Background: an optimization exercise with open tools, aiming at a short achievable clock period and few clock cycles. Do not read the settings as production practice. Only simulation tests tie the RTL to the original design; equivalence was not proved. Some runs may be left out. An edit can pass the tests and still lose a function that they never use. No activity file was given, so power comes from the tool's default toggle rates.

--- design/flow/config.mk ---
export PLATFORM = sky130hd
export DESIGN_NAME = openmips
export DESIGN_NICKNAME = openmips
export VERILOG_FILES = /design/flow/design.v
export SDC_FILE = /design/flow/constraint.sdc
export NUM_CORES = 4
export LEC_CHECK = 0
export ABC_CLOCK_PERIOD_IN_PS = 4000
export CAP_MARGIN = 20
export CORE_MARGIN = 2
export CORE_UTILIZATION = 40
export SETUP_SLACK_MARGIN = 5
export SLEW_MARGIN = 20
--- design/flow/constraint.sdc ---
create_clock -name core_clock -period 12.0 [get_ports {clk}]
set_input_delay 2.4000 -clock core_clock [delete_from_list [all_inputs] [get_ports {clk}]]
set_output_delay 2.4000 -clock core_clock [all_outputs]
set_load 0.01 [all_outputs]
--- design/flow/design.v ---
module openmips(
	input  wire        clk,
	input  wire        rst,
	input  wire [31:0] rom_data_i,
	output wire [31:0] rom_addr_o,
	output wire        rom_ce_o,
	input  wire [31:0] ram_data_i,
	output wire [31:0] ram_addr_o,
	output wire [31:0] ram_data_o,
	output wire        ram_we_o,
	output wire [3:0]  ram_sel_o,
	output wire        ram_ce_o,
	output wire        artificial_go_out
);
	reg  [31:0] pc;
	reg         fd_valid;
	reg  [31:0] fd_inst;
	reg  [31:0] fd_pc;
	reg         fd_pred;           
	reg         dx_valid;
	reg         dx_we;             
	reg  [4:0]  dx_rd;
	reg         dx_early;          
	reg         dx_load;
	reg         dx_mem;            
	reg         dx_store;
	reg  [2:0]  dx_f3;
	reg  [31:0] dx_a, dx_b;
	reg         dx_fa, dx_fb, dx_fs;    
	reg         dx_sub, dx_sra;
	reg  [31:0] dx_addr;
	reg  [3:0]  dx_sel;
	reg  [31:0] dx_sdata;
	reg  [31:0] xw_res;
	reg  [31:0] regs [1:31];
	assign rom_addr_o        = pc;
	assign rom_ce_o          = 1'b1;
	assign ram_addr_o        = dx_addr;
	assign ram_sel_o         = dx_sel;
	assign ram_ce_o          = dx_mem;
	assign artificial_go_out = dx_mem;
	assign ram_we_o          = dx_store & ~rst;
	wire [31:0] st_w = dx_fs ? xw_res : dx_sdata;
	assign ram_data_o = (dx_f3[1:0] == 2'b00) ? {4{st_w[7:0]}} :
	                    (dx_f3[1:0] == 2'b01) ? {2{st_w[7:0], st_w[15:8]}} :
	                    {st_w[7:0], st_w[15:8], st_w[23:16], st_w[31:24]};
	wire [31:0] xa = dx_fa ? xw_res : dx_a;
	wire [31:0] xb = dx_fb ? xw_res : dx_b;
	wire [31:0] x_sum = dx_sub ? (xa - xb) : (xa + xb);
	wire        x_lt  = ($signed(xa) < $signed(xb));
	wire        x_ltu = (xa < xb);
	wire [31:0] x_sll = xa << xb[4:0];
	wire signed [31:0] x_sra = $signed(xa) >>> xb[4:0];
	wire [31:0] x_srl = dx_sra ? x_sra : (xa >> xb[4:0]);
	reg  [31:0] x_alu;
	always @(*) begin
		case (dx_f3)
			3'd0: x_alu = x_sum;
			3'd1: x_alu = x_sll;
			3'd2: x_alu = {31'b0, x_lt};
			3'd3: x_alu = {31'b0, x_ltu};
			3'd4: x_alu = xa ^ xb;
			3'd5: x_alu = x_srl;
			3'd6: x_alu = xa | xb;
			default: x_alu = xa & xb;
		endcase
	end
	wire [1:0] lo = dx_addr[1:0];
	wire [7:0] ld_b = (lo == 2'd0) ? ram_data_i[31:24] : (lo == 2'd1) ? ram_data_i[23:16] :
	                  (lo == 2'd2) ? ram_data_i[15:8] : ram_data_i[7:0];
	wire [15:0] ld_h = lo[1] ? {ram_data_i[7:0], ram_data_i[15:8]} : {ram_data_i[23:16], ram_data_i[31:24]};
	reg  [31:0] x_ld;
	always @(*) begin
		case (dx_f3)
			3'd0: x_ld = {{24{ld_b[7]}}, ld_b};
			3'd1: x_ld = {{16{ld_h[15]}}, ld_h};
			3'd4: x_ld = {24'b0, ld_b};
			3'd5: x_ld = {16'b0, ld_h};
			default: x_ld = {ram_data_i[7:0], ram_data_i[15:8], ram_data_i[23:16], ram_data_i[31:24]};
		endcase
	end
	wire [31:0] x_res = dx_load ? x_ld : dx_early ? dx_a : x_alu;
	wire        x_wr  = dx_valid & dx_we;
	always @(posedge clk) begin
		xw_res <= x_res;
		if (x_wr) regs[dx_rd] <= x_res;
	end
	wire [31:0] ins = fd_inst;
	wire [6:0]  op  = ins[6:0];
	wire [2:0]  f3  = ins[14:12];
	wire [4:0]  rs1 = ins[19:15];
	wire [4:0]  rs2 = ins[24:20];
	wire [4:0]  rd  = ins[11:7];
	wire is_lui   = (op == 7'b0110111);
	wire is_auipc = (op == 7'b0010111);
	wire is_jal   = (op == 7'b1101111);
	wire is_jalr  = (op == 7'b1100111);
	wire is_br    = (op == 7'b1100011);
	wire is_load  = (op == 7'b0000011);
	wire is_store = (op == 7'b0100011);
	wire is_opi   = (op == 7'b0010011);
	wire is_op    = (op == 7'b0110011);
	wire [31:0] imm_i = {{20{ins[31]}}, ins[31:20]};
	wire [31:0] imm_s = {{20{ins[31]}}, ins[31:25], ins[11:7]};
	wire [31:0] imm_b = {{19{ins[31]}}, ins[31], ins[7], ins[30:25], ins[11:8], 1'b0};
	wire [31:0] imm_u = {ins[31:12], 12'b0};
	wire [31:0] rf1 = (rs1 == 5'd0) ? 32'b0 : regs[rs1];
	wire [31:0] rf2 = (rs2 == 5'd0) ? 32'b0 : regs[rs2];
	wire m1 = dx_valid & dx_we & (dx_rd == rs1);
	wire m2 = dx_valid & dx_we & (dx_rd == rs2);
	wire [31:0] c1 = m1 ? x_res : rf1;
	wire [31:0] c2 = m2 ? x_res : rf2;
	wire [31:0] e1 = m1 ? dx_a : rf1;
	wire needs_base = is_jalr | is_load | is_store;
	wire d_stall = fd_valid & needs_base & m1 & ~dx_early;
	reg br_taken;
	always @(*) begin
		case (f3)
			3'd0: br_taken = (c1 == c2);
			3'd1: br_taken = (c1 != c2);
			3'd4: br_taken = ($signed(c1) < $signed(c2));
			3'd5: br_taken = ($signed(c1) >= $signed(c2));
			3'd6: br_taken = (c1 < c2);
			default: br_taken = (c1 >= c2);
		endcase
	end
	wire [31:0] pc_plus4  = fd_pc + 32'd4;
	wire [31:0] br_target = fd_pc + imm_b;
	wire [31:0] jalr_target = (e1 + imm_i) & 32'hfffffffe;
	wire br_mis = is_br & (br_taken != fd_pred);
	wire d_go = fd_valid & ~d_stall;
	wire d_redirect = d_go & (is_jalr | br_mis);
	wire [31:0] d_target = is_jalr ? jalr_target : (fd_pred ? pc_plus4 : br_target);
	wire [31:0] mem_addr = e1 + (is_store ? imm_s : imm_i);
	always @(posedge clk) begin
		if (rst) begin
			dx_valid <= 1'b0;
			dx_mem   <= 1'b0;
			dx_store <= 1'b0;
		end else begin
			dx_valid <= d_go;
			dx_mem   <= d_go & (is_load | is_store);
			dx_store <= d_go & is_store;
		end
		dx_we    <= (is_lui | is_auipc | is_jal | is_jalr | is_load | is_opi | is_op) & (rd != 5'd0);
		dx_rd    <= rd;
		dx_early <= is_lui | is_auipc | is_jal | is_jalr;
		dx_load  <= is_load;
		dx_f3    <= is_load | is_store ? f3 : (is_opi | is_op) ? f3 : 3'd0;
		dx_sub   <= is_op & ins[30] & (f3 == 3'd0);
		dx_sra   <= ins[30];
		dx_a     <= is_lui ? imm_u : is_auipc ? (fd_pc + imm_u) : (is_jal | is_jalr) ? pc_plus4 : rf1;
		dx_fa    <= m1 & (is_opi | is_op);
		dx_b     <= is_op ? rf2 : imm_i;
		dx_fb    <= m2 & is_op;
		dx_fs    <= m2;
		dx_sdata <= rf2;
		dx_addr  <= mem_addr;
		dx_sel   <= (f3[1:0] == 2'b00) ? (4'b0001 << mem_addr[1:0]) :
		            (f3[1:0] == 2'b01) ? (mem_addr[1] ? 4'b1100 : 4'b0011) : 4'b1111;
	end
	reg  [31:0] ic_data [0:15];
	reg  [9:0]  ic_tag  [0:15];
	reg  [15:0] ic_valid;
	wire [3:0]  ic_idx = pc[5:2];
	wire ic_hit = ic_valid[ic_idx] & (ic_tag[ic_idx] == pc[15:6]) &
	              ~(dx_store & (dx_addr[15:2] == pc[15:2]));
	wire [3:0]  st_idx = dx_addr[5:2];
	wire st_inv = dx_store & (ic_tag[st_idx] == dx_addr[15:6]);
	always @(posedge clk) begin
		if (!dx_mem) begin
			ic_data[ic_idx] <= rom_data_i;
			ic_tag[ic_idx]  <= pc[15:6];
		end
		if (rst)
			ic_valid <= 16'b0;
		else if (!dx_mem)
			ic_valid[ic_idx] <= 1'b1;
		else if (st_inv)
			ic_valid[st_idx] <= 1'b0;
	end
	wire [31:0] f_ins = dx_mem ? ic_data[ic_idx] : rom_data_i;
	wire f_jal = (f_ins[6:0] == 7'b1101111);
	wire f_bbr = (f_ins[6:0] == 7'b1100011) & f_ins[31];
	wire f_pred = f_jal | f_bbr;
	wire [31:0] f_off = f_jal ? {{12{f_ins[31]}}, f_ins[19:12], f_ins[20], f_ins[30:21], 1'b0}
	                          : {{20{f_ins[31]}}, f_ins[7], f_ins[30:25], f_ins[11:8], 1'b0};
	wire f_fetch = ~dx_mem | ic_hit;
	always @(posedge clk) begin
		if (rst) begin
			pc       <= 32'b0;
			fd_valid <= 1'b0;
		end else if (d_redirect) begin
			pc       <= d_target;
			fd_valid <= 1'b0;
		end else if (d_stall) begin
		end else if (f_fetch) begin
			pc       <= f_pred ? (pc + f_off) : (pc + 32'd4);
			fd_valid <= 1'b1;
		end else begin
			fd_valid <= 1'b0;
		end
		if (!d_stall) begin
			fd_inst <= f_ins;
			fd_pc   <= pc;
			fd_pred <= f_pred;
		end
	end
endmodule
--- design/flow/run.sh ---
#!/bin/bash
# synth_recipe.tcl (not shown) runs the flow's synth.tcl, then flattens the netlist and writes it again
# the make line also repeats each setting of config.mk as NAME=value (left out here)
make -C /OpenROAD-flow-scripts/flow DESIGN_CONFIG=/design/flow/config.mk WORK_HOME=/design/flow/orfs CLKGATE_MAP_FILE= SYNTH_SCRIPT=/design/flow/synth_recipe.tcl finish
Figure 1. Met1 routing (run 1).
Scale: 1 px per um. Supply wires on this layer in grey. Cells faint in the background.
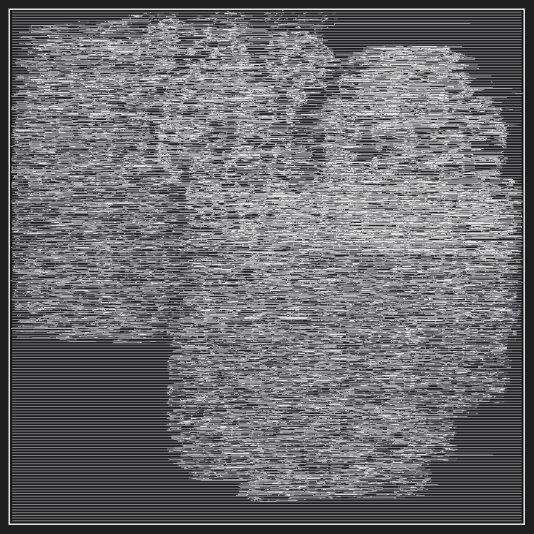
nets with wire on the layer: 7458
longest straight run: 151 um

Figure 2. Metal 2 (run 1).
Scale: 1 px per um.
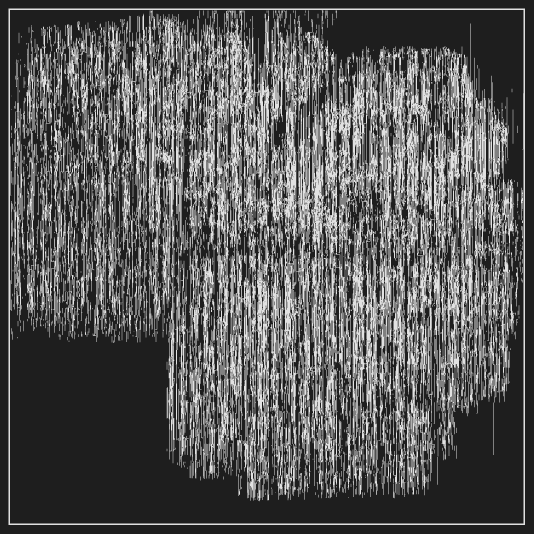
share of all routed wire: 46%
longest straight run: 165 um
nets with wire on the layer: 6807
wire length on this layer: 171 mm
main direction: vertical
WL final: 371 mm
met2 Use GR: 0.430
vias post-DR: 71200

==> impl_results.md, run 1 <==
- Status: finished clean
- Seq area share: 0.479
- Hold Fails Final Rpt: 0
- Crit-path slowest cell: a2111oi_0
- Int Power: roughly 13 mW
- Worst Path Buf+Inv: 7
- Most used cell, CP: mux2i_1
- DRT iter0 DRCs: just over 9000
- Slew headroom: 0.149
- Maximum fanout along the worst path: 7
- Fin Clk Skew: between 0.07 and 0.08 ns
- Initial Utilization: 0.401
- Reg2Reg Setup Slack: between 4 and 5 ns
- Mux share of post-synthesis cell area: 0.224
- Clock Power Share: 0.336
- Area grow syn2layout: 14.5%
- Tightest Hold Check Type: reg2reg
- CTS tree: yes
- I/O Buffers: ~170
- Setup violators final: 0
- Min Tclk post-route: roughly 7.7 ns
- Worst slew pin tran: 1.28 ns
- Syn avg cell area: roughly 14 um^2
- Multi-input combinational area share: 0.388
- Switching power: ~5.8 mW
- # nets final: 7828
- Post-synth EDFFs: roughly 1700
- Antenna cells: 7
- DRC errors left: 0
- Die height: approximately 500 um
- Fillers: 22500
- Reg power frac: 0.449
- Total clock sinks: around 2000
- Die width: between 500 and 600 um
- Synth area leader: edfxtp_1
- Detailed placement HPWL: roughly 230 mm
- CTS H-Tree Depth: 4
- First-pass GRT wire length: around 520 mm
- Logic pwr share: 0.215
- Final Max Tran Viols: 0
- Slowest stage delay, CP: about 0.77 ns
- Multi-In Gates: ~4700
- Synth Instances: 7347
- Worst Setup Start Kind: register
- Ys flop type: edfxtp_1
- Critical setup path kind: reg2reg
- Clk Latency, worst-skew pair: roughly 0.87 ns
- Inverters: between 150 and 200
- Tapcells: about 3400
- Final Cycle Share: 0.643
- Root Buffer Master: clkbuf_16
- Vias in the first global route: about 70000
- Sequential standard cell area: 56900 um^2
- CP Data Arrival Time: 8.51 ns
- Dominant class by area: registers
- Fraction of registers with async set/reset: 0
- Most frequent cell after synthesis: edfxtp_1
- Unrepaired setup endpoints after global routing: yes
- Io pins: 170
- Final clock-cell share: 0.0559
- CP required: 12.79 ns
- Area occupied by multi-input gates: about 46000 um^2
- NonClk Buf Share: 0.0360
- Net count after synthesis: between 7000 and 8000
- Die outline area: approximately 260000 um^2
- Share of cells above drive strength 1: 0.230
- Post-synth top cells: 1729 x edfxtp_1, 803 x mux4_2, 539 x nor2_1, 519 x a21oi_1, 430 x mux2i_1
- Final core utilization: 0.459
- Clock buf count: ~250
- CP top delay family: compound AO/OA/AOI/OAI gates
- Largest net degree at the start of global routing: roughly 120
- Initial antenna violation count: 22
- Synth cell types: 95
- Synth top area share: 0.500
- Fmax: ~130 MHz
- Row count: approximately 190
Testbench counts for the RTL of run 1, summed over its fixed seeds: cycles 61,282.
Figure 3. The metal 3 layer (run 1).
Scale: 1 px per um. Cells faint in the background.
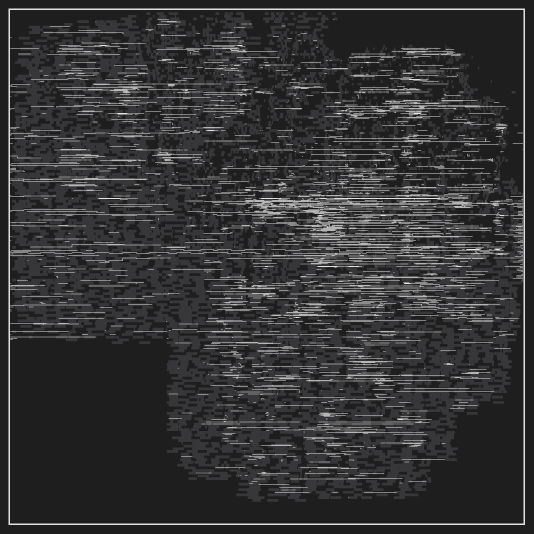
share of all routed wire: 8.7%
nets with wire on the layer: 1075
wire length on this layer: 32.3 mm
longest straight run: 157 um

run 1: per-layer routing:
layer / up-vias / global-route usage / wire length, um / part of all wire
met5: - / 0 / 159 / 0.00043
met4: 26 / 0.139 / 21800 / 0.059
met3: 854 / 0.0567 / 32300 / 0.087
met2: 3731 / 0.430 / 171000 / 0.46
met1: 37000 / 0.363 / 146000 / 0.39
li1: 29600 / - / - / -
run 1: registers in the layout, summed over array words and instances, names as in the netlist, 3 cells and up, named ones only:
register  count
fd_pc        32
dx_sel        4
ic_valid     16
dx_b         32
pc           32
dx_rd         5
dx_sdata     32
dx_f3         3
dx_a         32
dx_addr      32
ic_data     512
regs        992
ic_tag      160
xw_res       32
fd_inst      32
run 1: per-stage QoR:
step	hold slack [ns]	instances	instance area (um^2)	power, mW	setup slack (ns)
after floorplan	0.393	7347	104000	10.7	4.85
after global placement	0.433	10600	110000	12.3	2.89
after detailed placement	0.428	10600	110000	12.3	2.69
after CTS	0.435	11100	118000	18.8	4.55
after global routing	0.454	11100	119000	19.4	4.19
final	0.444	11100	119000	18.8	4.28
run 1: what timing repair did:
action | 4_1_cts | 5_1_grt
buffers inserted | 51 | 19
cloned | 14 | 3
pin swaps | 50 | 32
endpoints found under the setup margin | 37 | 37
hold buffers | 0 | 0
resized for setup | 183 | 67
run 1: power groups by stage:
stage                     logic, mW  clock network [mW]  registers, mW
after floorplan                2.27                   0           8.38
after global placement         3.70                   0           8.56
after detailed placement       3.73                   0           8.57
after CTS                      3.93                6.41           8.43
final                          4.04                6.32           8.45
after global routing           4.25                6.67           8.45
run 1: final timing paths:
| path | start | end | cells after the start |
|---|---|---|---|
| setup reg to reg | dx_fa | pc[29] | 29 |
| hold / removal | pc[9] | fd_pc[9] | 0 |
| setup / recovery | dx_fa | pc[29] | 29 |
| hold reg to reg | pc[9] | fd_pc[9] | 0 |
run 1: placed cells by master (no fill, tap or decap), drive strengths merged, types with 36 or more instances in the layout:
cell type,instances
inv,179
xor2,90
mux2i,431
and3,43
edfxtp,1729
nor2b,59
nand4,47
a221oi,48
a31oi,36
o22ai,49
xnor2,136
nand2b,38
clkdlybuf4s50,160
a21o,126
dfxtp,246
nand3,84
o211ai,62
buf,265
mux4,803
clkinv,104
a21oi,521
a211oi,69
mux2,73
nor2,539
nor3,123
ha,254
o21bai,42
nand2,355
o21ai,317
clkbuf,258
--- run 2 (changed files replaced; the others as in run 1) ---
removed: design/flow/run.sh
==> design/flow/design.v <==
module openmips(
	input  wire        clk,
	input  wire        rst,
	input  wire [31:0] rom_data_i,
	output wire [31:0] rom_addr_o,
	output wire        rom_ce_o,
	input  wire [31:0] ram_data_i,
	output wire [31:0] ram_addr_o,
	output wire [31:0] ram_data_o,
	output wire        ram_we_o,
	output wire [3:0]  ram_sel_o,
	output wire        ram_ce_o,
	output wire        artificial_go_out
);
	reg  [31:0] pc;
	reg         fd_valid;
	reg  [31:0] fd_inst;
	reg  [31:0] fd_pc;
	reg         fd_pred;           
	reg  [31:0] fd_rf1, fd_rf2;    
	reg         fd_m1, fd_m2;      
	reg  [8:0]  fd_dec;            
	reg         fd_we;             
	reg         dx_valid;
	reg         dx_we;             
	reg  [4:0]  dx_rd;
	reg         dx_early;          
	reg         p_go, p_we;
	reg  [31:0] p_addr;
	reg  [3:0]  p_sel;
	reg  [31:0] p_data;
	reg         dx_br;             
	reg         dx_pred;           
	reg  [31:0] dx_alt;            
	reg  [2:0]  dx_f3;
	reg  [31:0] dx_a, dx_b;        
	reg  [31:0] dx_sa;             
	reg  [4:0]  dx_sh;             
	reg         dx_sub, dx_sra;
	reg  [31:0] dx_ca, dx_cb;      
	reg         dx_csub;
	reg         s_sum, s_sll, s_slt, s_sltu, s_xor, s_sr, s_or, s_and, s_ld, s_early;
	reg  [3:0]  sb_v;
	reg  [31:0] sb_a [0:3];
	reg  [3:0]  sb_s [0:3];
	reg  [31:0] sb_d [0:3];
	reg  [1:0]  sb_h, sb_t;
	reg  [2:0]  sb_n;
	reg         xw_we;
	reg  [4:0]  xw_rd;
	reg  [31:0] xw_res;
	reg  [31:0] regs [1:31];
	assign rom_addr_o        = pc;
	assign rom_ce_o          = 1'b1;
	assign ram_addr_o        = p_addr;
	assign ram_sel_o         = p_sel;
	assign ram_ce_o          = p_go;
	assign artificial_go_out = p_go;
	assign ram_we_o          = p_we & ~rst;
	assign ram_data_o        = p_data;
	wire [31:0] xa = dx_a;
	wire [31:0] xb = dx_b;
	wire [31:0] x_sum = dx_sub ? (xa - xb) : (xa + xb);
	wire        x_lt  = ($signed(xa) < $signed(xb));
	wire        x_ltu = (xa < xb);
	wire [31:0] x_sll = dx_sa << dx_sh;
	wire signed [31:0] x_sra = $signed(dx_sa) >>> dx_sh;
	wire [31:0] x_srl = dx_sa >> dx_sh;
	wire [31:0] x_sr  = dx_sra ? x_sra : x_srl;
	wire [1:0] lo = p_addr[1:0];
	wire [7:0] ld_b = (lo == 2'd0) ? ram_data_i[31:24] : (lo == 2'd1) ? ram_data_i[23:16] :
	                  (lo == 2'd2) ? ram_data_i[15:8] : ram_data_i[7:0];
	wire [15:0] ld_h = lo[1] ? {ram_data_i[7:0], ram_data_i[15:8]} : {ram_data_i[23:16], ram_data_i[31:24]};
	reg  [31:0] x_ld;
	always @(*) begin
		case (dx_f3)
			3'd0: x_ld = {{24{ld_b[7]}}, ld_b};
			3'd1: x_ld = {{16{ld_h[15]}}, ld_h};
			3'd4: x_ld = {24'b0, ld_b};
			3'd5: x_ld = {16'b0, ld_h};
			default: x_ld = {ram_data_i[7:0], ram_data_i[15:8], ram_data_i[23:16], ram_data_i[31:24]};
		endcase
	end
	reg x_taken;
	always @(*) begin
		case (dx_f3)
			3'd0: x_taken = (xa == xb);
			3'd1: x_taken = (xa != xb);
			3'd4: x_taken = x_lt;
			3'd5: x_taken = ~x_lt;
			3'd6: x_taken = x_ltu;
			default: x_taken = ~x_ltu;
		endcase
	end
	wire x_redirect = dx_valid & dx_br & (x_taken != dx_pred);
	wire [31:0] x_res = ({32{s_sum}}   & x_sum) |
	                    ({32{s_sll}}   & x_sll) |
	                    ({32{s_sr}}    & x_sr) |
	                    ({32{s_xor}}   & (xa ^ xb)) |
	                    ({32{s_or}}    & (xa | xb)) |
	                    ({32{s_and}}   & (xa & xb)) |
	                    ({32{s_early}} & xa) |
	                    ({32{s_ld}}    & x_ld) |
	                    {31'b0, (s_slt & x_lt) | (s_sltu & x_ltu)};
	wire        x_wr  = dx_valid & dx_we;
	always @(posedge clk) begin
		xw_we  <= x_wr;
		xw_rd  <= dx_rd;
		xw_res <= x_res;
		if (xw_we) regs[xw_rd] <= xw_res;
	end
	wire [31:0] ins = fd_inst;
	wire [6:0]  op  = ins[6:0];
	wire [2:0]  f3  = ins[14:12];
	wire [4:0]  rs1 = ins[19:15];
	wire [4:0]  rs2 = ins[24:20];
	wire [4:0]  rd  = ins[11:7];
	wire is_lui   = fd_dec[8];
	wire is_auipc = fd_dec[7];
	wire is_jal   = fd_dec[6];
	wire is_jalr  = fd_dec[5];
	wire is_br    = fd_dec[4];
	wire is_load  = fd_dec[3];
	wire is_store = fd_dec[2];
	wire is_opi   = fd_dec[1];
	wire is_op    = fd_dec[0];
	wire is_alu   = is_opi | is_op;
	wire is_shift = is_alu & (f3[1:0] == 2'b01);
	wire d_we     = fd_we;
	wire [31:0] imm_i = {{20{ins[31]}}, ins[31:20]};
	wire [31:0] imm_s = {{20{ins[31]}}, ins[31:25], ins[11:7]};
	wire [31:0] imm_b = {{19{ins[31]}}, ins[31], ins[7], ins[30:25], ins[11:8], 1'b0};
	wire [31:0] imm_u = {ins[31:12], 12'b0};
	wire r1 = ~fd_m1 | dx_early;
	wire r2 = ~fd_m2 | dx_early;
	wire [31:0] e1 = fd_m1 ? dx_a : fd_rf1;
	wire [31:0] e2 = fd_m2 ? dx_a : fd_rf2;
	wire [31:0] v1 = fd_m1 ? x_res : fd_rf1;
	wire [31:0] v2 = fd_m2 ? x_res : fd_rf2;
	wire needs_base = is_jalr | is_load | is_store;
	wire [31:0] addr_i = e1 + imm_i;
	wire [31:0] addr_s = e1 + imm_s;
	wire [31:0] mem_addr = is_store ? addr_s : addr_i;
	wire [3:0] sb_hitv;
	genvar gi;
	generate for (gi = 0; gi < 4; gi = gi + 1) begin : sbm
		assign sb_hitv[gi] = sb_v[gi] & ~(p_we & (sb_h == gi)) & (sb_a[gi][11:2] == addr_i[11:2]);
	end endgenerate
	wire ld_blk = is_load & (|sb_hitv);
	wire st_blk = is_store & sb_n[2] & ~p_we;
	wire d_stall = fd_valid & ((needs_base & ~r1) | ld_blk | st_blk);
	reg d_taken;
	always @(*) begin
		case (f3)
			3'd0: d_taken = (e1 == e2);
			3'd1: d_taken = (e1 != e2);
			3'd4: d_taken = ($signed(e1) < $signed(e2));
			3'd5: d_taken = ($signed(e1) >= $signed(e2));
			3'd6: d_taken = (e1 < e2);
			default: d_taken = (e1 >= e2);
		endcase
	end
	wire [31:0] fk  = fd_m1 ? fd_rf2 : fd_rf1;
	wire [31:0] fbb = dx_csub ? ~dx_cb : dx_cb;
	wire [31:0] ft  = dx_ca ^ fbb ^ fk;                              
	wire [31:0] fco = (dx_ca & fbb) | ((dx_ca ^ fbb) & ~fk);          
	wire f_sumeq = (fd_m1 & fd_m2) | ((ft[0] == dx_csub) & (fco[30:0] == ft[31:1]));
	wire d_fast = is_br & (f3[2:1] == 2'b00) & s_sum & (fd_m1 | fd_m2);
	wire d_brready = (r1 & r2) | d_fast;
	wire [31:0] pc_plus4  = fd_pc + 32'd4;
	wire [31:0] br_target = fd_pc + imm_b;
	wire [31:0] jalr_target = addr_i & 32'hfffffffe;
	wire d_go = fd_valid & ~d_stall & ~x_redirect;
	wire d_tk = d_fast ? (f_sumeq ^ f3[0]) : d_taken;
	wire d_brmis = is_br & d_brready & (d_tk != fd_pred);
	wire d_redirect = d_go & ((is_jalr & ~fd_pred) | d_brmis);
	wire [31:0] d_target = is_jalr ? jalr_target : (fd_pred ? pc_plus4 : br_target);
	wire [31:0] st_w = v2;
	always @(posedge clk) begin
		if (rst) begin
			dx_valid <= 1'b0;
			dx_br    <= 1'b0;
		end else begin
			dx_valid <= d_go;
			dx_br    <= d_go & is_br & ~d_brready;
		end
		dx_we    <= d_we;
		dx_rd    <= rd;
		dx_early <= is_lui | is_auipc | is_jal | is_jalr;
		dx_f3    <= f3;
		dx_pred  <= fd_pred;
		dx_alt   <= fd_pred ? pc_plus4 : br_target;
		dx_sub   <= is_op & ins[30];
		dx_sra   <= ins[30];
		dx_a     <= d_early ? d_eval : (is_jal | is_jalr) ? pc_plus4 : v1;
		dx_b     <= (is_op | is_br) ? v2 : imm_i;
		dx_sa    <= is_shift ? v1 : 32'b0;
		dx_ca    <= (is_alu & (f3 == 3'd0)) ? v1 : 32'b0;
		dx_cb    <= (is_alu & (f3 == 3'd0)) ? (is_op ? v2 : imm_i) : 32'b0;
		dx_csub  <= is_op & ins[30] & (f3 == 3'd0);
		dx_sh    <= is_shift ? (is_op ? v2[4:0] : ins[24:20]) : 5'b0;
		s_sum    <= is_alu & (f3 == 3'd0);
		s_sll    <= is_alu & (f3 == 3'd1);
		s_slt    <= is_alu & (f3 == 3'd2);
		s_sltu   <= is_alu & (f3 == 3'd3);
		s_xor    <= is_alu & (f3 == 3'd4);
		s_sr     <= is_alu & (f3 == 3'd5);
		s_or     <= is_alu & (f3 == 3'd6);
		s_and    <= is_alu & (f3 == 3'd7);
		s_ld     <= is_load;
		s_early  <= is_lui | is_auipc | is_jal | is_jalr;
	end
	wire [3:0]  st_sel  = (f3[1:0] == 2'b00) ? (4'b0001 << mem_addr[1:0]) :
	                      (f3[1:0] == 2'b01) ? (mem_addr[1] ? 4'b1100 : 4'b0011) : 4'b1111;
	wire [31:0] st_data = (f3[1:0] == 2'b00) ? {4{st_w[7:0]}} :
	                      (f3[1:0] == 2'b01) ? {2{st_w[7:0], st_w[15:8]}} :
	                      {st_w[7:0], st_w[15:8], st_w[23:16], st_w[31:24]};
	wire sb_enq = d_go & is_store;
	wire [2:0] sb_n_deq  = sb_n - {2'b0, p_we};
	wire [2:0] sb_n_next = sb_n_deq + {2'b0, sb_enq};
	wire [1:0] sb_hn = sb_h + {1'b0, p_we};
	wire ld_next = d_go & is_load;
	wire drain_next = ~ld_next & (sb_n_next != 3'd0) & (ic_seen | sb_n_next[2] | (fd_valid & ld_blk));
	wire head_new = (sb_n_deq == 3'd0);
	always @(posedge clk) begin
		if (rst) begin
			p_go <= 1'b0;
			p_we <= 1'b0;
			sb_v <= 4'b0;
			sb_h <= 2'd0;
			sb_t <= 2'd0;
			sb_n <= 3'd0;
		end else begin
			p_go <= ld_next | drain_next;
			p_we <= drain_next;
			sb_n <= sb_n_next;
			sb_h <= sb_hn;
			if (p_we) sb_v[sb_h] <= 1'b0;
			if (sb_enq) begin
				sb_v[sb_t] <= 1'b1;
				sb_t <= sb_t + 2'd1;
			end
		end
		if (sb_enq) begin
			sb_a[sb_t] <= mem_addr;
			sb_s[sb_t] <= st_sel;
			sb_d[sb_t] <= st_data;
		end
		p_addr <= ld_next ? mem_addr : head_new ? mem_addr : sb_a[sb_hn];
		p_sel  <= head_new ? st_sel : sb_s[sb_hn];
		p_data <= head_new ? st_data : sb_d[sb_hn];
	end
	reg  [31:0] ic_data [0:15];
	reg  [25:0] ic_tag  [0:15];
	reg         ic_pp   [0:15];    
	reg  [31:0] ic_pt   [0:15];
	reg  [15:0] ic_valid;
	wire [3:0]  ic_idx = pc[5:2];
	wire ic_seen = ic_valid[ic_idx] & (ic_tag[ic_idx] == pc[31:6]);
	wire ic_hit = ic_seen & ~(p_we & (p_addr[15:2] == pc[15:2]));
	wire [3:0]  st_idx = p_addr[5:2];
	wire [25:0] st_tag = ic_tag[st_idx];
	wire st_inv = p_we & (st_tag[9:0] == p_addr[15:6]);
	always @(posedge clk) begin
		if (!p_go) begin
			ic_data[ic_idx] <= rom_data_i;
			ic_tag[ic_idx]  <= pc[31:6];
			ic_pp[ic_idx]   <= sp_rom;
			ic_pt[ic_idx]   <= st_rom;
		end
		if (rst)
			ic_valid <= 16'b0;
		else if (!p_go)
			ic_valid[ic_idx] <= 1'b1;
		else if (st_inv)
			ic_valid[st_idx] <= 1'b0;
	end
	wire [31:0] f_ins = p_go ? ic_data[ic_idx] : rom_data_i;
	wire [6:0]  f_op  = f_ins[6:0];
	wire [8:0]  f_dec = {f_op == 7'b0110111, f_op == 7'b0010111, f_op == 7'b1101111, f_op == 7'b1100111,
	                     f_op == 7'b1100011, f_op == 7'b0000011, f_op == 7'b0100011, f_op == 7'b0010011,
	                     f_op == 7'b0110011};
	wire        f_we  = (|{f_dec[8:5], f_dec[3], f_dec[1:0]}) & (f_ins[11:7] != 5'd0);
	wire [4:0]  f_rs1 = f_ins[19:15];
	wire [4:0]  f_rs2 = f_ins[24:20];
	wire [31:0] f_rf1 = (f_rs1 == 5'd0) ? 32'b0 : regs[f_rs1];
	wire [31:0] f_rf2 = (f_rs2 == 5'd0) ? 32'b0 : regs[f_rs2];
	wire [31:0] ic_word = ic_data[ic_idx];
	wire        fp_rom, sp_rom;
	wire [31:0] ft_rom, st_rom;
	wire        d_early = is_lui | is_auipc;
	wire        jok = fd_valid & d_early & (rd != 5'd0);
	wire [31:0] d_eval = is_lui ? imm_u : (fd_pc + imm_u);
	fpredict fpr (.pc(pc), .ins(rom_data_i), .jok(jok), .jrd(rd), .jv(d_eval), .pred(fp_rom), .target(ft_rom),
	              .spred(sp_rom), .starget(st_rom));
	wire        f_pred   = p_go ? ic_pp[ic_idx] : fp_rom;
	wire [31:0] f_target = p_go ? ic_pt[ic_idx] : ft_rom;
	wire [31:0] pc_seq = pc + 32'd4;
	wire f_fetch = ~p_go | ic_hit;
	wire take_f = ~rst & ~x_redirect & ~d_redirect & ~d_stall & f_fetch;
	wire [31:0] pc_other = rst ? 32'b0 : x_redirect ? dx_alt : d_redirect ? d_target :
	                       (~d_stall & f_fetch) ? pc_seq : pc;
	always @(posedge clk) begin
		pc <= (take_f & f_pred) ? f_target : pc_other;
		if (rst | x_redirect | d_redirect)
			fd_valid <= 1'b0;
		else if (!d_stall)
			fd_valid <= f_fetch;
		if (!d_stall) begin
			fd_inst <= f_ins;
			fd_pc   <= pc;
			fd_pred <= f_pred;
			fd_dec  <= f_dec;
			fd_we   <= f_we;
			fd_m1   <= fd_valid & d_we & (rd == f_rs1);
			fd_m2   <= fd_valid & d_we & (rd == f_rs2);
			fd_rf1  <= (x_wr && dx_rd == f_rs1) ? x_res : (xw_we && xw_rd == f_rs1) ? xw_res : f_rf1;
			fd_rf2  <= (x_wr && dx_rd == f_rs2) ? x_res : (xw_we && xw_rd == f_rs2) ? xw_res : f_rf2;
		end else begin
			fd_m1   <= 1'b0;
			fd_m2   <= 1'b0;
			if (x_wr && dx_rd == rs1) fd_rf1 <= x_res;
			if (x_wr && dx_rd == rs2) fd_rf2 <= x_res;
		end
	end
endmodule
module fpredict(
	input  wire [31:0] pc,
	input  wire [31:0] ins,
	input  wire        jok,
	input  wire [4:0]  jrd,
	input  wire [31:0] jv,
	output wire        pred,
	output wire [31:0] target,
	output wire        spred,       
	output wire [31:0] starget
);
	wire jal  = (ins[6:0] == 7'b1101111);
	wire bbr  = (ins[6:0] == 7'b1100011) & ins[31];
	wire jalr = (ins[6:0] == 7'b1100111) & jok & (ins[19:15] == jrd);
	assign pred = jal | bbr | jalr;
	wire [20:0] offj = {ins[31], ins[19:12], ins[20], ins[30:21], 1'b0};
	wire [12:0] offb = {ins[31], ins[7], ins[30:25], ins[11:8], 1'b0};
	wire [21:0] loj = {1'b0, pc[20:0]} + {1'b0, offj};
	wire [13:0] lob = {1'b0, pc[12:0]} + {1'b0, offb};
	wire [10:0] hj_p1 = pc[31:21] + 11'd1;
	wire [10:0] hj_m1 = pc[31:21] - 11'd1;
	wire [18:0] hb_p1 = pc[31:13] + 19'd1;
	wire [18:0] hb_m1 = pc[31:13] - 19'd1;
	wire [10:0] hj = (loj[21] & ~offj[20]) ? hj_p1 : (~loj[21] & offj[20]) ? hj_m1 : pc[31:21];
	wire [18:0] hb = (lob[13] & ~offb[12]) ? hb_p1 : (~lob[13] & offb[12]) ? hb_m1 : pc[31:13];
	wire [31:0] tr = (jv + {{20{ins[31]}}, ins[31:20]}) & 32'hfffffffe;
	assign spred = jal | bbr;
	assign starget = jal ? {hj, loj[20:0]} : {hb, lob[12:0]};
	assign target = jalr ? tr : starget;
endmodule
==> design/flow/flow/run.sh <==
#!/bin/bash
set -euo pipefail
export SETUP_SLACK_MARGIN=7.0
bash standard.sh SETUP_SLACK_MARGIN=7.0 finish > standard.log 2>&1
==> design/flow/standard.sh <==
#!/bin/bash
# synth_recipe.tcl (not shown) runs the flow's synth.tcl, then flattens the netlist and writes it again
# the make line also repeats each setting of config.mk as NAME=value (left out here)
make -C /OpenROAD-flow-scripts/flow DESIGN_CONFIG=/design/flow/config.mk WORK_HOME=/design/flow/orfs CLKGATE_MAP_FILE= SYNTH_SCRIPT=/design/flow/synth_recipe.tcl "${@:-finish}"
==> design/flow/config.mk <==
export PLATFORM = sky130hd
export DESIGN_NAME = openmips
export DESIGN_NICKNAME = openmips
export VERILOG_FILES = /design/flow/design.v
export SDC_FILE = /design/flow/constraint.sdc
export NUM_CORES = 4
export LEC_CHECK = 0
export ABC_CLOCK_PERIOD_IN_PS = 4000
export CAP_MARGIN = 20
export CORE_MARGIN = 2
export CORE_UTILIZATION = 30
export SLEW_MARGIN = 20
==> impl_results.md, run 2 <==
- Status: finished clean
- Synth top area share: 0.540
- I/O Buffers: roughly 170
- Synth cell types: about 100
- Ys flop type: edfxtp_1
- Setup violators final: 0
- Slew headroom: 0.158
- Worst slew pin tran: around 1.2 ns
- Unrepaired setup endpoints after global routing: yes
- Hold_buf cts: 0
- Die width: ~740 um
- Metal2 WL: between 200 and 300 mm
- Most frequent cell after synthesis: edfxtp_1
- Clk slew on worst S/H paths: around 0.060 ns
- Hold Fails Final Rpt: 0
- Post-synth EDFFs: roughly 2900
- Total GRT Usage: 0.213
- Final Max Tran Viols: 0
- Root Buffer Master: clkbuf_16
- Setup crit start: ram_data_i[4]
- CP Data Arrival Time: roughly 6.0 ns
- Total clock sinks: 3248
- Largest reg by FF count: regs
- Fraction of registers with async set/reset: 0
- Fin Clk Skew: 0.108 ns
- DRC errors left: 0
- Final Cycle Share: 0.429
- Max rail drop VDD: 0.174 mV
- Syn avg cell area: approximately 12 um^2
- Worst Setup Start Kind: input port
- Vias in the first global route: between 100k and 150k
- Post-synth top cells: 2884 x edfxtp_1, 2394 x nand2_1, 619 x nor2_1, 601 x mux4_2, 571 x clkbuf_1
- Met1 Routed Length: 239 mm
- Commonest non-fill, non-tap cell in the layout: edfxtp_1
- Metal3 WL: about 71 mm
- Most frequent cells in the layout: 2884 x edfxtp_1, 2373 x nand2_1, 601 x mux4_2
- First-pass GRT wire length: approximately 840 mm
- Fillers: roughly 50000
- Worst r2r src: dx_csub
- # nets final: roughly 14000
- DRT iter0 DRCs: 18100
- Initial Utilization: 0.301
- Initial antenna violation count: 24
- Synth Instances: 13100
- Share of cells above drive strength 1: 0.174
- CTS H-Tree Depth: 5
- Largest net degree at the start of global routing: 158
- CTS tree: yes
- Fmax: around 200 MHz
- DP Worst Slack: about 4.3 ns
- Area occupied by multi-input gates: roughly 65000 um^2
- Maximum fanout along the worst path: 10
- Area grow syn2layout: 17.0%
- Synth area leader: edfxtp_1
- Max Used Layer: met5
- GRT busiest layer: met2
- CP required: about 13 ns
- Max reg flops: 992
- Tightest Hold Check Type: reg2reg
- Hold Startpoint: dx_rd[0]
- Io pins: 170
- Clk Latency, worst-skew pair: 1.03 ns
- Top flop regs: regs: 992 flops, ic_data: 512 flops, ic_pt: 512 flops
- Critical setup path kind: in2reg
- Min Tclk post-route: 5.15 ns
- Sequential standard cell area: around 94000 um^2
Testbench counts for the RTL of run 2, summed over its fixed seeds: cycles 59,558.
## run 2: worst paths after layout
| check | cells past startpoint | end | slack (ns) |
|---|---|---|---|
| setup / recovery | 13 | p_data[4] | 6.85 |
| hold / removal | 0 | xw_rd[0] | 0.43 |
| setup reg to reg | 16 | pc[13] | 6.90 |
| hold reg to reg | 0 | xw_rd[0] | 0.43 |
## run 2: critical path: stages
cell,delay [ns]
clkdlybuf4s50_1,0.48
mux2_2,0.31
nor2_1,0.10
a31oi_1,0.06
o221ai_1,0.45
nand4_1,0.34
a221oi_1,0.42
buf_4,0.31
a21oi_1,0.10
buf_4,0.21
mux2_2,0.29
a22o_1,0.23
a31o_2,0.26
## run 2: metrics by stage
stage | hold WS, ns | power (mW) | area [um^2] | util | instances
detailed placement | 0.475 | 28.9 | 171000 | 0.321 | 19700
finish | 0.431 | 40.7 | 188000 | 0.352 | 20600
floorplan | 0.329 | 23.4 | 161000 | - | 13100
global placement | 0.475 | 28.9 | 171000 | 0.321 | 19700
global route | 0.455 | 42.0 | 188000 | 0.352 | 20600
CTS | 0.426 | 40.2 | 186000 | 0.349 | 20500
## run 2: where the power goes
group,switching [mW],total [mW],internal [mW]
sequential,0.955,15.2,14.3
clock,4.68,10.6,5.90
combinational,9.50,14.9,5.42
total,15.1,40.7,25.6
## run 2: timing repair
item / in CTS / in global routing
resized for setup: 536 / 235
buffers inserted: 134 / 76
pin swaps: 69 / 76
endpoints found under the hold margin: 0 / 0
cloned: 19 / 10
setup endpoints to repair: 1157 / 637
## run 2: kinds of logic (layout without fill, tap and decap cells)
group | count (synthesis) | after routing | share of synthesized area
DFF | 3248 | 3248 | 0.586
other | 1 | 14 | 0.0000234
adders and majority gates | 337 | 337 | 0.0282
muxes | 957 | 957 | 0.108
AOI/OAI and AO/OA | 2466 | 2467 | 0.102
buffers and inverters | 1192 | 1660 | 0.0306
xor gates and xnor gates | 454 | 454 | 0.0256
and+or+nand+nor | 4406 | 4411 | 0.120
## run 2: layout make-up
class,count,share of cell area
sequential,3248,0.501
multi-input combinational,8627,0.345
clock buffer,469,0.0500
tap,7020,0.0468
timing repair buffer,750,0.0420
clock inverter,157,0.00884
inverter,282,0.00627
antenna,13,0.000173
timing repair inverter,2,0.0000867
Figure 4. Metal 2 (run 2).
Scale: 1 px per um.
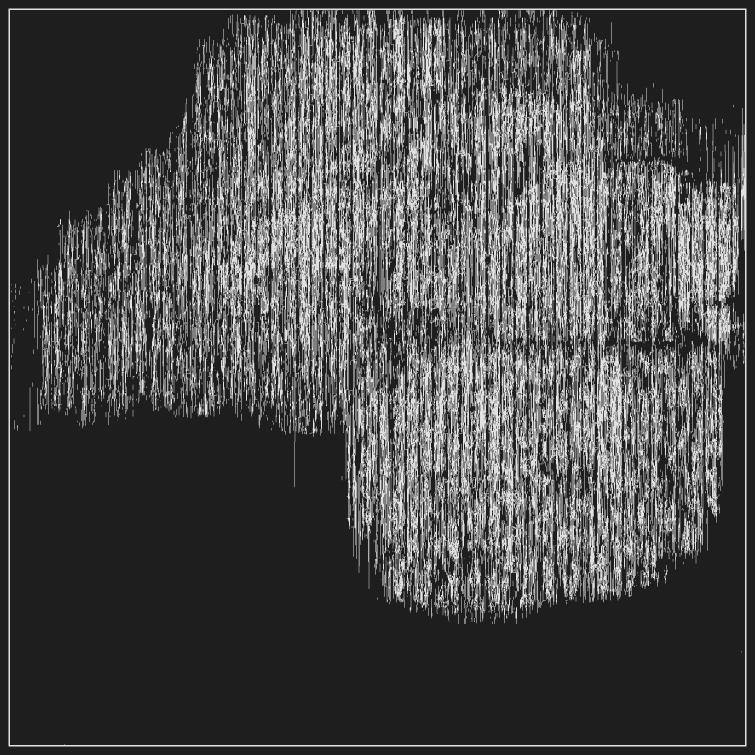
met2 Use GR: 0.321
WL final: 605 mm

Figure 5. Metal 4 (run 2).
Scale: 1 px per um. Supply wires on this layer in grey.
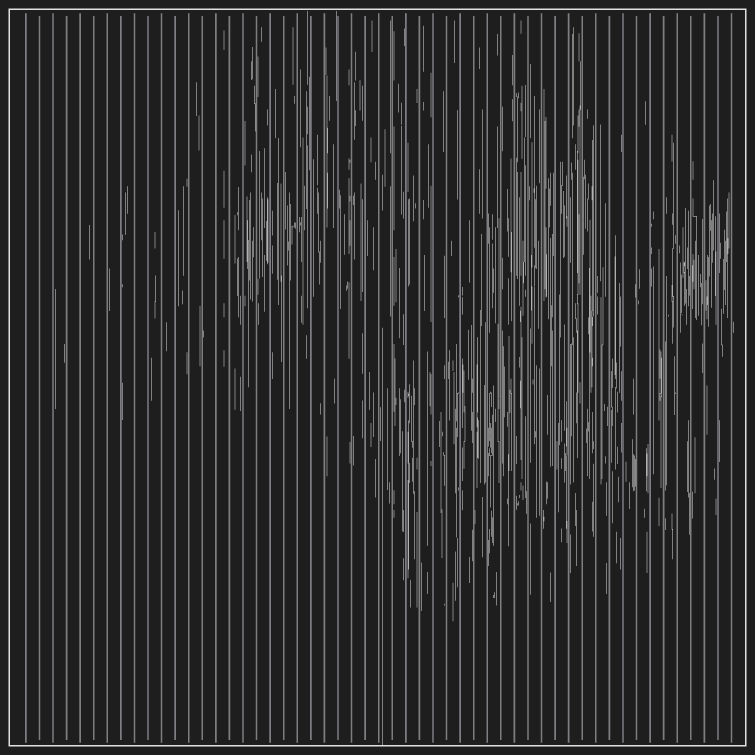
share of all routed wire: 5.1%
main direction: vertical
nets with wire on the layer: 390
wire length on this layer: 30.7 mm
longest straight run: 417 um

Figure 6. The metal 3 layer (run 2).
Scale: 1 px per um. Cells faint in the background.
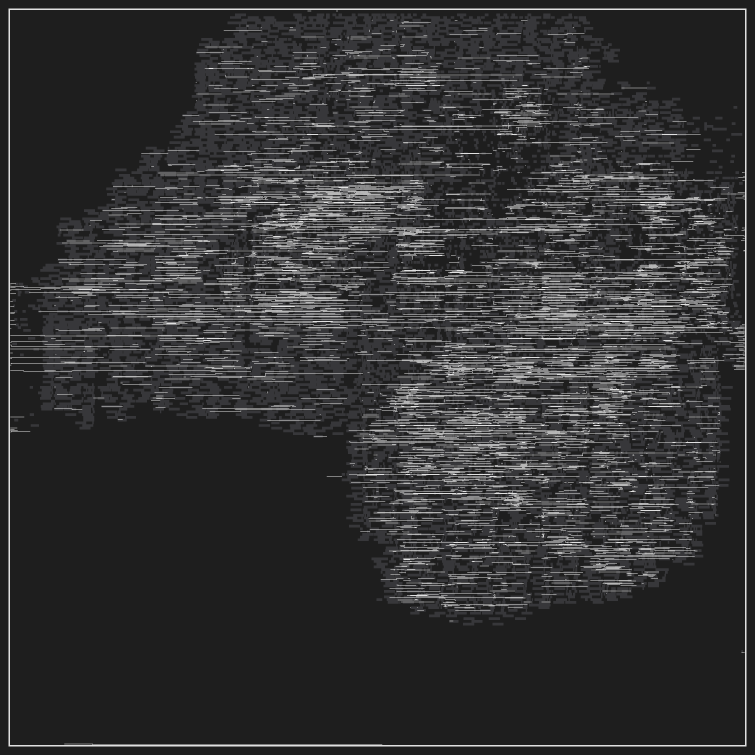
longest straight run: 289 um
wire length on this layer: 71.0 mm
nets with wire on the layer: 1773
main direction: horizontal
share of all routed wire: 12%
vias post-DR: 119000
met3 GRT Util: 0.0461

Figure 7. Finished layout with every layer on (run 2).
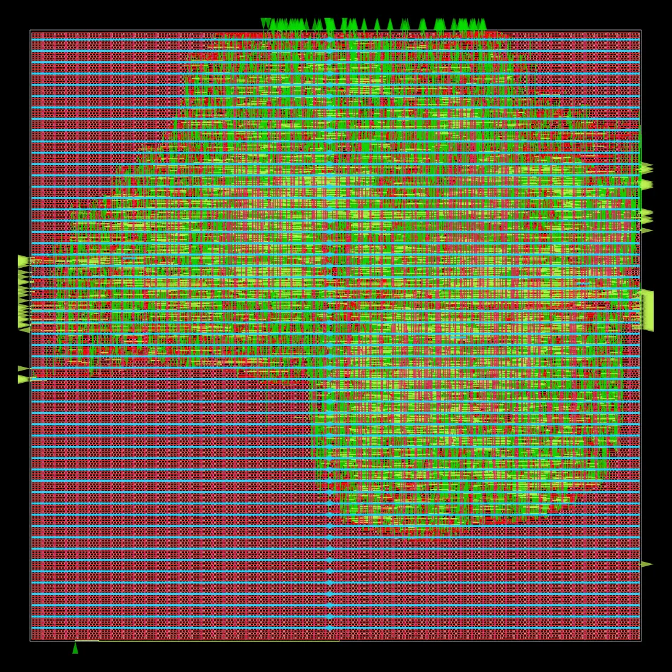
die height: 735 um
row count: 268
final core utilization: 0.352
die outline area: 540000 um^2

--- run 3 (diff from run 2) ---
--- a/design/flow/design.v
+++ b/design/flow/design.v
@@ -42,2 +42,6 @@
 	reg         s_sum, s_sll, s_slt, s_sltu, s_xor, s_sr, s_or, s_and, s_ld, s_early;
+	reg         lst_v;
+	reg  [1:0]  lst_idx;
+	reg  [4:0]  lst_rs1;
+	reg  [11:0] lst_imm;
 	reg  [3:0]  sb_v;
@@ -52,3 +56,3 @@
 	reg  [31:0] regs [1:31];
-	assign rom_addr_o        = pc;
+	assign rom_addr_o        = rom_addr;
 	assign rom_ce_o          = 1'b1;
@@ -70,5 +74,6 @@
 	wire [1:0] lo = p_addr[1:0];
-	wire [7:0] ld_b = (lo == 2'd0) ? ram_data_i[31:24] : (lo == 2'd1) ? ram_data_i[23:16] :
-	                  (lo == 2'd2) ? ram_data_i[15:8] : ram_data_i[7:0];
-	wire [15:0] ld_h = lo[1] ? {ram_data_i[7:0], ram_data_i[15:8]} : {ram_data_i[23:16], ram_data_i[31:24]};
+	wire [31:0] ld_w = ram_data_i;
+	wire [7:0] ld_b = (lo == 2'd0) ? ld_w[31:24] : (lo == 2'd1) ? ld_w[23:16] :
+	                  (lo == 2'd2) ? ld_w[15:8] : ld_w[7:0];
+	wire [15:0] ld_h = lo[1] ? {ld_w[7:0], ld_w[15:8]} : {ld_w[23:16], ld_w[31:24]};
 	reg  [31:0] x_ld;
@@ -80,3 +85,3 @@
 			3'd5: x_ld = {16'b0, ld_h};
-			default: x_ld = {ram_data_i[7:0], ram_data_i[15:8], ram_data_i[23:16], ram_data_i[31:24]};
+			default: x_ld = {ld_w[7:0], ld_w[15:8], ld_w[23:16], ld_w[31:24]};
 		endcase
@@ -144,7 +149,13 @@
 	wire [3:0] sb_hitv;
+	wire ld_c2 = (e1[1] & imm_i[1]) | ((e1[1] | imm_i[1]) & e1[0] & imm_i[0]);
 	genvar gi;
 	generate for (gi = 0; gi < 4; gi = gi + 1) begin : sbm
-		assign sb_hitv[gi] = sb_v[gi] & ~(p_we & (sb_h == gi)) & (sb_a[gi][11:2] == addr_i[11:2]);
+		wire [11:2] k  = sb_a[gi][11:2];
+		wire [11:2] t  = e1[11:2] ^ imm_i[11:2] ^ k;
+		wire [11:2] co = (e1[11:2] & imm_i[11:2]) | ((e1[11:2] ^ imm_i[11:2]) & ~k);
+		assign sb_hitv[gi] = sb_v[gi] & ~(p_we & (sb_h == gi)) & (t[2] == ld_c2) & (co[10:2] == t[11:3]);
 	end endgenerate
-	wire ld_blk = is_load & (|sb_hitv);
+	wire [31:0] fwd_w = sb_d[lst_idx];
+	wire ld_fwd = is_load & (f3 == 3'b010) & lst_v & (rs1 == lst_rs1) & (ins[31:20] == lst_imm);
+	wire ld_blk = is_load & (|sb_hitv) & ~ld_fwd;
 	wire st_blk = is_store & sb_n[2] & ~p_we;
@@ -188,3 +199,3 @@
 		dx_rd    <= rd;
-		dx_early <= is_lui | is_auipc | is_jal | is_jalr;
+		dx_early <= is_lui | is_auipc | is_jal | is_jalr | ld_fwd;
 		dx_f3    <= f3;
@@ -194,3 +205,4 @@
 		dx_sra   <= ins[30];
-		dx_a     <= d_early ? d_eval : (is_jal | is_jalr) ? pc_plus4 : v1;
+		dx_a     <= d_early ? d_eval : (is_jal | is_jalr) ? pc_plus4 :
+		            ld_fwd ? fwd_v : v1;
 		dx_b     <= (is_op | is_br) ? v2 : imm_i;
@@ -209,4 +221,4 @@
 		s_and    <= is_alu & (f3 == 3'd7);
-		s_ld     <= is_load;
-		s_early  <= is_lui | is_auipc | is_jal | is_jalr;
+		s_ld     <= is_load & ~ld_fwd;
+		s_early  <= is_lui | is_auipc | is_jal | is_jalr | ld_fwd;
 	end
@@ -221,5 +233,6 @@
 	wire [1:0] sb_hn = sb_h + {1'b0, p_we};
-	wire ld_next = d_go & is_load;
-	wire drain_next = ~ld_next & (sb_n_next != 3'd0) & (ic_seen | sb_n_next[2] | (fd_valid & ld_blk));
-	wire head_new = (sb_n_deq == 3'd0);
+	wire ld_next = d_go & is_load & ~ld_fwd;
+	wire ld_cand = fd_valid & is_load & ~ld_fwd & ~ld_blk;
+	wire drain_next = ~ld_cand & (sb_n_deq != 3'd0) &
+	                  (ic_seen | sb_n_deq[2] | ((sb_n_deq == 3'd3) & fd_valid & is_store) | (fd_valid & ld_blk));
 	always @(posedge clk) begin
@@ -232,3 +245,8 @@
 			sb_n <= 3'd0;
+			lst_v <= 1'b0;
 		end else begin
+			if (sb_enq)
+				lst_v <= (f3 == 3'b010);
+			else if ((p_we & (sb_h == lst_idx)) | (d_go & d_we & (rd == lst_rs1)))
+				lst_v <= 1'b0;
 			p_go <= ld_next | drain_next;
@@ -244,2 +262,5 @@
 		if (sb_enq) begin
+			lst_idx <= sb_t;
+			lst_rs1 <= rs1;
+			lst_imm <= {ins[31:25], ins[11:7]};
 			sb_a[sb_t] <= mem_addr;
@@ -248,28 +269,41 @@
 		end
-		p_addr <= ld_next ? mem_addr : head_new ? mem_addr : sb_a[sb_hn];
-		p_sel  <= head_new ? st_sel : sb_s[sb_hn];
-		p_data <= head_new ? st_data : sb_d[sb_hn];
+		p_addr <= ld_next ? mem_addr : sb_a[sb_hn];
+		p_sel  <= sb_s[sb_hn];
+		p_data <= sb_d[sb_hn];
 	end
-	reg  [31:0] ic_data [0:15];
-	reg  [25:0] ic_tag  [0:15];
-	reg         ic_pp   [0:15];    
-	reg  [31:0] ic_pt   [0:15];
-	reg  [15:0] ic_valid;
-	wire [3:0]  ic_idx = pc[5:2];
-	wire ic_seen = ic_valid[ic_idx] & (ic_tag[ic_idx] == pc[31:6]);
+	reg  [31:0] ic_data [0:31];
+	reg  [24:0] ic_tag  [0:31];
+	reg         ic_pp   [0:31];    
+	reg  [31:0] ic_pt   [0:31];
+	reg         ic_lp   [0:31];    
+	reg  [31:0] ic_valid;
+	wire [4:0]  ic_idx = pc[6:2];
+	reg         pf_on, pf_now;
+	reg  [29:0] pf_addr;           
+	reg  [4:0]  pf_top;            
+	reg  [29:0] pf_br;             
+	reg         pf_brv;
+	reg         pf_trig;           
+	reg  [29:0] pf_tpc;
+	reg  [4:0]  pf_ttop;
+	reg  [31:0] rom_addr;          
+	wire [4:0]  rom_idx  = rom_addr[6:2];
+	wire        f_src_ic = p_go | pf_now;
+	wire ic_seen = ic_valid[ic_idx] & (ic_tag[ic_idx] == pc[31:7]);
 	wire ic_hit = ic_seen & ~(p_we & (p_addr[15:2] == pc[15:2]));
-	wire [3:0]  st_idx = p_addr[5:2];
-	wire [25:0] st_tag = ic_tag[st_idx];
-	wire st_inv = p_we & (st_tag[9:0] == p_addr[15:6]);
+	wire [4:0]  st_idx = p_addr[6:2];
+	wire [24:0] st_tag = ic_tag[st_idx];
+	wire st_inv = p_we & (st_tag[8:0] == p_addr[15:7]);
 	always @(posedge clk) begin
 		if (!p_go) begin
-			ic_data[ic_idx] <= rom_data_i;
-			ic_tag[ic_idx]  <= pc[31:6];
-			ic_pp[ic_idx]   <= sp_rom;
-			ic_pt[ic_idx]   <= st_rom;
+			ic_data[rom_idx] <= rom_data_i;
+			ic_tag[rom_idx]  <= rom_addr[31:7];
+			ic_pp[rom_idx]   <= sp_rom;
+			ic_pt[rom_idx]   <= st_rom;
+			ic_lp[rom_idx]   <= lp_rom;
 		end
 		if (rst)
-			ic_valid <= 16'b0;
+			ic_valid <= 32'b0;
 		else if (!p_go)
-			ic_valid[ic_idx] <= 1'b1;
+			ic_valid[rom_idx] <= 1'b1;
 		else if (st_inv)
@@ -277,3 +311,3 @@
 	end
-	wire [31:0] f_ins = p_go ? ic_data[ic_idx] : rom_data_i;
+	wire [31:0] f_ins = f_src_ic ? ic_data[ic_idx] : rom_data_i;
 	wire [6:0]  f_op  = f_ins[6:0];
@@ -288,13 +322,25 @@
 	wire [31:0] ic_word = ic_data[ic_idx];
-	wire        fp_rom, sp_rom;
+	wire        fp_rom, sp_rom, lp_rom;
 	wire [31:0] ft_rom, st_rom;
 	wire        d_early = is_lui | is_auipc;
-	wire        jok = fd_valid & d_early & (rd != 5'd0);
+	wire        jok = fd_valid & (d_early | ld_fwd) & (rd != 5'd0);
+	wire [31:0] fwd_v = {fwd_w[7:0], fwd_w[15:8], fwd_w[23:16], fwd_w[31:24]};
+	wire [31:0] d_jv  = ld_fwd ? fwd_v : d_eval;
 	wire [31:0] d_eval = is_lui ? imm_u : (fd_pc + imm_u);
-	fpredict fpr (.pc(pc), .ins(rom_data_i), .jok(jok), .jrd(rd), .jv(d_eval), .pred(fp_rom), .target(ft_rom),
-	              .spred(sp_rom), .starget(st_rom));
-	wire        f_pred   = p_go ? ic_pp[ic_idx] : fp_rom;
-	wire [31:0] f_target = p_go ? ic_pt[ic_idx] : ft_rom;
+	fpredict fpr (.pc(rom_addr), .ins(rom_data_i), .jok(jok), .jrd(rd), .jv(d_jv), .pred(fp_rom), .target(ft_rom),
+	              .spred(sp_rom), .starget(st_rom), .loop(lp_rom));
+	wire        dz_ok = fd_valid & is_alu & (f3 == 3'd0) & ~fd_m1 & (is_opi | ~fd_m2) & (rd != 5'd0);
+	wire        dz_sub = is_op & ins[30];
+	wire [31:0] dz_b = is_op ? (dz_sub ? ~fd_rf2 : fd_rf2) : imm_i;
+	wire [31:0] dz_t = fd_rf1 ^ dz_b;
+	wire [31:0] dz_c = fd_rf1 | dz_b;
+	wire        dz = (dz_t[0] == dz_sub) & (dz_c[30:0] == dz_t[31:1]);
+	wire        fz = dz_ok & (f_ins[6:0] == 7'b1100011) & (f_ins[14:13] == 2'b00) &
+	                 (((f_rs1 == rd) & (f_rs2 == 5'd0)) | ((f_rs2 == rd) & (f_rs1 == 5'd0)));
+	wire        fz_taken = f_ins[12] ^ dz;
+	wire        f_pred   = fz ? fz_taken : f_src_ic ? ic_pp[ic_idx] : fp_rom;
+	wire [31:0] f_target = f_src_ic ? ic_pt[ic_idx] : ft_rom;
+	wire        f_loop   = f_src_ic ? ic_lp[ic_idx] : lp_rom;
 	wire [31:0] pc_seq = pc + 32'd4;
-	wire f_fetch = ~p_go | ic_hit;
+	wire f_fetch = ~f_src_ic | ic_hit;
 	wire take_f = ~rst & ~x_redirect & ~d_redirect & ~d_stall & f_fetch;
@@ -302,4 +348,30 @@
 	                       (~d_stall & f_fetch) ? pc_seq : pc;
+	wire pf_done  = pf_now & ((pf_addr[4:0] + 5'd1) == pf_top);
+	wire pf_on_next = pf_trig | (pf_on & ~pf_done);
+	wire pf_next = pf_on_next & ~ld_cand & ~drain_next & ic_seen & ~rst;
+	wire [31:0] pc_next = (take_f & f_pred) ? f_target : pc_other;
+	wire [29:0] pf_addr_next = pf_trig ? pf_tpc + 30'd1 : pf_now ? pf_addr + 30'd1 : pf_addr;
 	always @(posedge clk) begin
-		pc <= (take_f & f_pred) ? f_target : pc_other;
+		if (rst) begin
+			pf_on   <= 1'b0;
+			pf_now  <= 1'b0;
+			pf_trig <= 1'b0;
+			pf_brv  <= 1'b0;
+		end else begin
+			if (pf_trig) pf_brv <= 1'b1;
+			pf_on   <= pf_on_next;
+			pf_now  <= pf_next;
+			pf_trig <= take_f & f_loop & (~pf_brv | (pc[31:2] != pf_br));
+		end
+		pf_tpc  <= pc[31:2];
+		pf_ttop <= f_target[6:2];
+		pf_addr <= pf_addr_next;
+		if (pf_trig) begin
+			pf_br   <= pf_tpc;
+			pf_top  <= pf_ttop;
+		end
+	end
+	always @(posedge clk) begin
+		pc <= pc_next;
+		rom_addr <= pf_next ? {pf_addr_next, 2'b00} : pc_next;
 		if (rst | x_redirect | d_redirect)
@@ -335,3 +407,4 @@
 	output wire        spred,       
-	output wire [31:0] starget
+	output wire [31:0] starget,
+	output wire        loop         
 );
@@ -339,2 +412,3 @@
 	wire bbr  = (ins[6:0] == 7'b1100011) & ins[31];
+	assign loop = bbr & (&{ins[7], ins[30:27]}) & (|{ins[26:25], ins[11:10]});
 	wire jalr = (ins[6:0] == 7'b1100111) & jok & (ins[19:15] == jrd);
==> design/flow/flow/run.sh (replaced) <==
#!/bin/bash
set -euo pipefail
export SETUP_SLACK_MARGIN=7.15
export BUFFER_PORTS_ARGS="-buffer_cell sky130_fd_sc_hd__buf_4"
bash standard.sh SETUP_SLACK_MARGIN=7.15 "BUFFER_PORTS_ARGS=-buffer_cell sky130_fd_sc_hd__buf_4" finish > standard.log 2>&1
==> impl_results.md, run 3 <==
- DRT iter0 DRCs: 23900
- Max rail drop VDD: approximately 0.21 mV
- Row count: 319
- I/O Buffers: ~170
- Worst hold margin: 0.416 ns
- Net count after synthesis: ~17000
- Setup violators final: 0
- Largest net degree at the start of global routing: 144
- Post-synth EDFFs: around 4400
- CTS H-Tree Depth: 5
- Logic pwr share: 0.352
- Setup slack after layout: around 6.7 ns
- Detailed placement HPWL: between 500 and 600 mm
- Sequential standard cell area: about 140000 um^2
- Worst r2r src: fd_pc[12]
- Int Power: roughly 36 mW
- Top flop regs: ic_data: 1024 flops, ic_pt: 1024 flops, regs: 992 flops
- Fraction of registers with async set/reset: 0
- Hold Startpoint: pf_ttop[1]
- Metal3 WL: 104 mm
- Synth area leader: edfxtp_1
- Die width: just under 900 um
- Main power group: sequential cells
- Clock Power Share: 0.263
- Clk Latency, worst-skew pair: 1.12 ns
- Tightest Hold Check Type: reg2reg
- Power in the clock group: roughly 15 mW
- Worst hold stages: 0
- Total GRT Usage: 0.220
- Reg2Reg Setup Slack: between 6 and 7 ns
- Reg2reg path depth: 25
- Most frequent cell after synthesis: edfxtp_1
- Clk slew on worst S/H paths: about 0.070 ns
- Synth top area share: 0.577
- Unrepaired setup endpoints after global routing: yes
- Total clock sinks: roughly 5000
- Min Tclk post-route: ~5.3 ns
- Initial Utilization: 0.301
- Area occupied by multi-input gates: about 86000 um^2
- Comb. pwr: a little under 20 mW
- Hold Fails Final Rpt: 0
- Synth Instances: 16200
- Switching power: approximately 20 mW
- Status: finished clean
- Die height: roughly 900 um
- Met1 Routed Length: ~340 mm
- Most frequent cells in the layout: 4362 x edfxtp_1, 2123 x nand2_1, 1031 x mux4_2
- Metal2 WL: 388 mm
- CP required: 13.07 ns
- Fillers: about 71000
- Root Buffer Master: clkbuf_16
- Fin Clk Skew: about 0.13 ns
- Area grow syn2layout: 18.2%
- Share of cells above drive strength 1: 0.223
- # nets final: ~17000
- CTS tree: yes
- Hold Path End: pf_top[1]
Testbench counts for the RTL of run 3, summed over its fixed seeds: cycles 55,453.
## run 3: cell types whose count changed after synthesis, moves of 147 or more
cell,change
edfxtp_1,+1478
mux4_2,+426
nand3_1,+409
mux2i_1,+285
nand2_1,-233
dfxtp_1,+148
xor2_1,+148
clkbuf_1,+147
## run 3: through the flow
step	power (mW)	cells
after floorplan	32.0	16200
after global placement	38.6	25700
after detailed placement	38.7	25700
after CTS	55.2	26900
after global routing	57.7	27100
final	56.1	27100
## run 3: critical path, stage by stage (launching register included)
cell	delay (ns)
edfxtp_1	0.50
ha_4	0.22
fa_2	0.36
a21o_1	0.18
a21oi_2	0.16
nor2b_1	0.08
o211ai_1	0.32
a21boi_2	0.13
o21ai_2	0.19
a21oi_2	0.10
a221oi_2	0.26
xnor2_1	0.16
nor2_1	0.07
o21bai_4	0.21
a21oi_4	0.37
ha_4	0.28
buf_6	0.12
and3_4	0.15
nand3_4	0.10
o21ai_4	0.08
o31ai_4	0.26
xnor2_1	0.16
xnor2_1	0.12
a2111o_1	0.41
o31ai_2	0.09
mux2_4	0.20
## run 3: repair_timing
action                                   CTS  global route
pin swaps                                155           169
endpoints found under the setup margin  1524           846
cloned                                    79            27
buffers inserted                         235           133
resized for setup                        821           383
## run 3: logic make-up (layout without fill, tap and decap cells)
logic type,Yosys count,count (layout),synth area share
adders and majority gates,403,403,0.0247
AOI/OAI and AO/OA,2540,2545,0.0765
and+or+nand+nor,4729,4737,0.0936
other,1,36,0.0000165
buffers and inverters,1423,2291,0.0270
xor gates and xnor gates,573,583,0.0222
DFF,4874,4874,0.622
muxes,1703,1705,0.134
## run 3: how the worst max path moves through the flow
| stage | slack [ns] | endpoint | from | cells after the start |
|---|---|---|---|---|
| after global placement | 4.42 | rom_addr[23] | pc[2] | 16 |
| after detailed placement | 4.39 | rom_addr[23] | pc[2] | 16 |
| after CTS | 6.75 | ram_we_o | rst | 3 |
| final | 6.70 | rom_addr[31] | fd_pc[12] | 25 |
| after global routing | 6.58 | rom_addr[29] | fd_inst[12] | 26 |
| after floorplan | 6.30 | ic_data[12][0] | rom_addr[2] | 7 |
## run 3: area by class of cell
class,count,share of cell area
sequential,4874,0.527
multi-input combinational,9974,0.319
clock buffer,605,0.0465
tap,9951,0.0464
timing repair buffer,1062,0.0463
clock inverter,262,0.00923
inverter,356,0.00554
antenna,35,0.000326
timing repair inverter,6,0.000191
Figure 8. Metal 4 (run 3).
Scale: 1 px per um. Supply wires on this layer in grey.
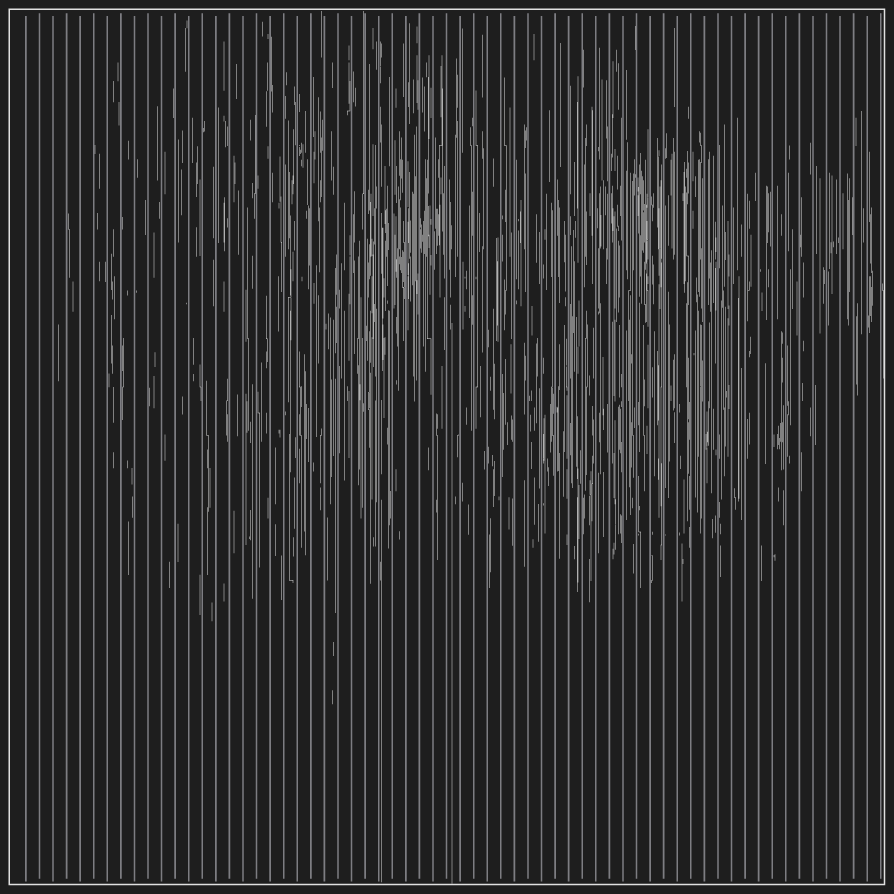
longest straight run: 560 um
main direction: vertical
wire length on this layer: 51.4 mm
share of all routed wire: 5.8%
nets with wire on the layer: 545
WL final: 886 mm
vias post-DR: 158000

Figure 9. The metal 3 layer (run 3).
Scale: 1 px per um. Cells faint in the background.
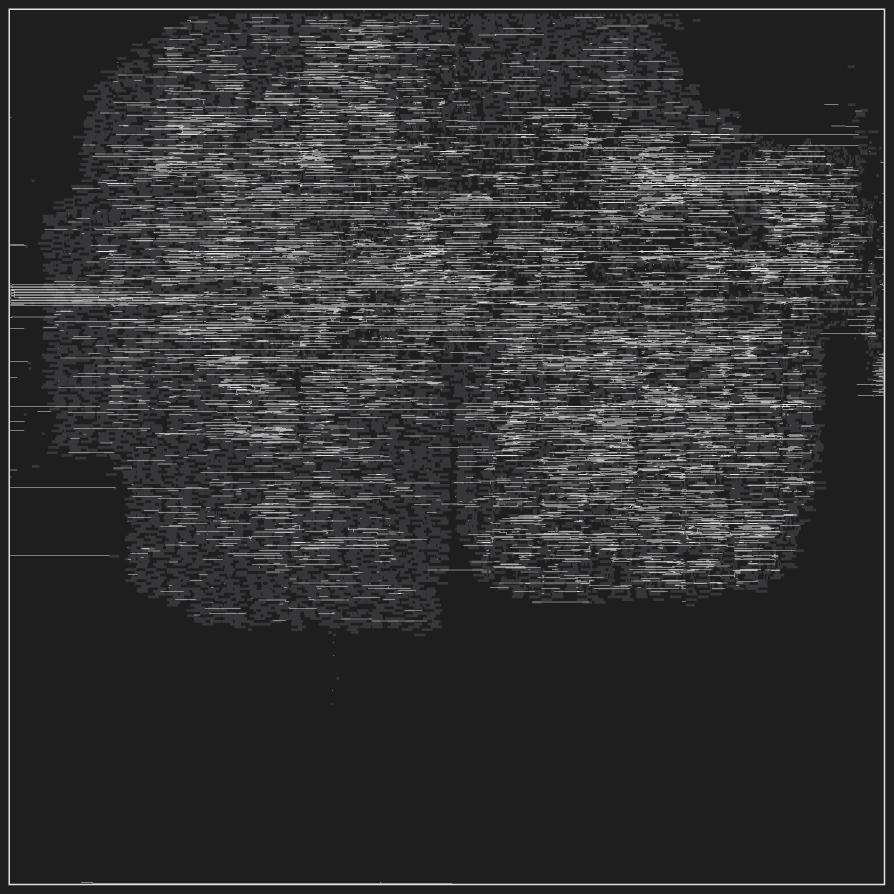
met3 GRT Util: 0.0483

Figure 10. Metal 2 (run 3).
Scale: 1 px per um.
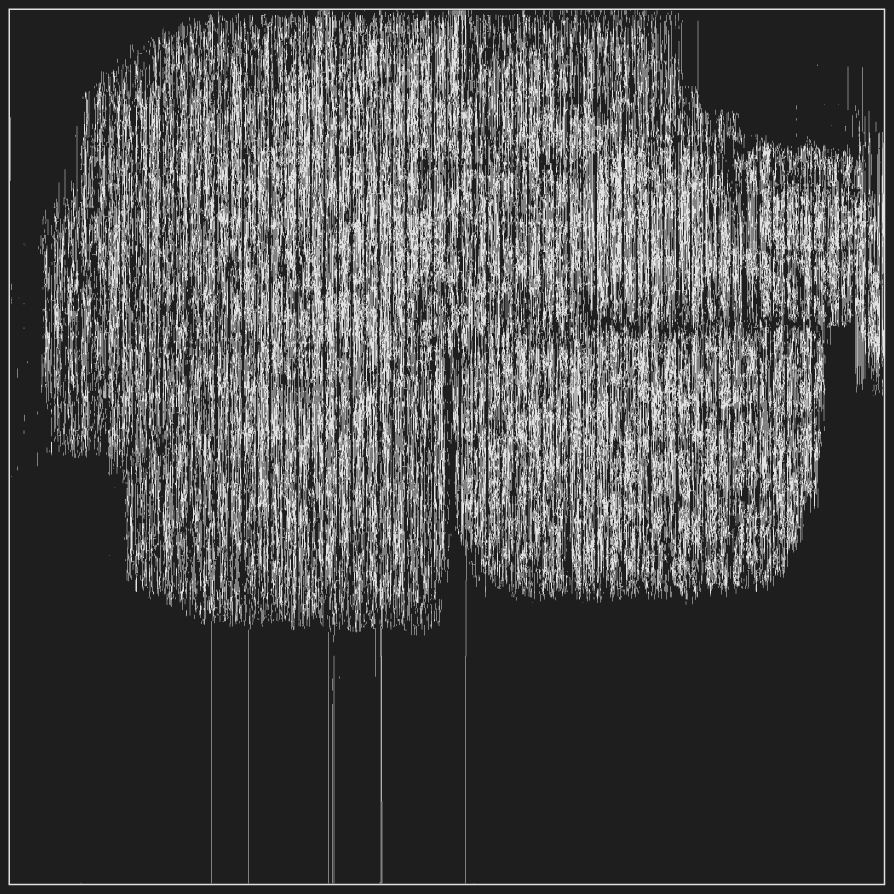
nets with wire on the layer: 14504
longest straight run: 263 um
main direction: vertical
met2 Use GR: 0.332

Figure 11. Finished layout with every layer on (run 3).
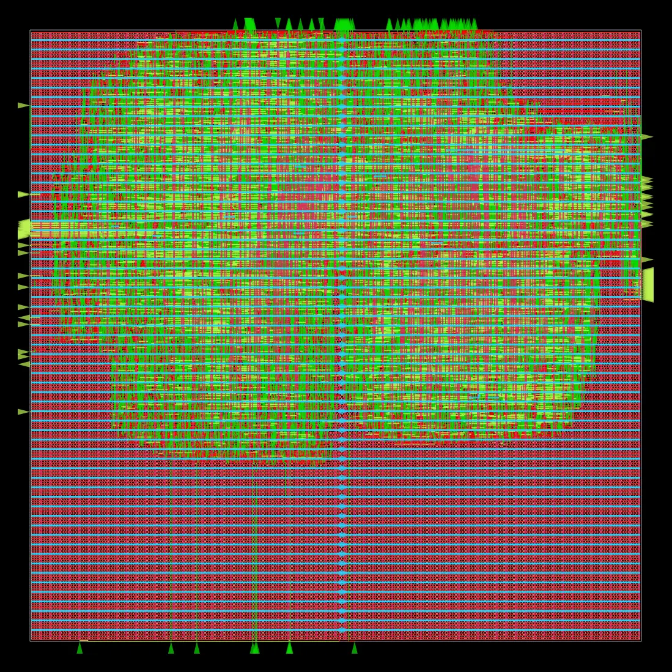
io pins: 170
final core utilization: 0.356

--- run 4 (diff from run 3) ---
--- a/design/flow/design.v
+++ b/design/flow/design.v
@@ -14,2 +14,4 @@
 );
+	reg         rst_q;
+	always @(posedge clk) rst_q <= rst;
 	reg  [31:0] pc;
@@ -21,2 +23,5 @@
 	reg         fd_m1, fd_m2;      
+	reg  [31:0] fd_pc4;            
+	reg  [31:0] fd_tgt;            
+	reg  [31:0] fd_uval;           
 	reg  [8:0]  fd_dec;            
@@ -52,2 +57,4 @@
 	reg  [2:0]  sb_n;
+	reg  [2:0]  sb_age;            
+	wire        sb_old = (sb_age == 3'd7);
 	reg         xw_we;
@@ -62,3 +69,3 @@
 	assign artificial_go_out = p_go;
-	assign ram_we_o          = p_we & ~rst;
+	assign ram_we_o          = p_we & ~rst;      
 	assign ram_data_o        = p_data;
@@ -180,4 +187,4 @@
 	wire d_brready = (r1 & r2) | d_fast;
-	wire [31:0] pc_plus4  = fd_pc + 32'd4;
-	wire [31:0] br_target = fd_pc + imm_b;
+	wire [31:0] pc_plus4  = fd_pc4;
+	wire [31:0] br_target = fd_tgt;
 	wire [31:0] jalr_target = addr_i & 32'hfffffffe;
@@ -187,6 +194,5 @@
 	wire d_redirect = d_go & ((is_jalr & ~fd_pred) | d_brmis);
-	wire [31:0] d_target = is_jalr ? jalr_target : (fd_pred ? pc_plus4 : br_target);
 	wire [31:0] st_w = v2;
 	always @(posedge clk) begin
-		if (rst) begin
+		if (rst_q) begin
 			dx_valid <= 1'b0;
@@ -236,5 +242,5 @@
 	wire drain_next = ~ld_cand & (sb_n_deq != 3'd0) &
-	                  (ic_seen | sb_n_deq[2] | ((sb_n_deq == 3'd3) & fd_valid & is_store) | (fd_valid & ld_blk));
+	                  (ic_seen | sb_old | sb_n_deq[2] | ((sb_n_deq == 3'd3) & fd_valid & is_store) | (fd_valid & ld_blk));
 	always @(posedge clk) begin
-		if (rst) begin
+		if (rst_q) begin
 			p_go <= 1'b0;
@@ -245,2 +251,3 @@
 			sb_n <= 3'd0;
+			sb_age <= 3'd0;
 			lst_v <= 1'b0;
@@ -254,2 +261,6 @@
 			sb_n <= sb_n_next;
+			if (p_we | (sb_n == 3'd0))
+				sb_age <= 3'd0;
+			else if (!sb_old)
+				sb_age <= sb_age + 3'd1;
 			sb_h <= sb_hn;
@@ -293,2 +304,5 @@
 	wire ic_hit = ic_seen & ~(p_we & (p_addr[15:2] == pc[15:2]));
+	wire [31:0] pc_n4  = pc + 32'd4;
+	wire [4:0]  ic_nidx = pc_n4[6:2];
+	wire hit_pred = ic_seen & ic_valid[ic_nidx] & (ic_tag[ic_nidx] == pc_n4[31:7]);
 	wire [4:0]  st_idx = p_addr[6:2];
@@ -304,3 +318,3 @@
 		end
-		if (rst)
+		if (rst_q)
 			ic_valid <= 32'b0;
@@ -325,7 +339,8 @@
 	wire        d_early = is_lui | is_auipc;
-	wire        jok = fd_valid & (d_early | ld_fwd) & (rd != 5'd0);
+	wire        jok = fd_valid ? ((d_early | ld_fwd) & (rd != 5'd0)) : (dx_valid & dx_early & dx_we);
+	wire [4:0]  jrd = fd_valid ? rd : dx_rd;
 	wire [31:0] fwd_v = {fwd_w[7:0], fwd_w[15:8], fwd_w[23:16], fwd_w[31:24]};
-	wire [31:0] d_jv  = ld_fwd ? fwd_v : d_eval;
-	wire [31:0] d_eval = is_lui ? imm_u : (fd_pc + imm_u);
-	fpredict fpr (.pc(rom_addr), .ins(rom_data_i), .jok(jok), .jrd(rd), .jv(d_jv), .pred(fp_rom), .target(ft_rom),
+	wire [31:0] d_jv  = ~fd_valid ? dx_a : ld_fwd ? fwd_v : d_eval;
+	wire [31:0] d_eval = fd_uval;
+	fpredict fpr (.pc(rom_addr), .ins(rom_data_i), .jok(jok), .jrd(jrd), .jv(d_jv), .pred(fp_rom), .target(ft_rom),
 	              .spred(sp_rom), .starget(st_rom), .loop(lp_rom));
@@ -345,12 +360,20 @@
 	wire f_fetch = ~f_src_ic | ic_hit;
-	wire take_f = ~rst & ~x_redirect & ~d_redirect & ~d_stall & f_fetch;
-	wire [31:0] pc_other = rst ? 32'b0 : x_redirect ? dx_alt : d_redirect ? d_target :
-	                       (~d_stall & f_fetch) ? pc_seq : pc;
+	wire take_f = ~rst_q & ~x_redirect & ~d_redirect & ~d_stall & f_fetch;
+	wire go_f   = ~d_stall & f_fetch;
+	wire sel_x  = ~rst_q & x_redirect;
+	wire sel_dj = ~rst_q & ~x_redirect & d_redirect & is_jalr;
+	wire sel_db = ~rst_q & ~x_redirect & d_redirect & ~is_jalr;
+	wire sel_h  = ~rst_q & ~x_redirect & ~d_redirect & ~go_f;
 	wire pf_done  = pf_now & ((pf_addr[4:0] + 5'd1) == pf_top);
 	wire pf_on_next = pf_trig | (pf_on & ~pf_done);
-	wire pf_next = pf_on_next & ~ld_cand & ~drain_next & ic_seen & ~rst;
-	wire [31:0] pc_next = (take_f & f_pred) ? f_target : pc_other;
+	wire pf_next = pf_on_next & ~ld_cand & ~drain_next & hit_pred & ~rst_q;
+	wire [31:0] pc_next = ({32{sel_x}}  & dx_alt) |
+	                      ({32{sel_dj}} & jalr_target) |
+	                      ({32{sel_db}} & (fd_pred ? pc_plus4 : br_target)) |
+	                      ({32{take_f & f_pred}}  & f_target) |
+	                      ({32{take_f & ~f_pred}} & pc_seq) |
+	                      ({32{sel_h}}  & pc);
 	wire [29:0] pf_addr_next = pf_trig ? pf_tpc + 30'd1 : pf_now ? pf_addr + 30'd1 : pf_addr;
 	always @(posedge clk) begin
-		if (rst) begin
+		if (rst_q) begin
 			pf_on   <= 1'b0;
@@ -376,3 +399,3 @@
 		rom_addr <= pf_next ? {pf_addr_next, 2'b00} : pc_next;
-		if (rst | x_redirect | d_redirect)
+		if (rst_q | x_redirect | d_redirect)
 			fd_valid <= 1'b0;
@@ -383,2 +406,5 @@
 			fd_pc   <= pc;
+			fd_pc4  <= pc_seq;
+			fd_tgt  <= f_src_ic ? ic_pt[ic_idx] : st_rom;
+			fd_uval <= (f_op == 7'b0110111) ? {f_ins[31:12], 12'b0} : (pc + {f_ins[31:12], 12'b0});
 			fd_pred <= f_pred;
==> impl_results.md, run 4 <==
- Status: finished clean
- Hold Fails Final Rpt: 0
- Final Cycle Share: 0.435
- DRC errors left: 0
- Switching power: 19.2 mW
- Top flop regs: ic_data: 1024 flops, ic_pt: 1024 flops, regs: 992 flops
- Sequential standard cell area: between 100000 and 150000 um^2
- Die width: around 900 um
- Area occupied by multi-input gates: ~90000 um^2
- Worst Setup Start Kind: input port
- I/O Buffers: approximately 170
- Maximum fanout along the worst path: 36
- Setup violators final: 0
- GRT busiest layer: met2
- Detailed placement HPWL: 573 mm
- Crit-path slowest cell: a221o_2
- Slowest stage delay, CP: around 0.47 ns
- Tightest Hold Check Type: reg2reg
- Clk slew on worst S/H paths: about 0.070 ns
- Synth cell types: 112
- Int Power: ~38 mW
- Commonest non-fill, non-tap cell in the layout: edfxtp_1
- Max rail drop VDD: between 0.15 and 0.2 mV
- CP cell instances: buf_6 > ha_1 > nor2b_4 > o311ai_4 > a221o_2 > o211a_4 > o211ai_1 > nand2_2 > buf_6 > mux2_4 > o22ai_4 > xor2_4 > o21a_1 > and3_1 > or3_1
- CP required: between 10 and 15 ns
- Synth top area share: 0.566
- Total clock sinks: 4942
- Met1 Routed Length: between 300 and 400 mm
- Worst Path Buf+Inv: 2
- Syn avg cell area: between 10 and 15 um^2
- Initial Utilization: 0.301
- Reg power frac: 0.375
- Fmax: around 190 MHz
- Hold_buf cts: 0
- Initial antenna violation count: 77
- Total GRT Usage: 0.236
- Clk Latency, worst-skew pair: approximately 1.2 ns
- Die height: 889 um
- Met2 Use GR: 0.356
- Hold Startpoint: pf_ttop[4]
- DP Worst Slack: about 4.4 ns
- Metal2 WL: 432 mm
- Most frequent cell after synthesis: edfxtp_1
- Setup slack after layout: a little under 7 ns
- Final Max Tran Viols: 0
- # nets final: 18100
- Most used cell, CP: buf_6
- Fraction of registers with async set/reset: 0
- Logic pwr share: 0.342
- CTS H-Tree Depth: 6
- Clock Power Share: 0.283
- R2R Path End: rom_addr[24]
- Hold Path End: pf_top[4]
- Crit path depth: 15
- Unrepaired setup endpoints after global routing: yes
- Metal3 WL: around 120 mm
- Reg2Reg Setup Slack: roughly 6.8 ns
- Slew headroom: 0.0900
- Share of cells above drive strength 1: 0.245
- Net count after synthesis: 17500
- Critical setup path kind: in2reg
- Vias in the first global route: around 160k
Testbench counts for the RTL of run 4, summed over its fixed seeds: cycles 55,407.
==> run 4: cell count changes after synthesis, sizes merged, moves of 40 or more <==
cell    before   now
a21o       156   116
mux4      1044  1271
mux2i      508   348
a311oi     217   285
nand3      952   857
a31oi      134   176
edfxtp    4362  4426
nand2     2162  2532
o21ai      462   536
a21oi      560   686
and3       155   230
clkbuf     718   795
==> run 4: layout make-up <==
class                   count  share of cell area
diodes                     42            0.000371
repair inverters            7            0.000212
clock buffers             651              0.0492
clock inverters           276             0.00939
inverters                 360             0.00548
flip-flops and latches   4942               0.506
well taps               10400              0.0461
multi-input cells       10600               0.323
repair buffers           1314              0.0600
==> run 4: worst max path at each step <==
stage                         startpoint            to
after floorplan                    fd_m1  rom_addr[24]
after global placement    rom_data_i[23]         pc[6]
after detailed placement  rom_data_i[23]  rom_addr[28]
after CTS                          pc[2]   fd_uval[31]
after global routing         fd_inst[20]  rom_addr[28]
final                     rom_data_i[23]        pc[31]
==> run 4: through the flow <==
step / instance area, um^2 / instances / total power [mW] / util
finish: 283000 / 28600 / 57.2 / 0.363
global route: 283000 / 28500 / 58.5 / 0.363
CTS: 279000 / 28400 / 56.1 / 0.358
detailed placement: 250000 / 26900 / 37.4 / 0.321
global placement: 250000 / 26900 / 37.3 / 0.321
floorplan: 236000 / 17000 / 31.7 / -
==> run 4: what timing repair did <==
item	CTS	global route
pin swaps	195	186
cloned	124	45
setup endpoints to repair	1871	1040
gates resized for setup	1059	395
setup buffers	362	134
==> run 4: cells by family (layout without fill, tap and decap cells) <==
| kind of cell | after synthesis | in the layout | synth area share |
|---|---|---|---|
| AND/OR/NAND/NOR | 5067 | 5074 | 0.0963 |
| XOR/XNOR | 575 | 585 | 0.0215 |
| adder cells (fa/ha/maj) | 376 | 376 | 0.0224 |
| multiplexers | 1768 | 1768 | 0.144 |
| flip-flops | 4942 | 4942 | 0.610 |
| AO/OA/AOI/OAI | 2749 | 2752 | 0.0782 |
| buffers and inverters | 1535 | 2608 | 0.0276 |
| other | 1 | 43 | 0.0000160 |
==> run 4: power groups by stage <==
stage	sequential [mW]	combinational (mW)	clock, mW
after floorplan	21.5	10.2	0
after global placement	21.8	15.4	0
after detailed placement	21.9	15.5	0
after CTS	21.4	18.5	16.2
after global routing	21.5	20.0	16.9
final	21.5	19.5	16.2
Figure 12. Metal 2 (run 4).
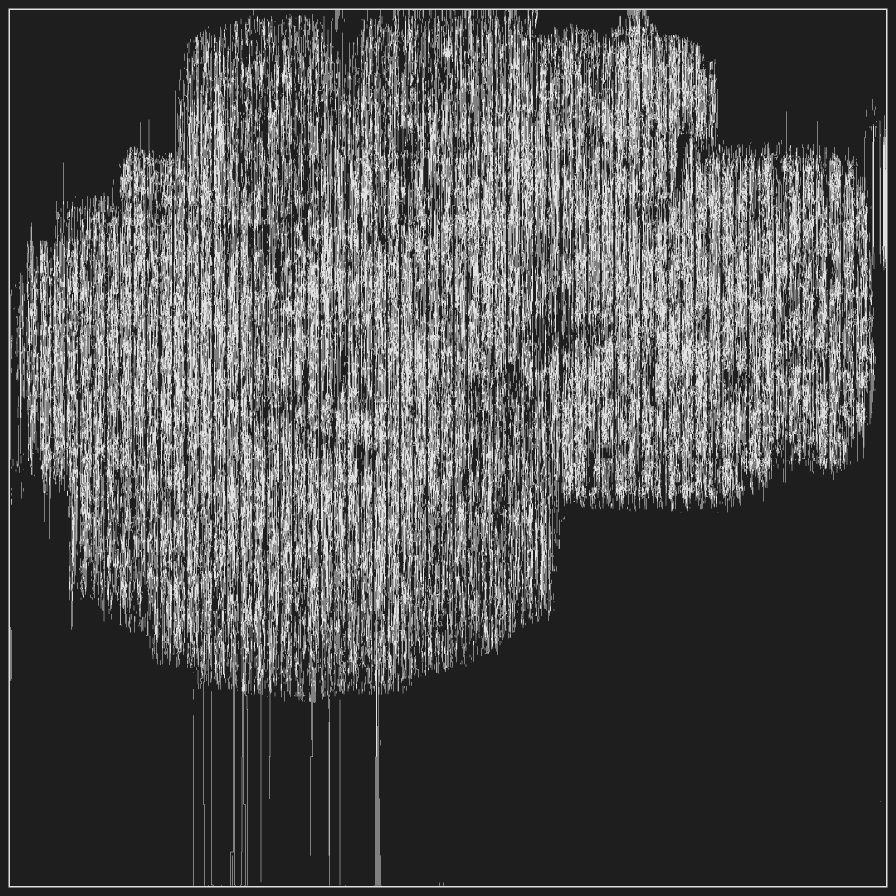
longest straight run: 241 um
main direction: vertical
share of all routed wire: 44%
nets with wire on the layer: 15388
wire length on this layer: 432 mm

Figure 13. Metal 4 (run 4).
Supply wires on this layer in grey.
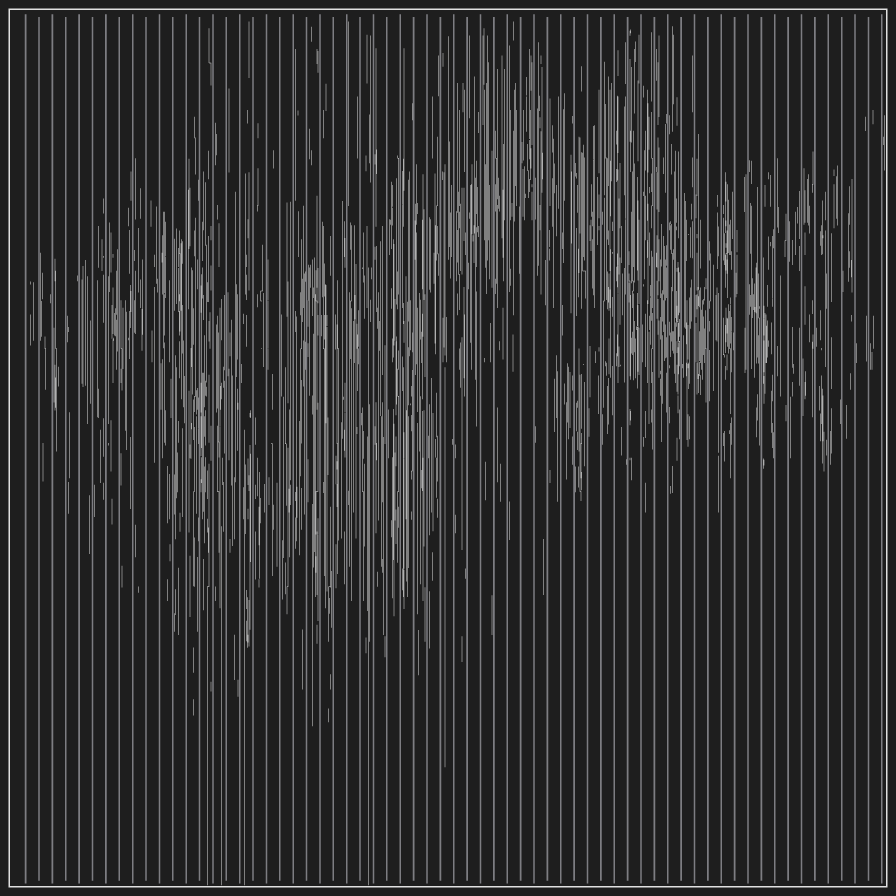
wire length on this layer: 68.5 mm
longest straight run: 626 um
share of all routed wire: 6.9%
vias post-DR: 170000
WL final: 988 mm

Figure 14. Met1 routing (run 4).
Supply wires on this layer in grey. Cells faint in the background.
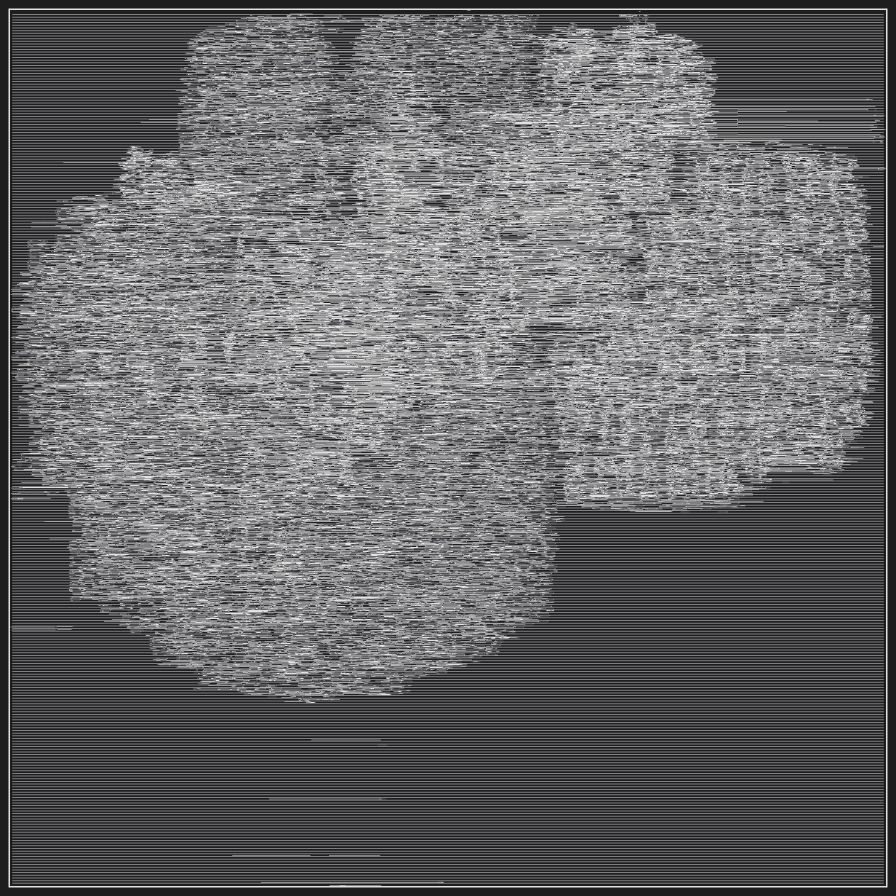
met1 Use GR: 0.314

Figure 15. The metal 3 layer (run 4).
Cells faint in the background.
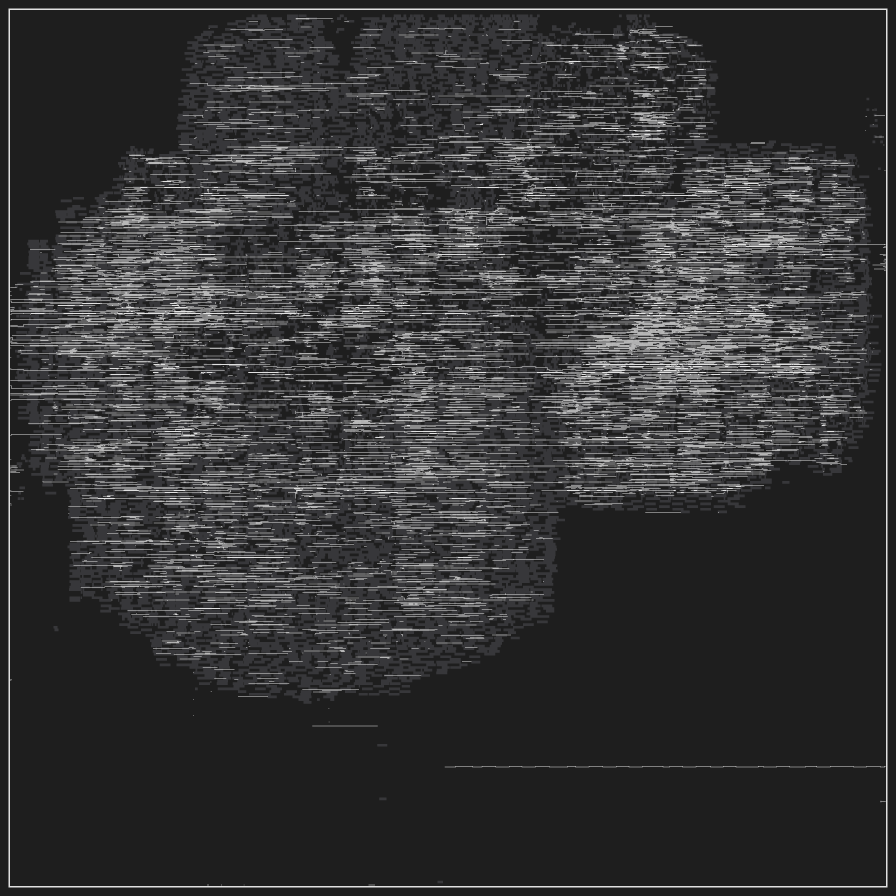
met3 GRT Util: 0.0558

--- run 5 (diff from run 4) ---
==> design/flow/flow/run.sh (replaced) <==
#!/bin/bash
set -euo pipefail
export SETUP_SLACK_MARGIN=7.3
export BUFFER_PORTS_ARGS="-buffer_cell sky130_fd_sc_hd__buf_4"
bash standard.sh SETUP_SLACK_MARGIN=7.3 "BUFFER_PORTS_ARGS=-buffer_cell sky130_fd_sc_hd__buf_4" finish > standard.log 2>&1
==> impl_results.md, run 5 <==
- Worst slew pin tran: roughly 2.8 ns
- DRT iter0 DRCs: 29100
- Clock Power Share: 0.290
- Combinational family with the most area after synthesis: multiplexers
- Lkg Pwr: roughly 97 nW
- Total GRT Usage: 0.239
- Largest cells by area after synthesis: edfxtp_1 57%, mux4_2 12%, dfxtp_1 4.4%, nand2_1 4.0%, nand3_1 1.8%
- Area grow syn2layout: 21.8%
- Yosys Warn Count: 1
- Clk Latency, worst-skew pair: 1.14 ns
- Synth top area share: 0.566
- Syn avg cell area: 13.8 um^2
- Initial Utilization: 0.301
- Worst Setup Start Kind: register
- DRC errors left: 0
- Tightest Hold Check Type: reg2reg
- Placed cell areas: roughly 250000 um^2
- Fmax: 192 MHz
- Die outline area: between 700000 and 800000 um^2
- Root Buffer Master: clkbuf_16
- Largest net degree at the start of global routing: 101
- Most frequent cell after synthesis: edfxtp_1
- Io pins: 170
- Mux share of post-synthesis cell area: 0.144
- Fraction of registers with async set/reset: 0
- Post-Synth Simple-Gate Area: 0.0963
- Most frequent cells in the layout: 4426 x edfxtp_1, 2509 x nand2_1, 1271 x mux4_2
- Final Cycle Share: 0.434
- CP required: ~13 ns
- Total clock sinks: around 4900
- Maximum fanout along the worst path: 8
- Drt first pass iters: 14
- FF+latch count, synth: 4942
- Critical setup path kind: reg2reg
- Setup slack after layout: 6.79 ns
- Reg power frac: 0.371
- Slowest stage delay, CP: 0.44 ns
- Commonest non-fill, non-tap cell in the layout: edfxtp_1
- Power density of the placed cells: just over 200 nW/um^2
- Via density: between 5 and 6
- Total CTS buffers: 526
- Compound-Gate Fraction of Synth Area: 0.0782
- Post-synth top cells: 4426 x edfxtp_1, 2531 x nand2_1, 1271 x mux4_2, 856 x nand3_1, 794 x clkbuf_1
- Total global routing overflow: 0
- Post-route ant nets: 0
- Initial antenna violation count: 67
- Inst Count DP: ~27000
- Core area: around 780000 um^2
- Logic pwr share: 0.339
- Hold Fails Final Rpt: 0
- Failing Checks: max-capacitance violations, max-slew violations
- Setup tns final: 0 ns
- CP Data Arrival Time: roughly 6.2 ns
- Xor-xnor portion of the synthesized cell area: 0.0215
- Post-synth EDFFs: ~4400
- Deepest clock path buffer count: 4
- Int Power: around 38 mW
- Min Tclk post-route: 5.21 ns
- GPL Wtd Cong: 1.00
- Post-Synth Adder-Cell Area: 0.0224
- Synth cell types: about 110
- CTS tree: yes
- Clk slew on worst S/H paths: 0.07 ns
- # nets final: ~18000
- Worst setup EP type: register
- Tot Pwr: 57.7 mW
- Finished Cell Area: between 200000 and 300000 um^2
- Max-Cap Viols: 3
- Status: complete, but fails checks
- Fin Clk Skew: 0.0856 ns
- Max rail drop VDD: roughly 0.23 mV
- First-pass GRT wire length: roughly 1300 mm
- Slew headroom: -0.893
- Hold_buf cts: 0
- DP Worst Slack: about 4.4 ns
- Share of cells above drive strength 1: 0.253
- Crit-path slowest cell: edfxtp_1
- Setup violators final: 0
- Unrepaired setup endpoints after global routing: yes
- Synth Cell Area: ~230000 um^2
- Sequential area share after synthesis: 0.610
- Final Max Tran Viols: 7
- CP cell instances: buf_12 > or3b_4 > nor4_4 > nand3_2 > nor2_4 > buf_12 > nand2_4 > a31oi_4 > ha_4 > and2_4 > or3_4 > o31ai_4 > a21oi_2 > buf_6 > o2111ai_4 > buf_6 > nand2_4 > a311oi_4 > o21ai_2 > a31oi_2 > xnor2_2 > o21ai_2 > o2111ai_1
- I/O Buffers: around 170
- Detailed placement HPWL: approximately 570 mm
- Synth Instances: between 15000 and 20000
- Top flop regs: ic_data: 1024 flops, ic_pt: 1024 flops, regs: 992 flops
- Synth area leader: edfxtp_1
- Switching power: between 15 and 20 mW
- Net count after synthesis: roughly 17000
- WL/cell: approximately 35 um
- Worst hold margin: around 0.41 ns
- CTS H-Tree Depth: 6
- Sw Ratio: 0.336
- Ys flop type: edfxtp_1
- Vias in the first global route: about 160k
-- run 5: cell count changes in the layout (fill, tap and decap cells not counted), moves of 14 or more --
cell / before / now
buf_4: 799 / 721
buf_6: 119 / 173
a21oi_1: 601 / 558
buf_12: 148 / 183
mux2_4: 17 / 45
mux2_2: 131 / 104
a21oi_4: 21 / 44
a21oi_2: 64 / 84
clkbuf_1: 98 / 117
o21ai_2: 12 / 30
buf_16: 96 / 110
clkbuf_16: 570 / 584
-- run 5: timing repair --
action                     in CTS  in global routing
pin swaps                     210                169
setup endpoints to repair    1951               1009
resized for setup            1254                503
gates cloned                  127                 58
setup buffers                 395                139
-- run 5: cells by family after synthesis --
logic type                 after synthesis
other                                    1
AOI/OAI and AO/OA                     2749
DFF                                   4942
adders and majority gates              376
xor gates and xnor gates               575
and+or+nand+nor                       5067
buffers and inverters                 1535
muxes                                 1768
-- run 5: layout make-up --
cell class              count  area [um^2]
diodes                     38         95.1
clock buffers             682        14300
clock inverters           271         3110
fillers                 73100       493000
inverters                 360         1620
multi-input cells       10600        92100
flip-flops and latches   4942       143000
well taps               10400        13100
repair buffers           1342        18100
repair inverters           14          164
-- run 5: path summary, 6_finish.rpt --
kind	startpoint	endpoint	slack, ns	cells after the start
max	fd_inst[12]	pc[30]	6.79	23
min	pf_ttop[2]	pf_top[2]	0.41	0
max reg2reg	fd_inst[12]	pc[30]	6.79	23
min reg2reg	pf_ttop[2]	pf_top[2]	0.41	0
-- run 5: power by group through the flow --
stage	Sequential, mW	Clock (mW)	Combinational [mW]
after global placement	21.8	0	15.5
after global routing	21.5	17.5	20.1
after floorplan	21.5	0	10.2
after CTS	21.4	16.8	18.6
final	21.4	16.7	19.5
after detailed placement	21.8	0	15.6
-- run 5: critical path, delay by kind of cell (launching register included) --
family,cells,cell delay [ns]
compound gates,9,2.04
xor+xnor,1,0.16
fa+ha+maj,1,0.25
buf+inv,4,0.59
flops,1,0.44
simple gates,8,1.59
-- run 5: per-layer routing --
metal,GRT usage,vias to the layer above,routed length [um]
li1,-,67500,-
met5,0.00144,-,469
met1,0.306,87200,361000
met4,0.148,38,79100
met3,0.0651,2788,127000
met2,0.362,12900,435000
Figure 16. Metal 4 (run 5).
Supply wires on this layer in grey.
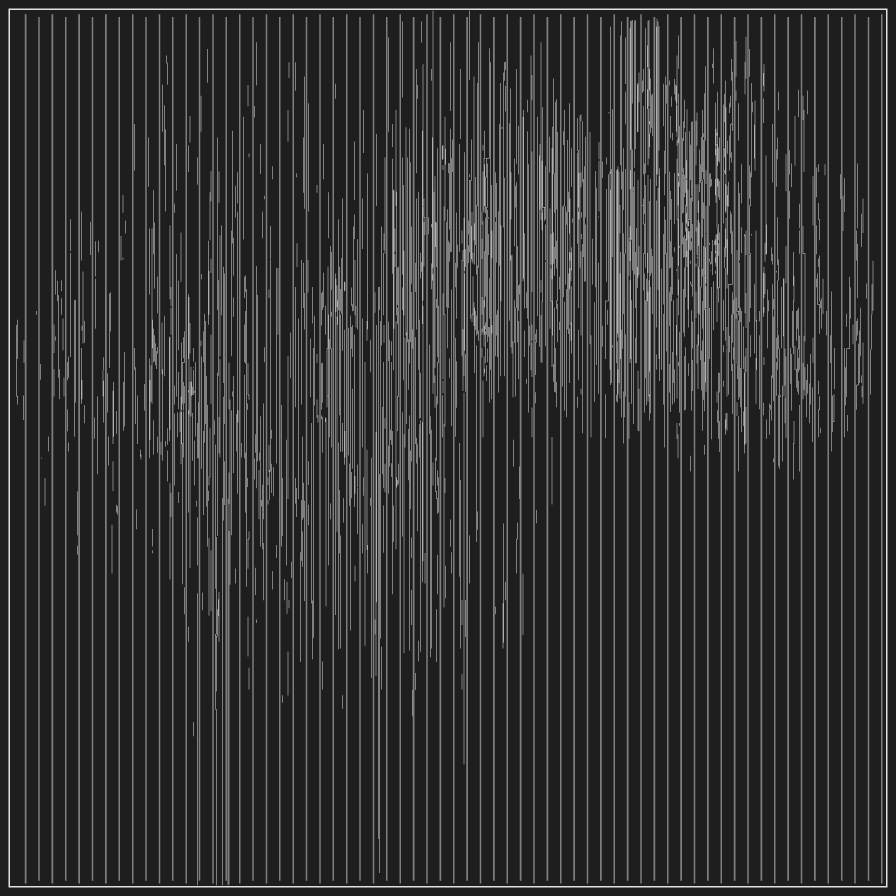
wire length on this layer: 79.1 mm
longest straight run: 560 um
share of all routed wire: 7.9%
nets with wire on the layer: 791
WL final: 1000 mm
vias post-DR: 170000

Figure 17. The metal 3 layer (run 5).
Cells faint in the background.
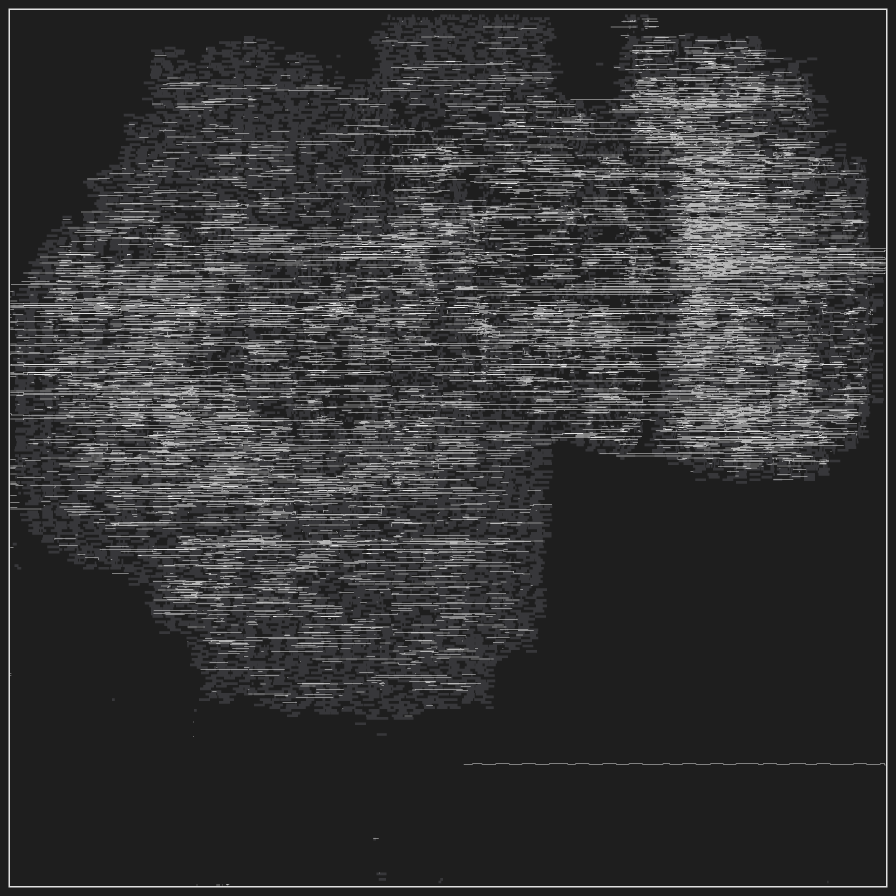
longest straight run: 237 um
nets with wire on the layer: 2658
met3 GRT Util: 0.0651

Figure 18. Met1 routing (run 5).
Supply wires on this layer in grey. Cells faint in the background.
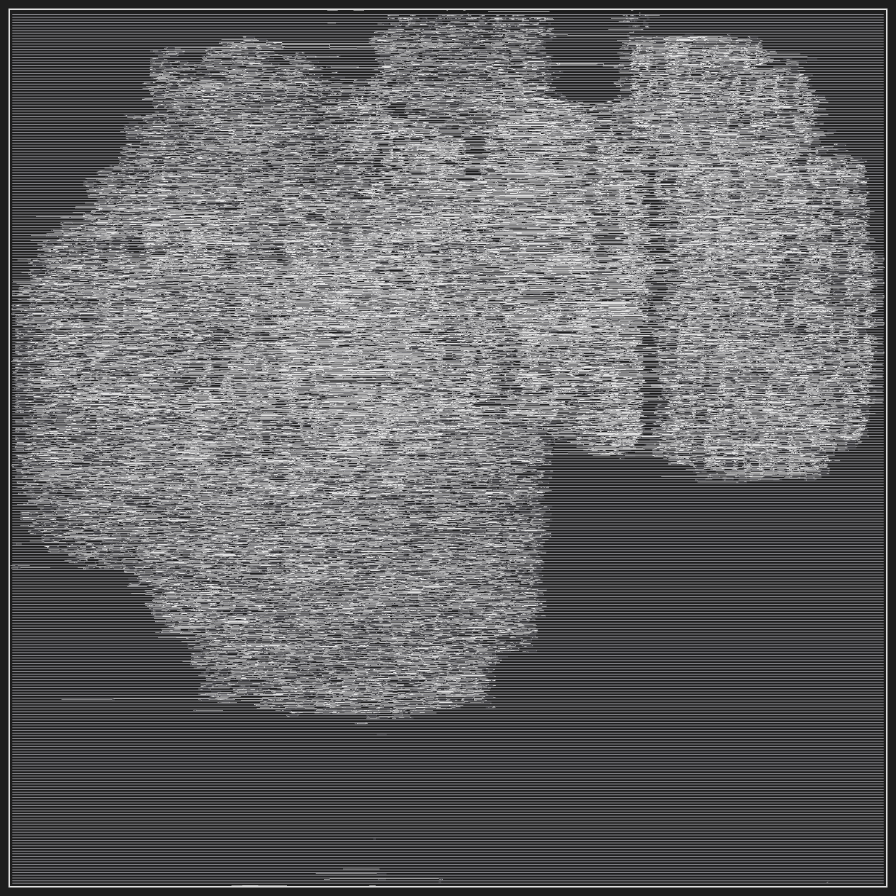
met1 Use GR: 0.306

Figure 19. Finished layout with every layer on (run 5).
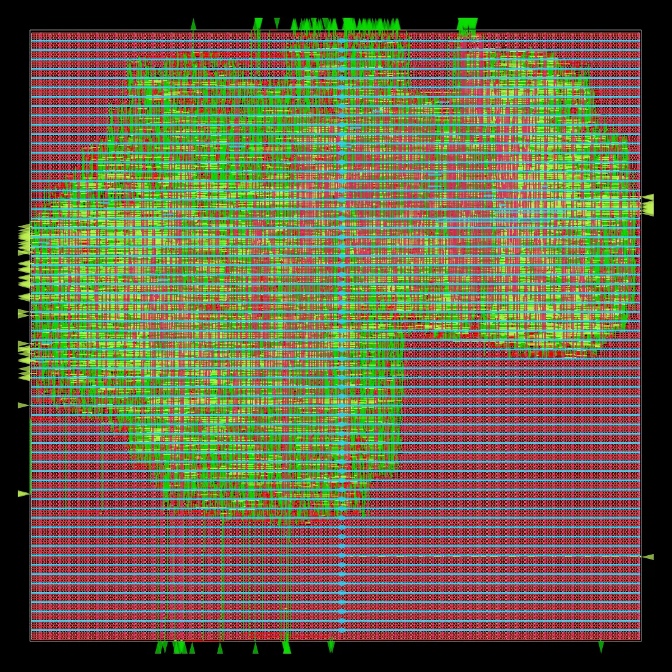
row count: 324
Layout Cells excl Fill: 28600
die width: 889 um
final core utilization: 0.367

-- separate check: timing with driven ports --
How much do the figures lean on ideal ports? The routed layouts below were timed once more, with nothing changed but the port constraints.
Step 1 sets driving cells, clkbuf_16 on the clock port and buf_2 on the other inputs (assumed; they add their load-dependent delay and slew).
Step 2 moves the port delays by t, midway between the first and last clock arrival at a register: inputs arrive t later, outputs are due t later. That takes back most of the time a late clock gives input paths.
Three values: ideal ports, drivers, drivers and shift; two values: the first two.
run | t, ns | setup slack, ns | slew at the worst register clock pin (ns)
run 1 | 0.933 | 4.279 / 4.279 / 3.568 | 0.07 / 0.07
run 2 | 1.098 | 6.850 / 6.847 / 5.842 | 0.07 / 0.07
run 3 | 1.190 | 6.702 / 6.366 / 5.524 | 0.07 / 0.07
run 4 | 1.232 | 6.782 / 6.605 / 5.372 | 0.08 / 0.08
run 5 | 1.238 | 6.792 / 6.727 / 5.489 | 0.07 / 0.07
For run 4, which loses most, drivers alone change the setup slack by -0.177 ns; drivers and shift together by -1.410 ns.
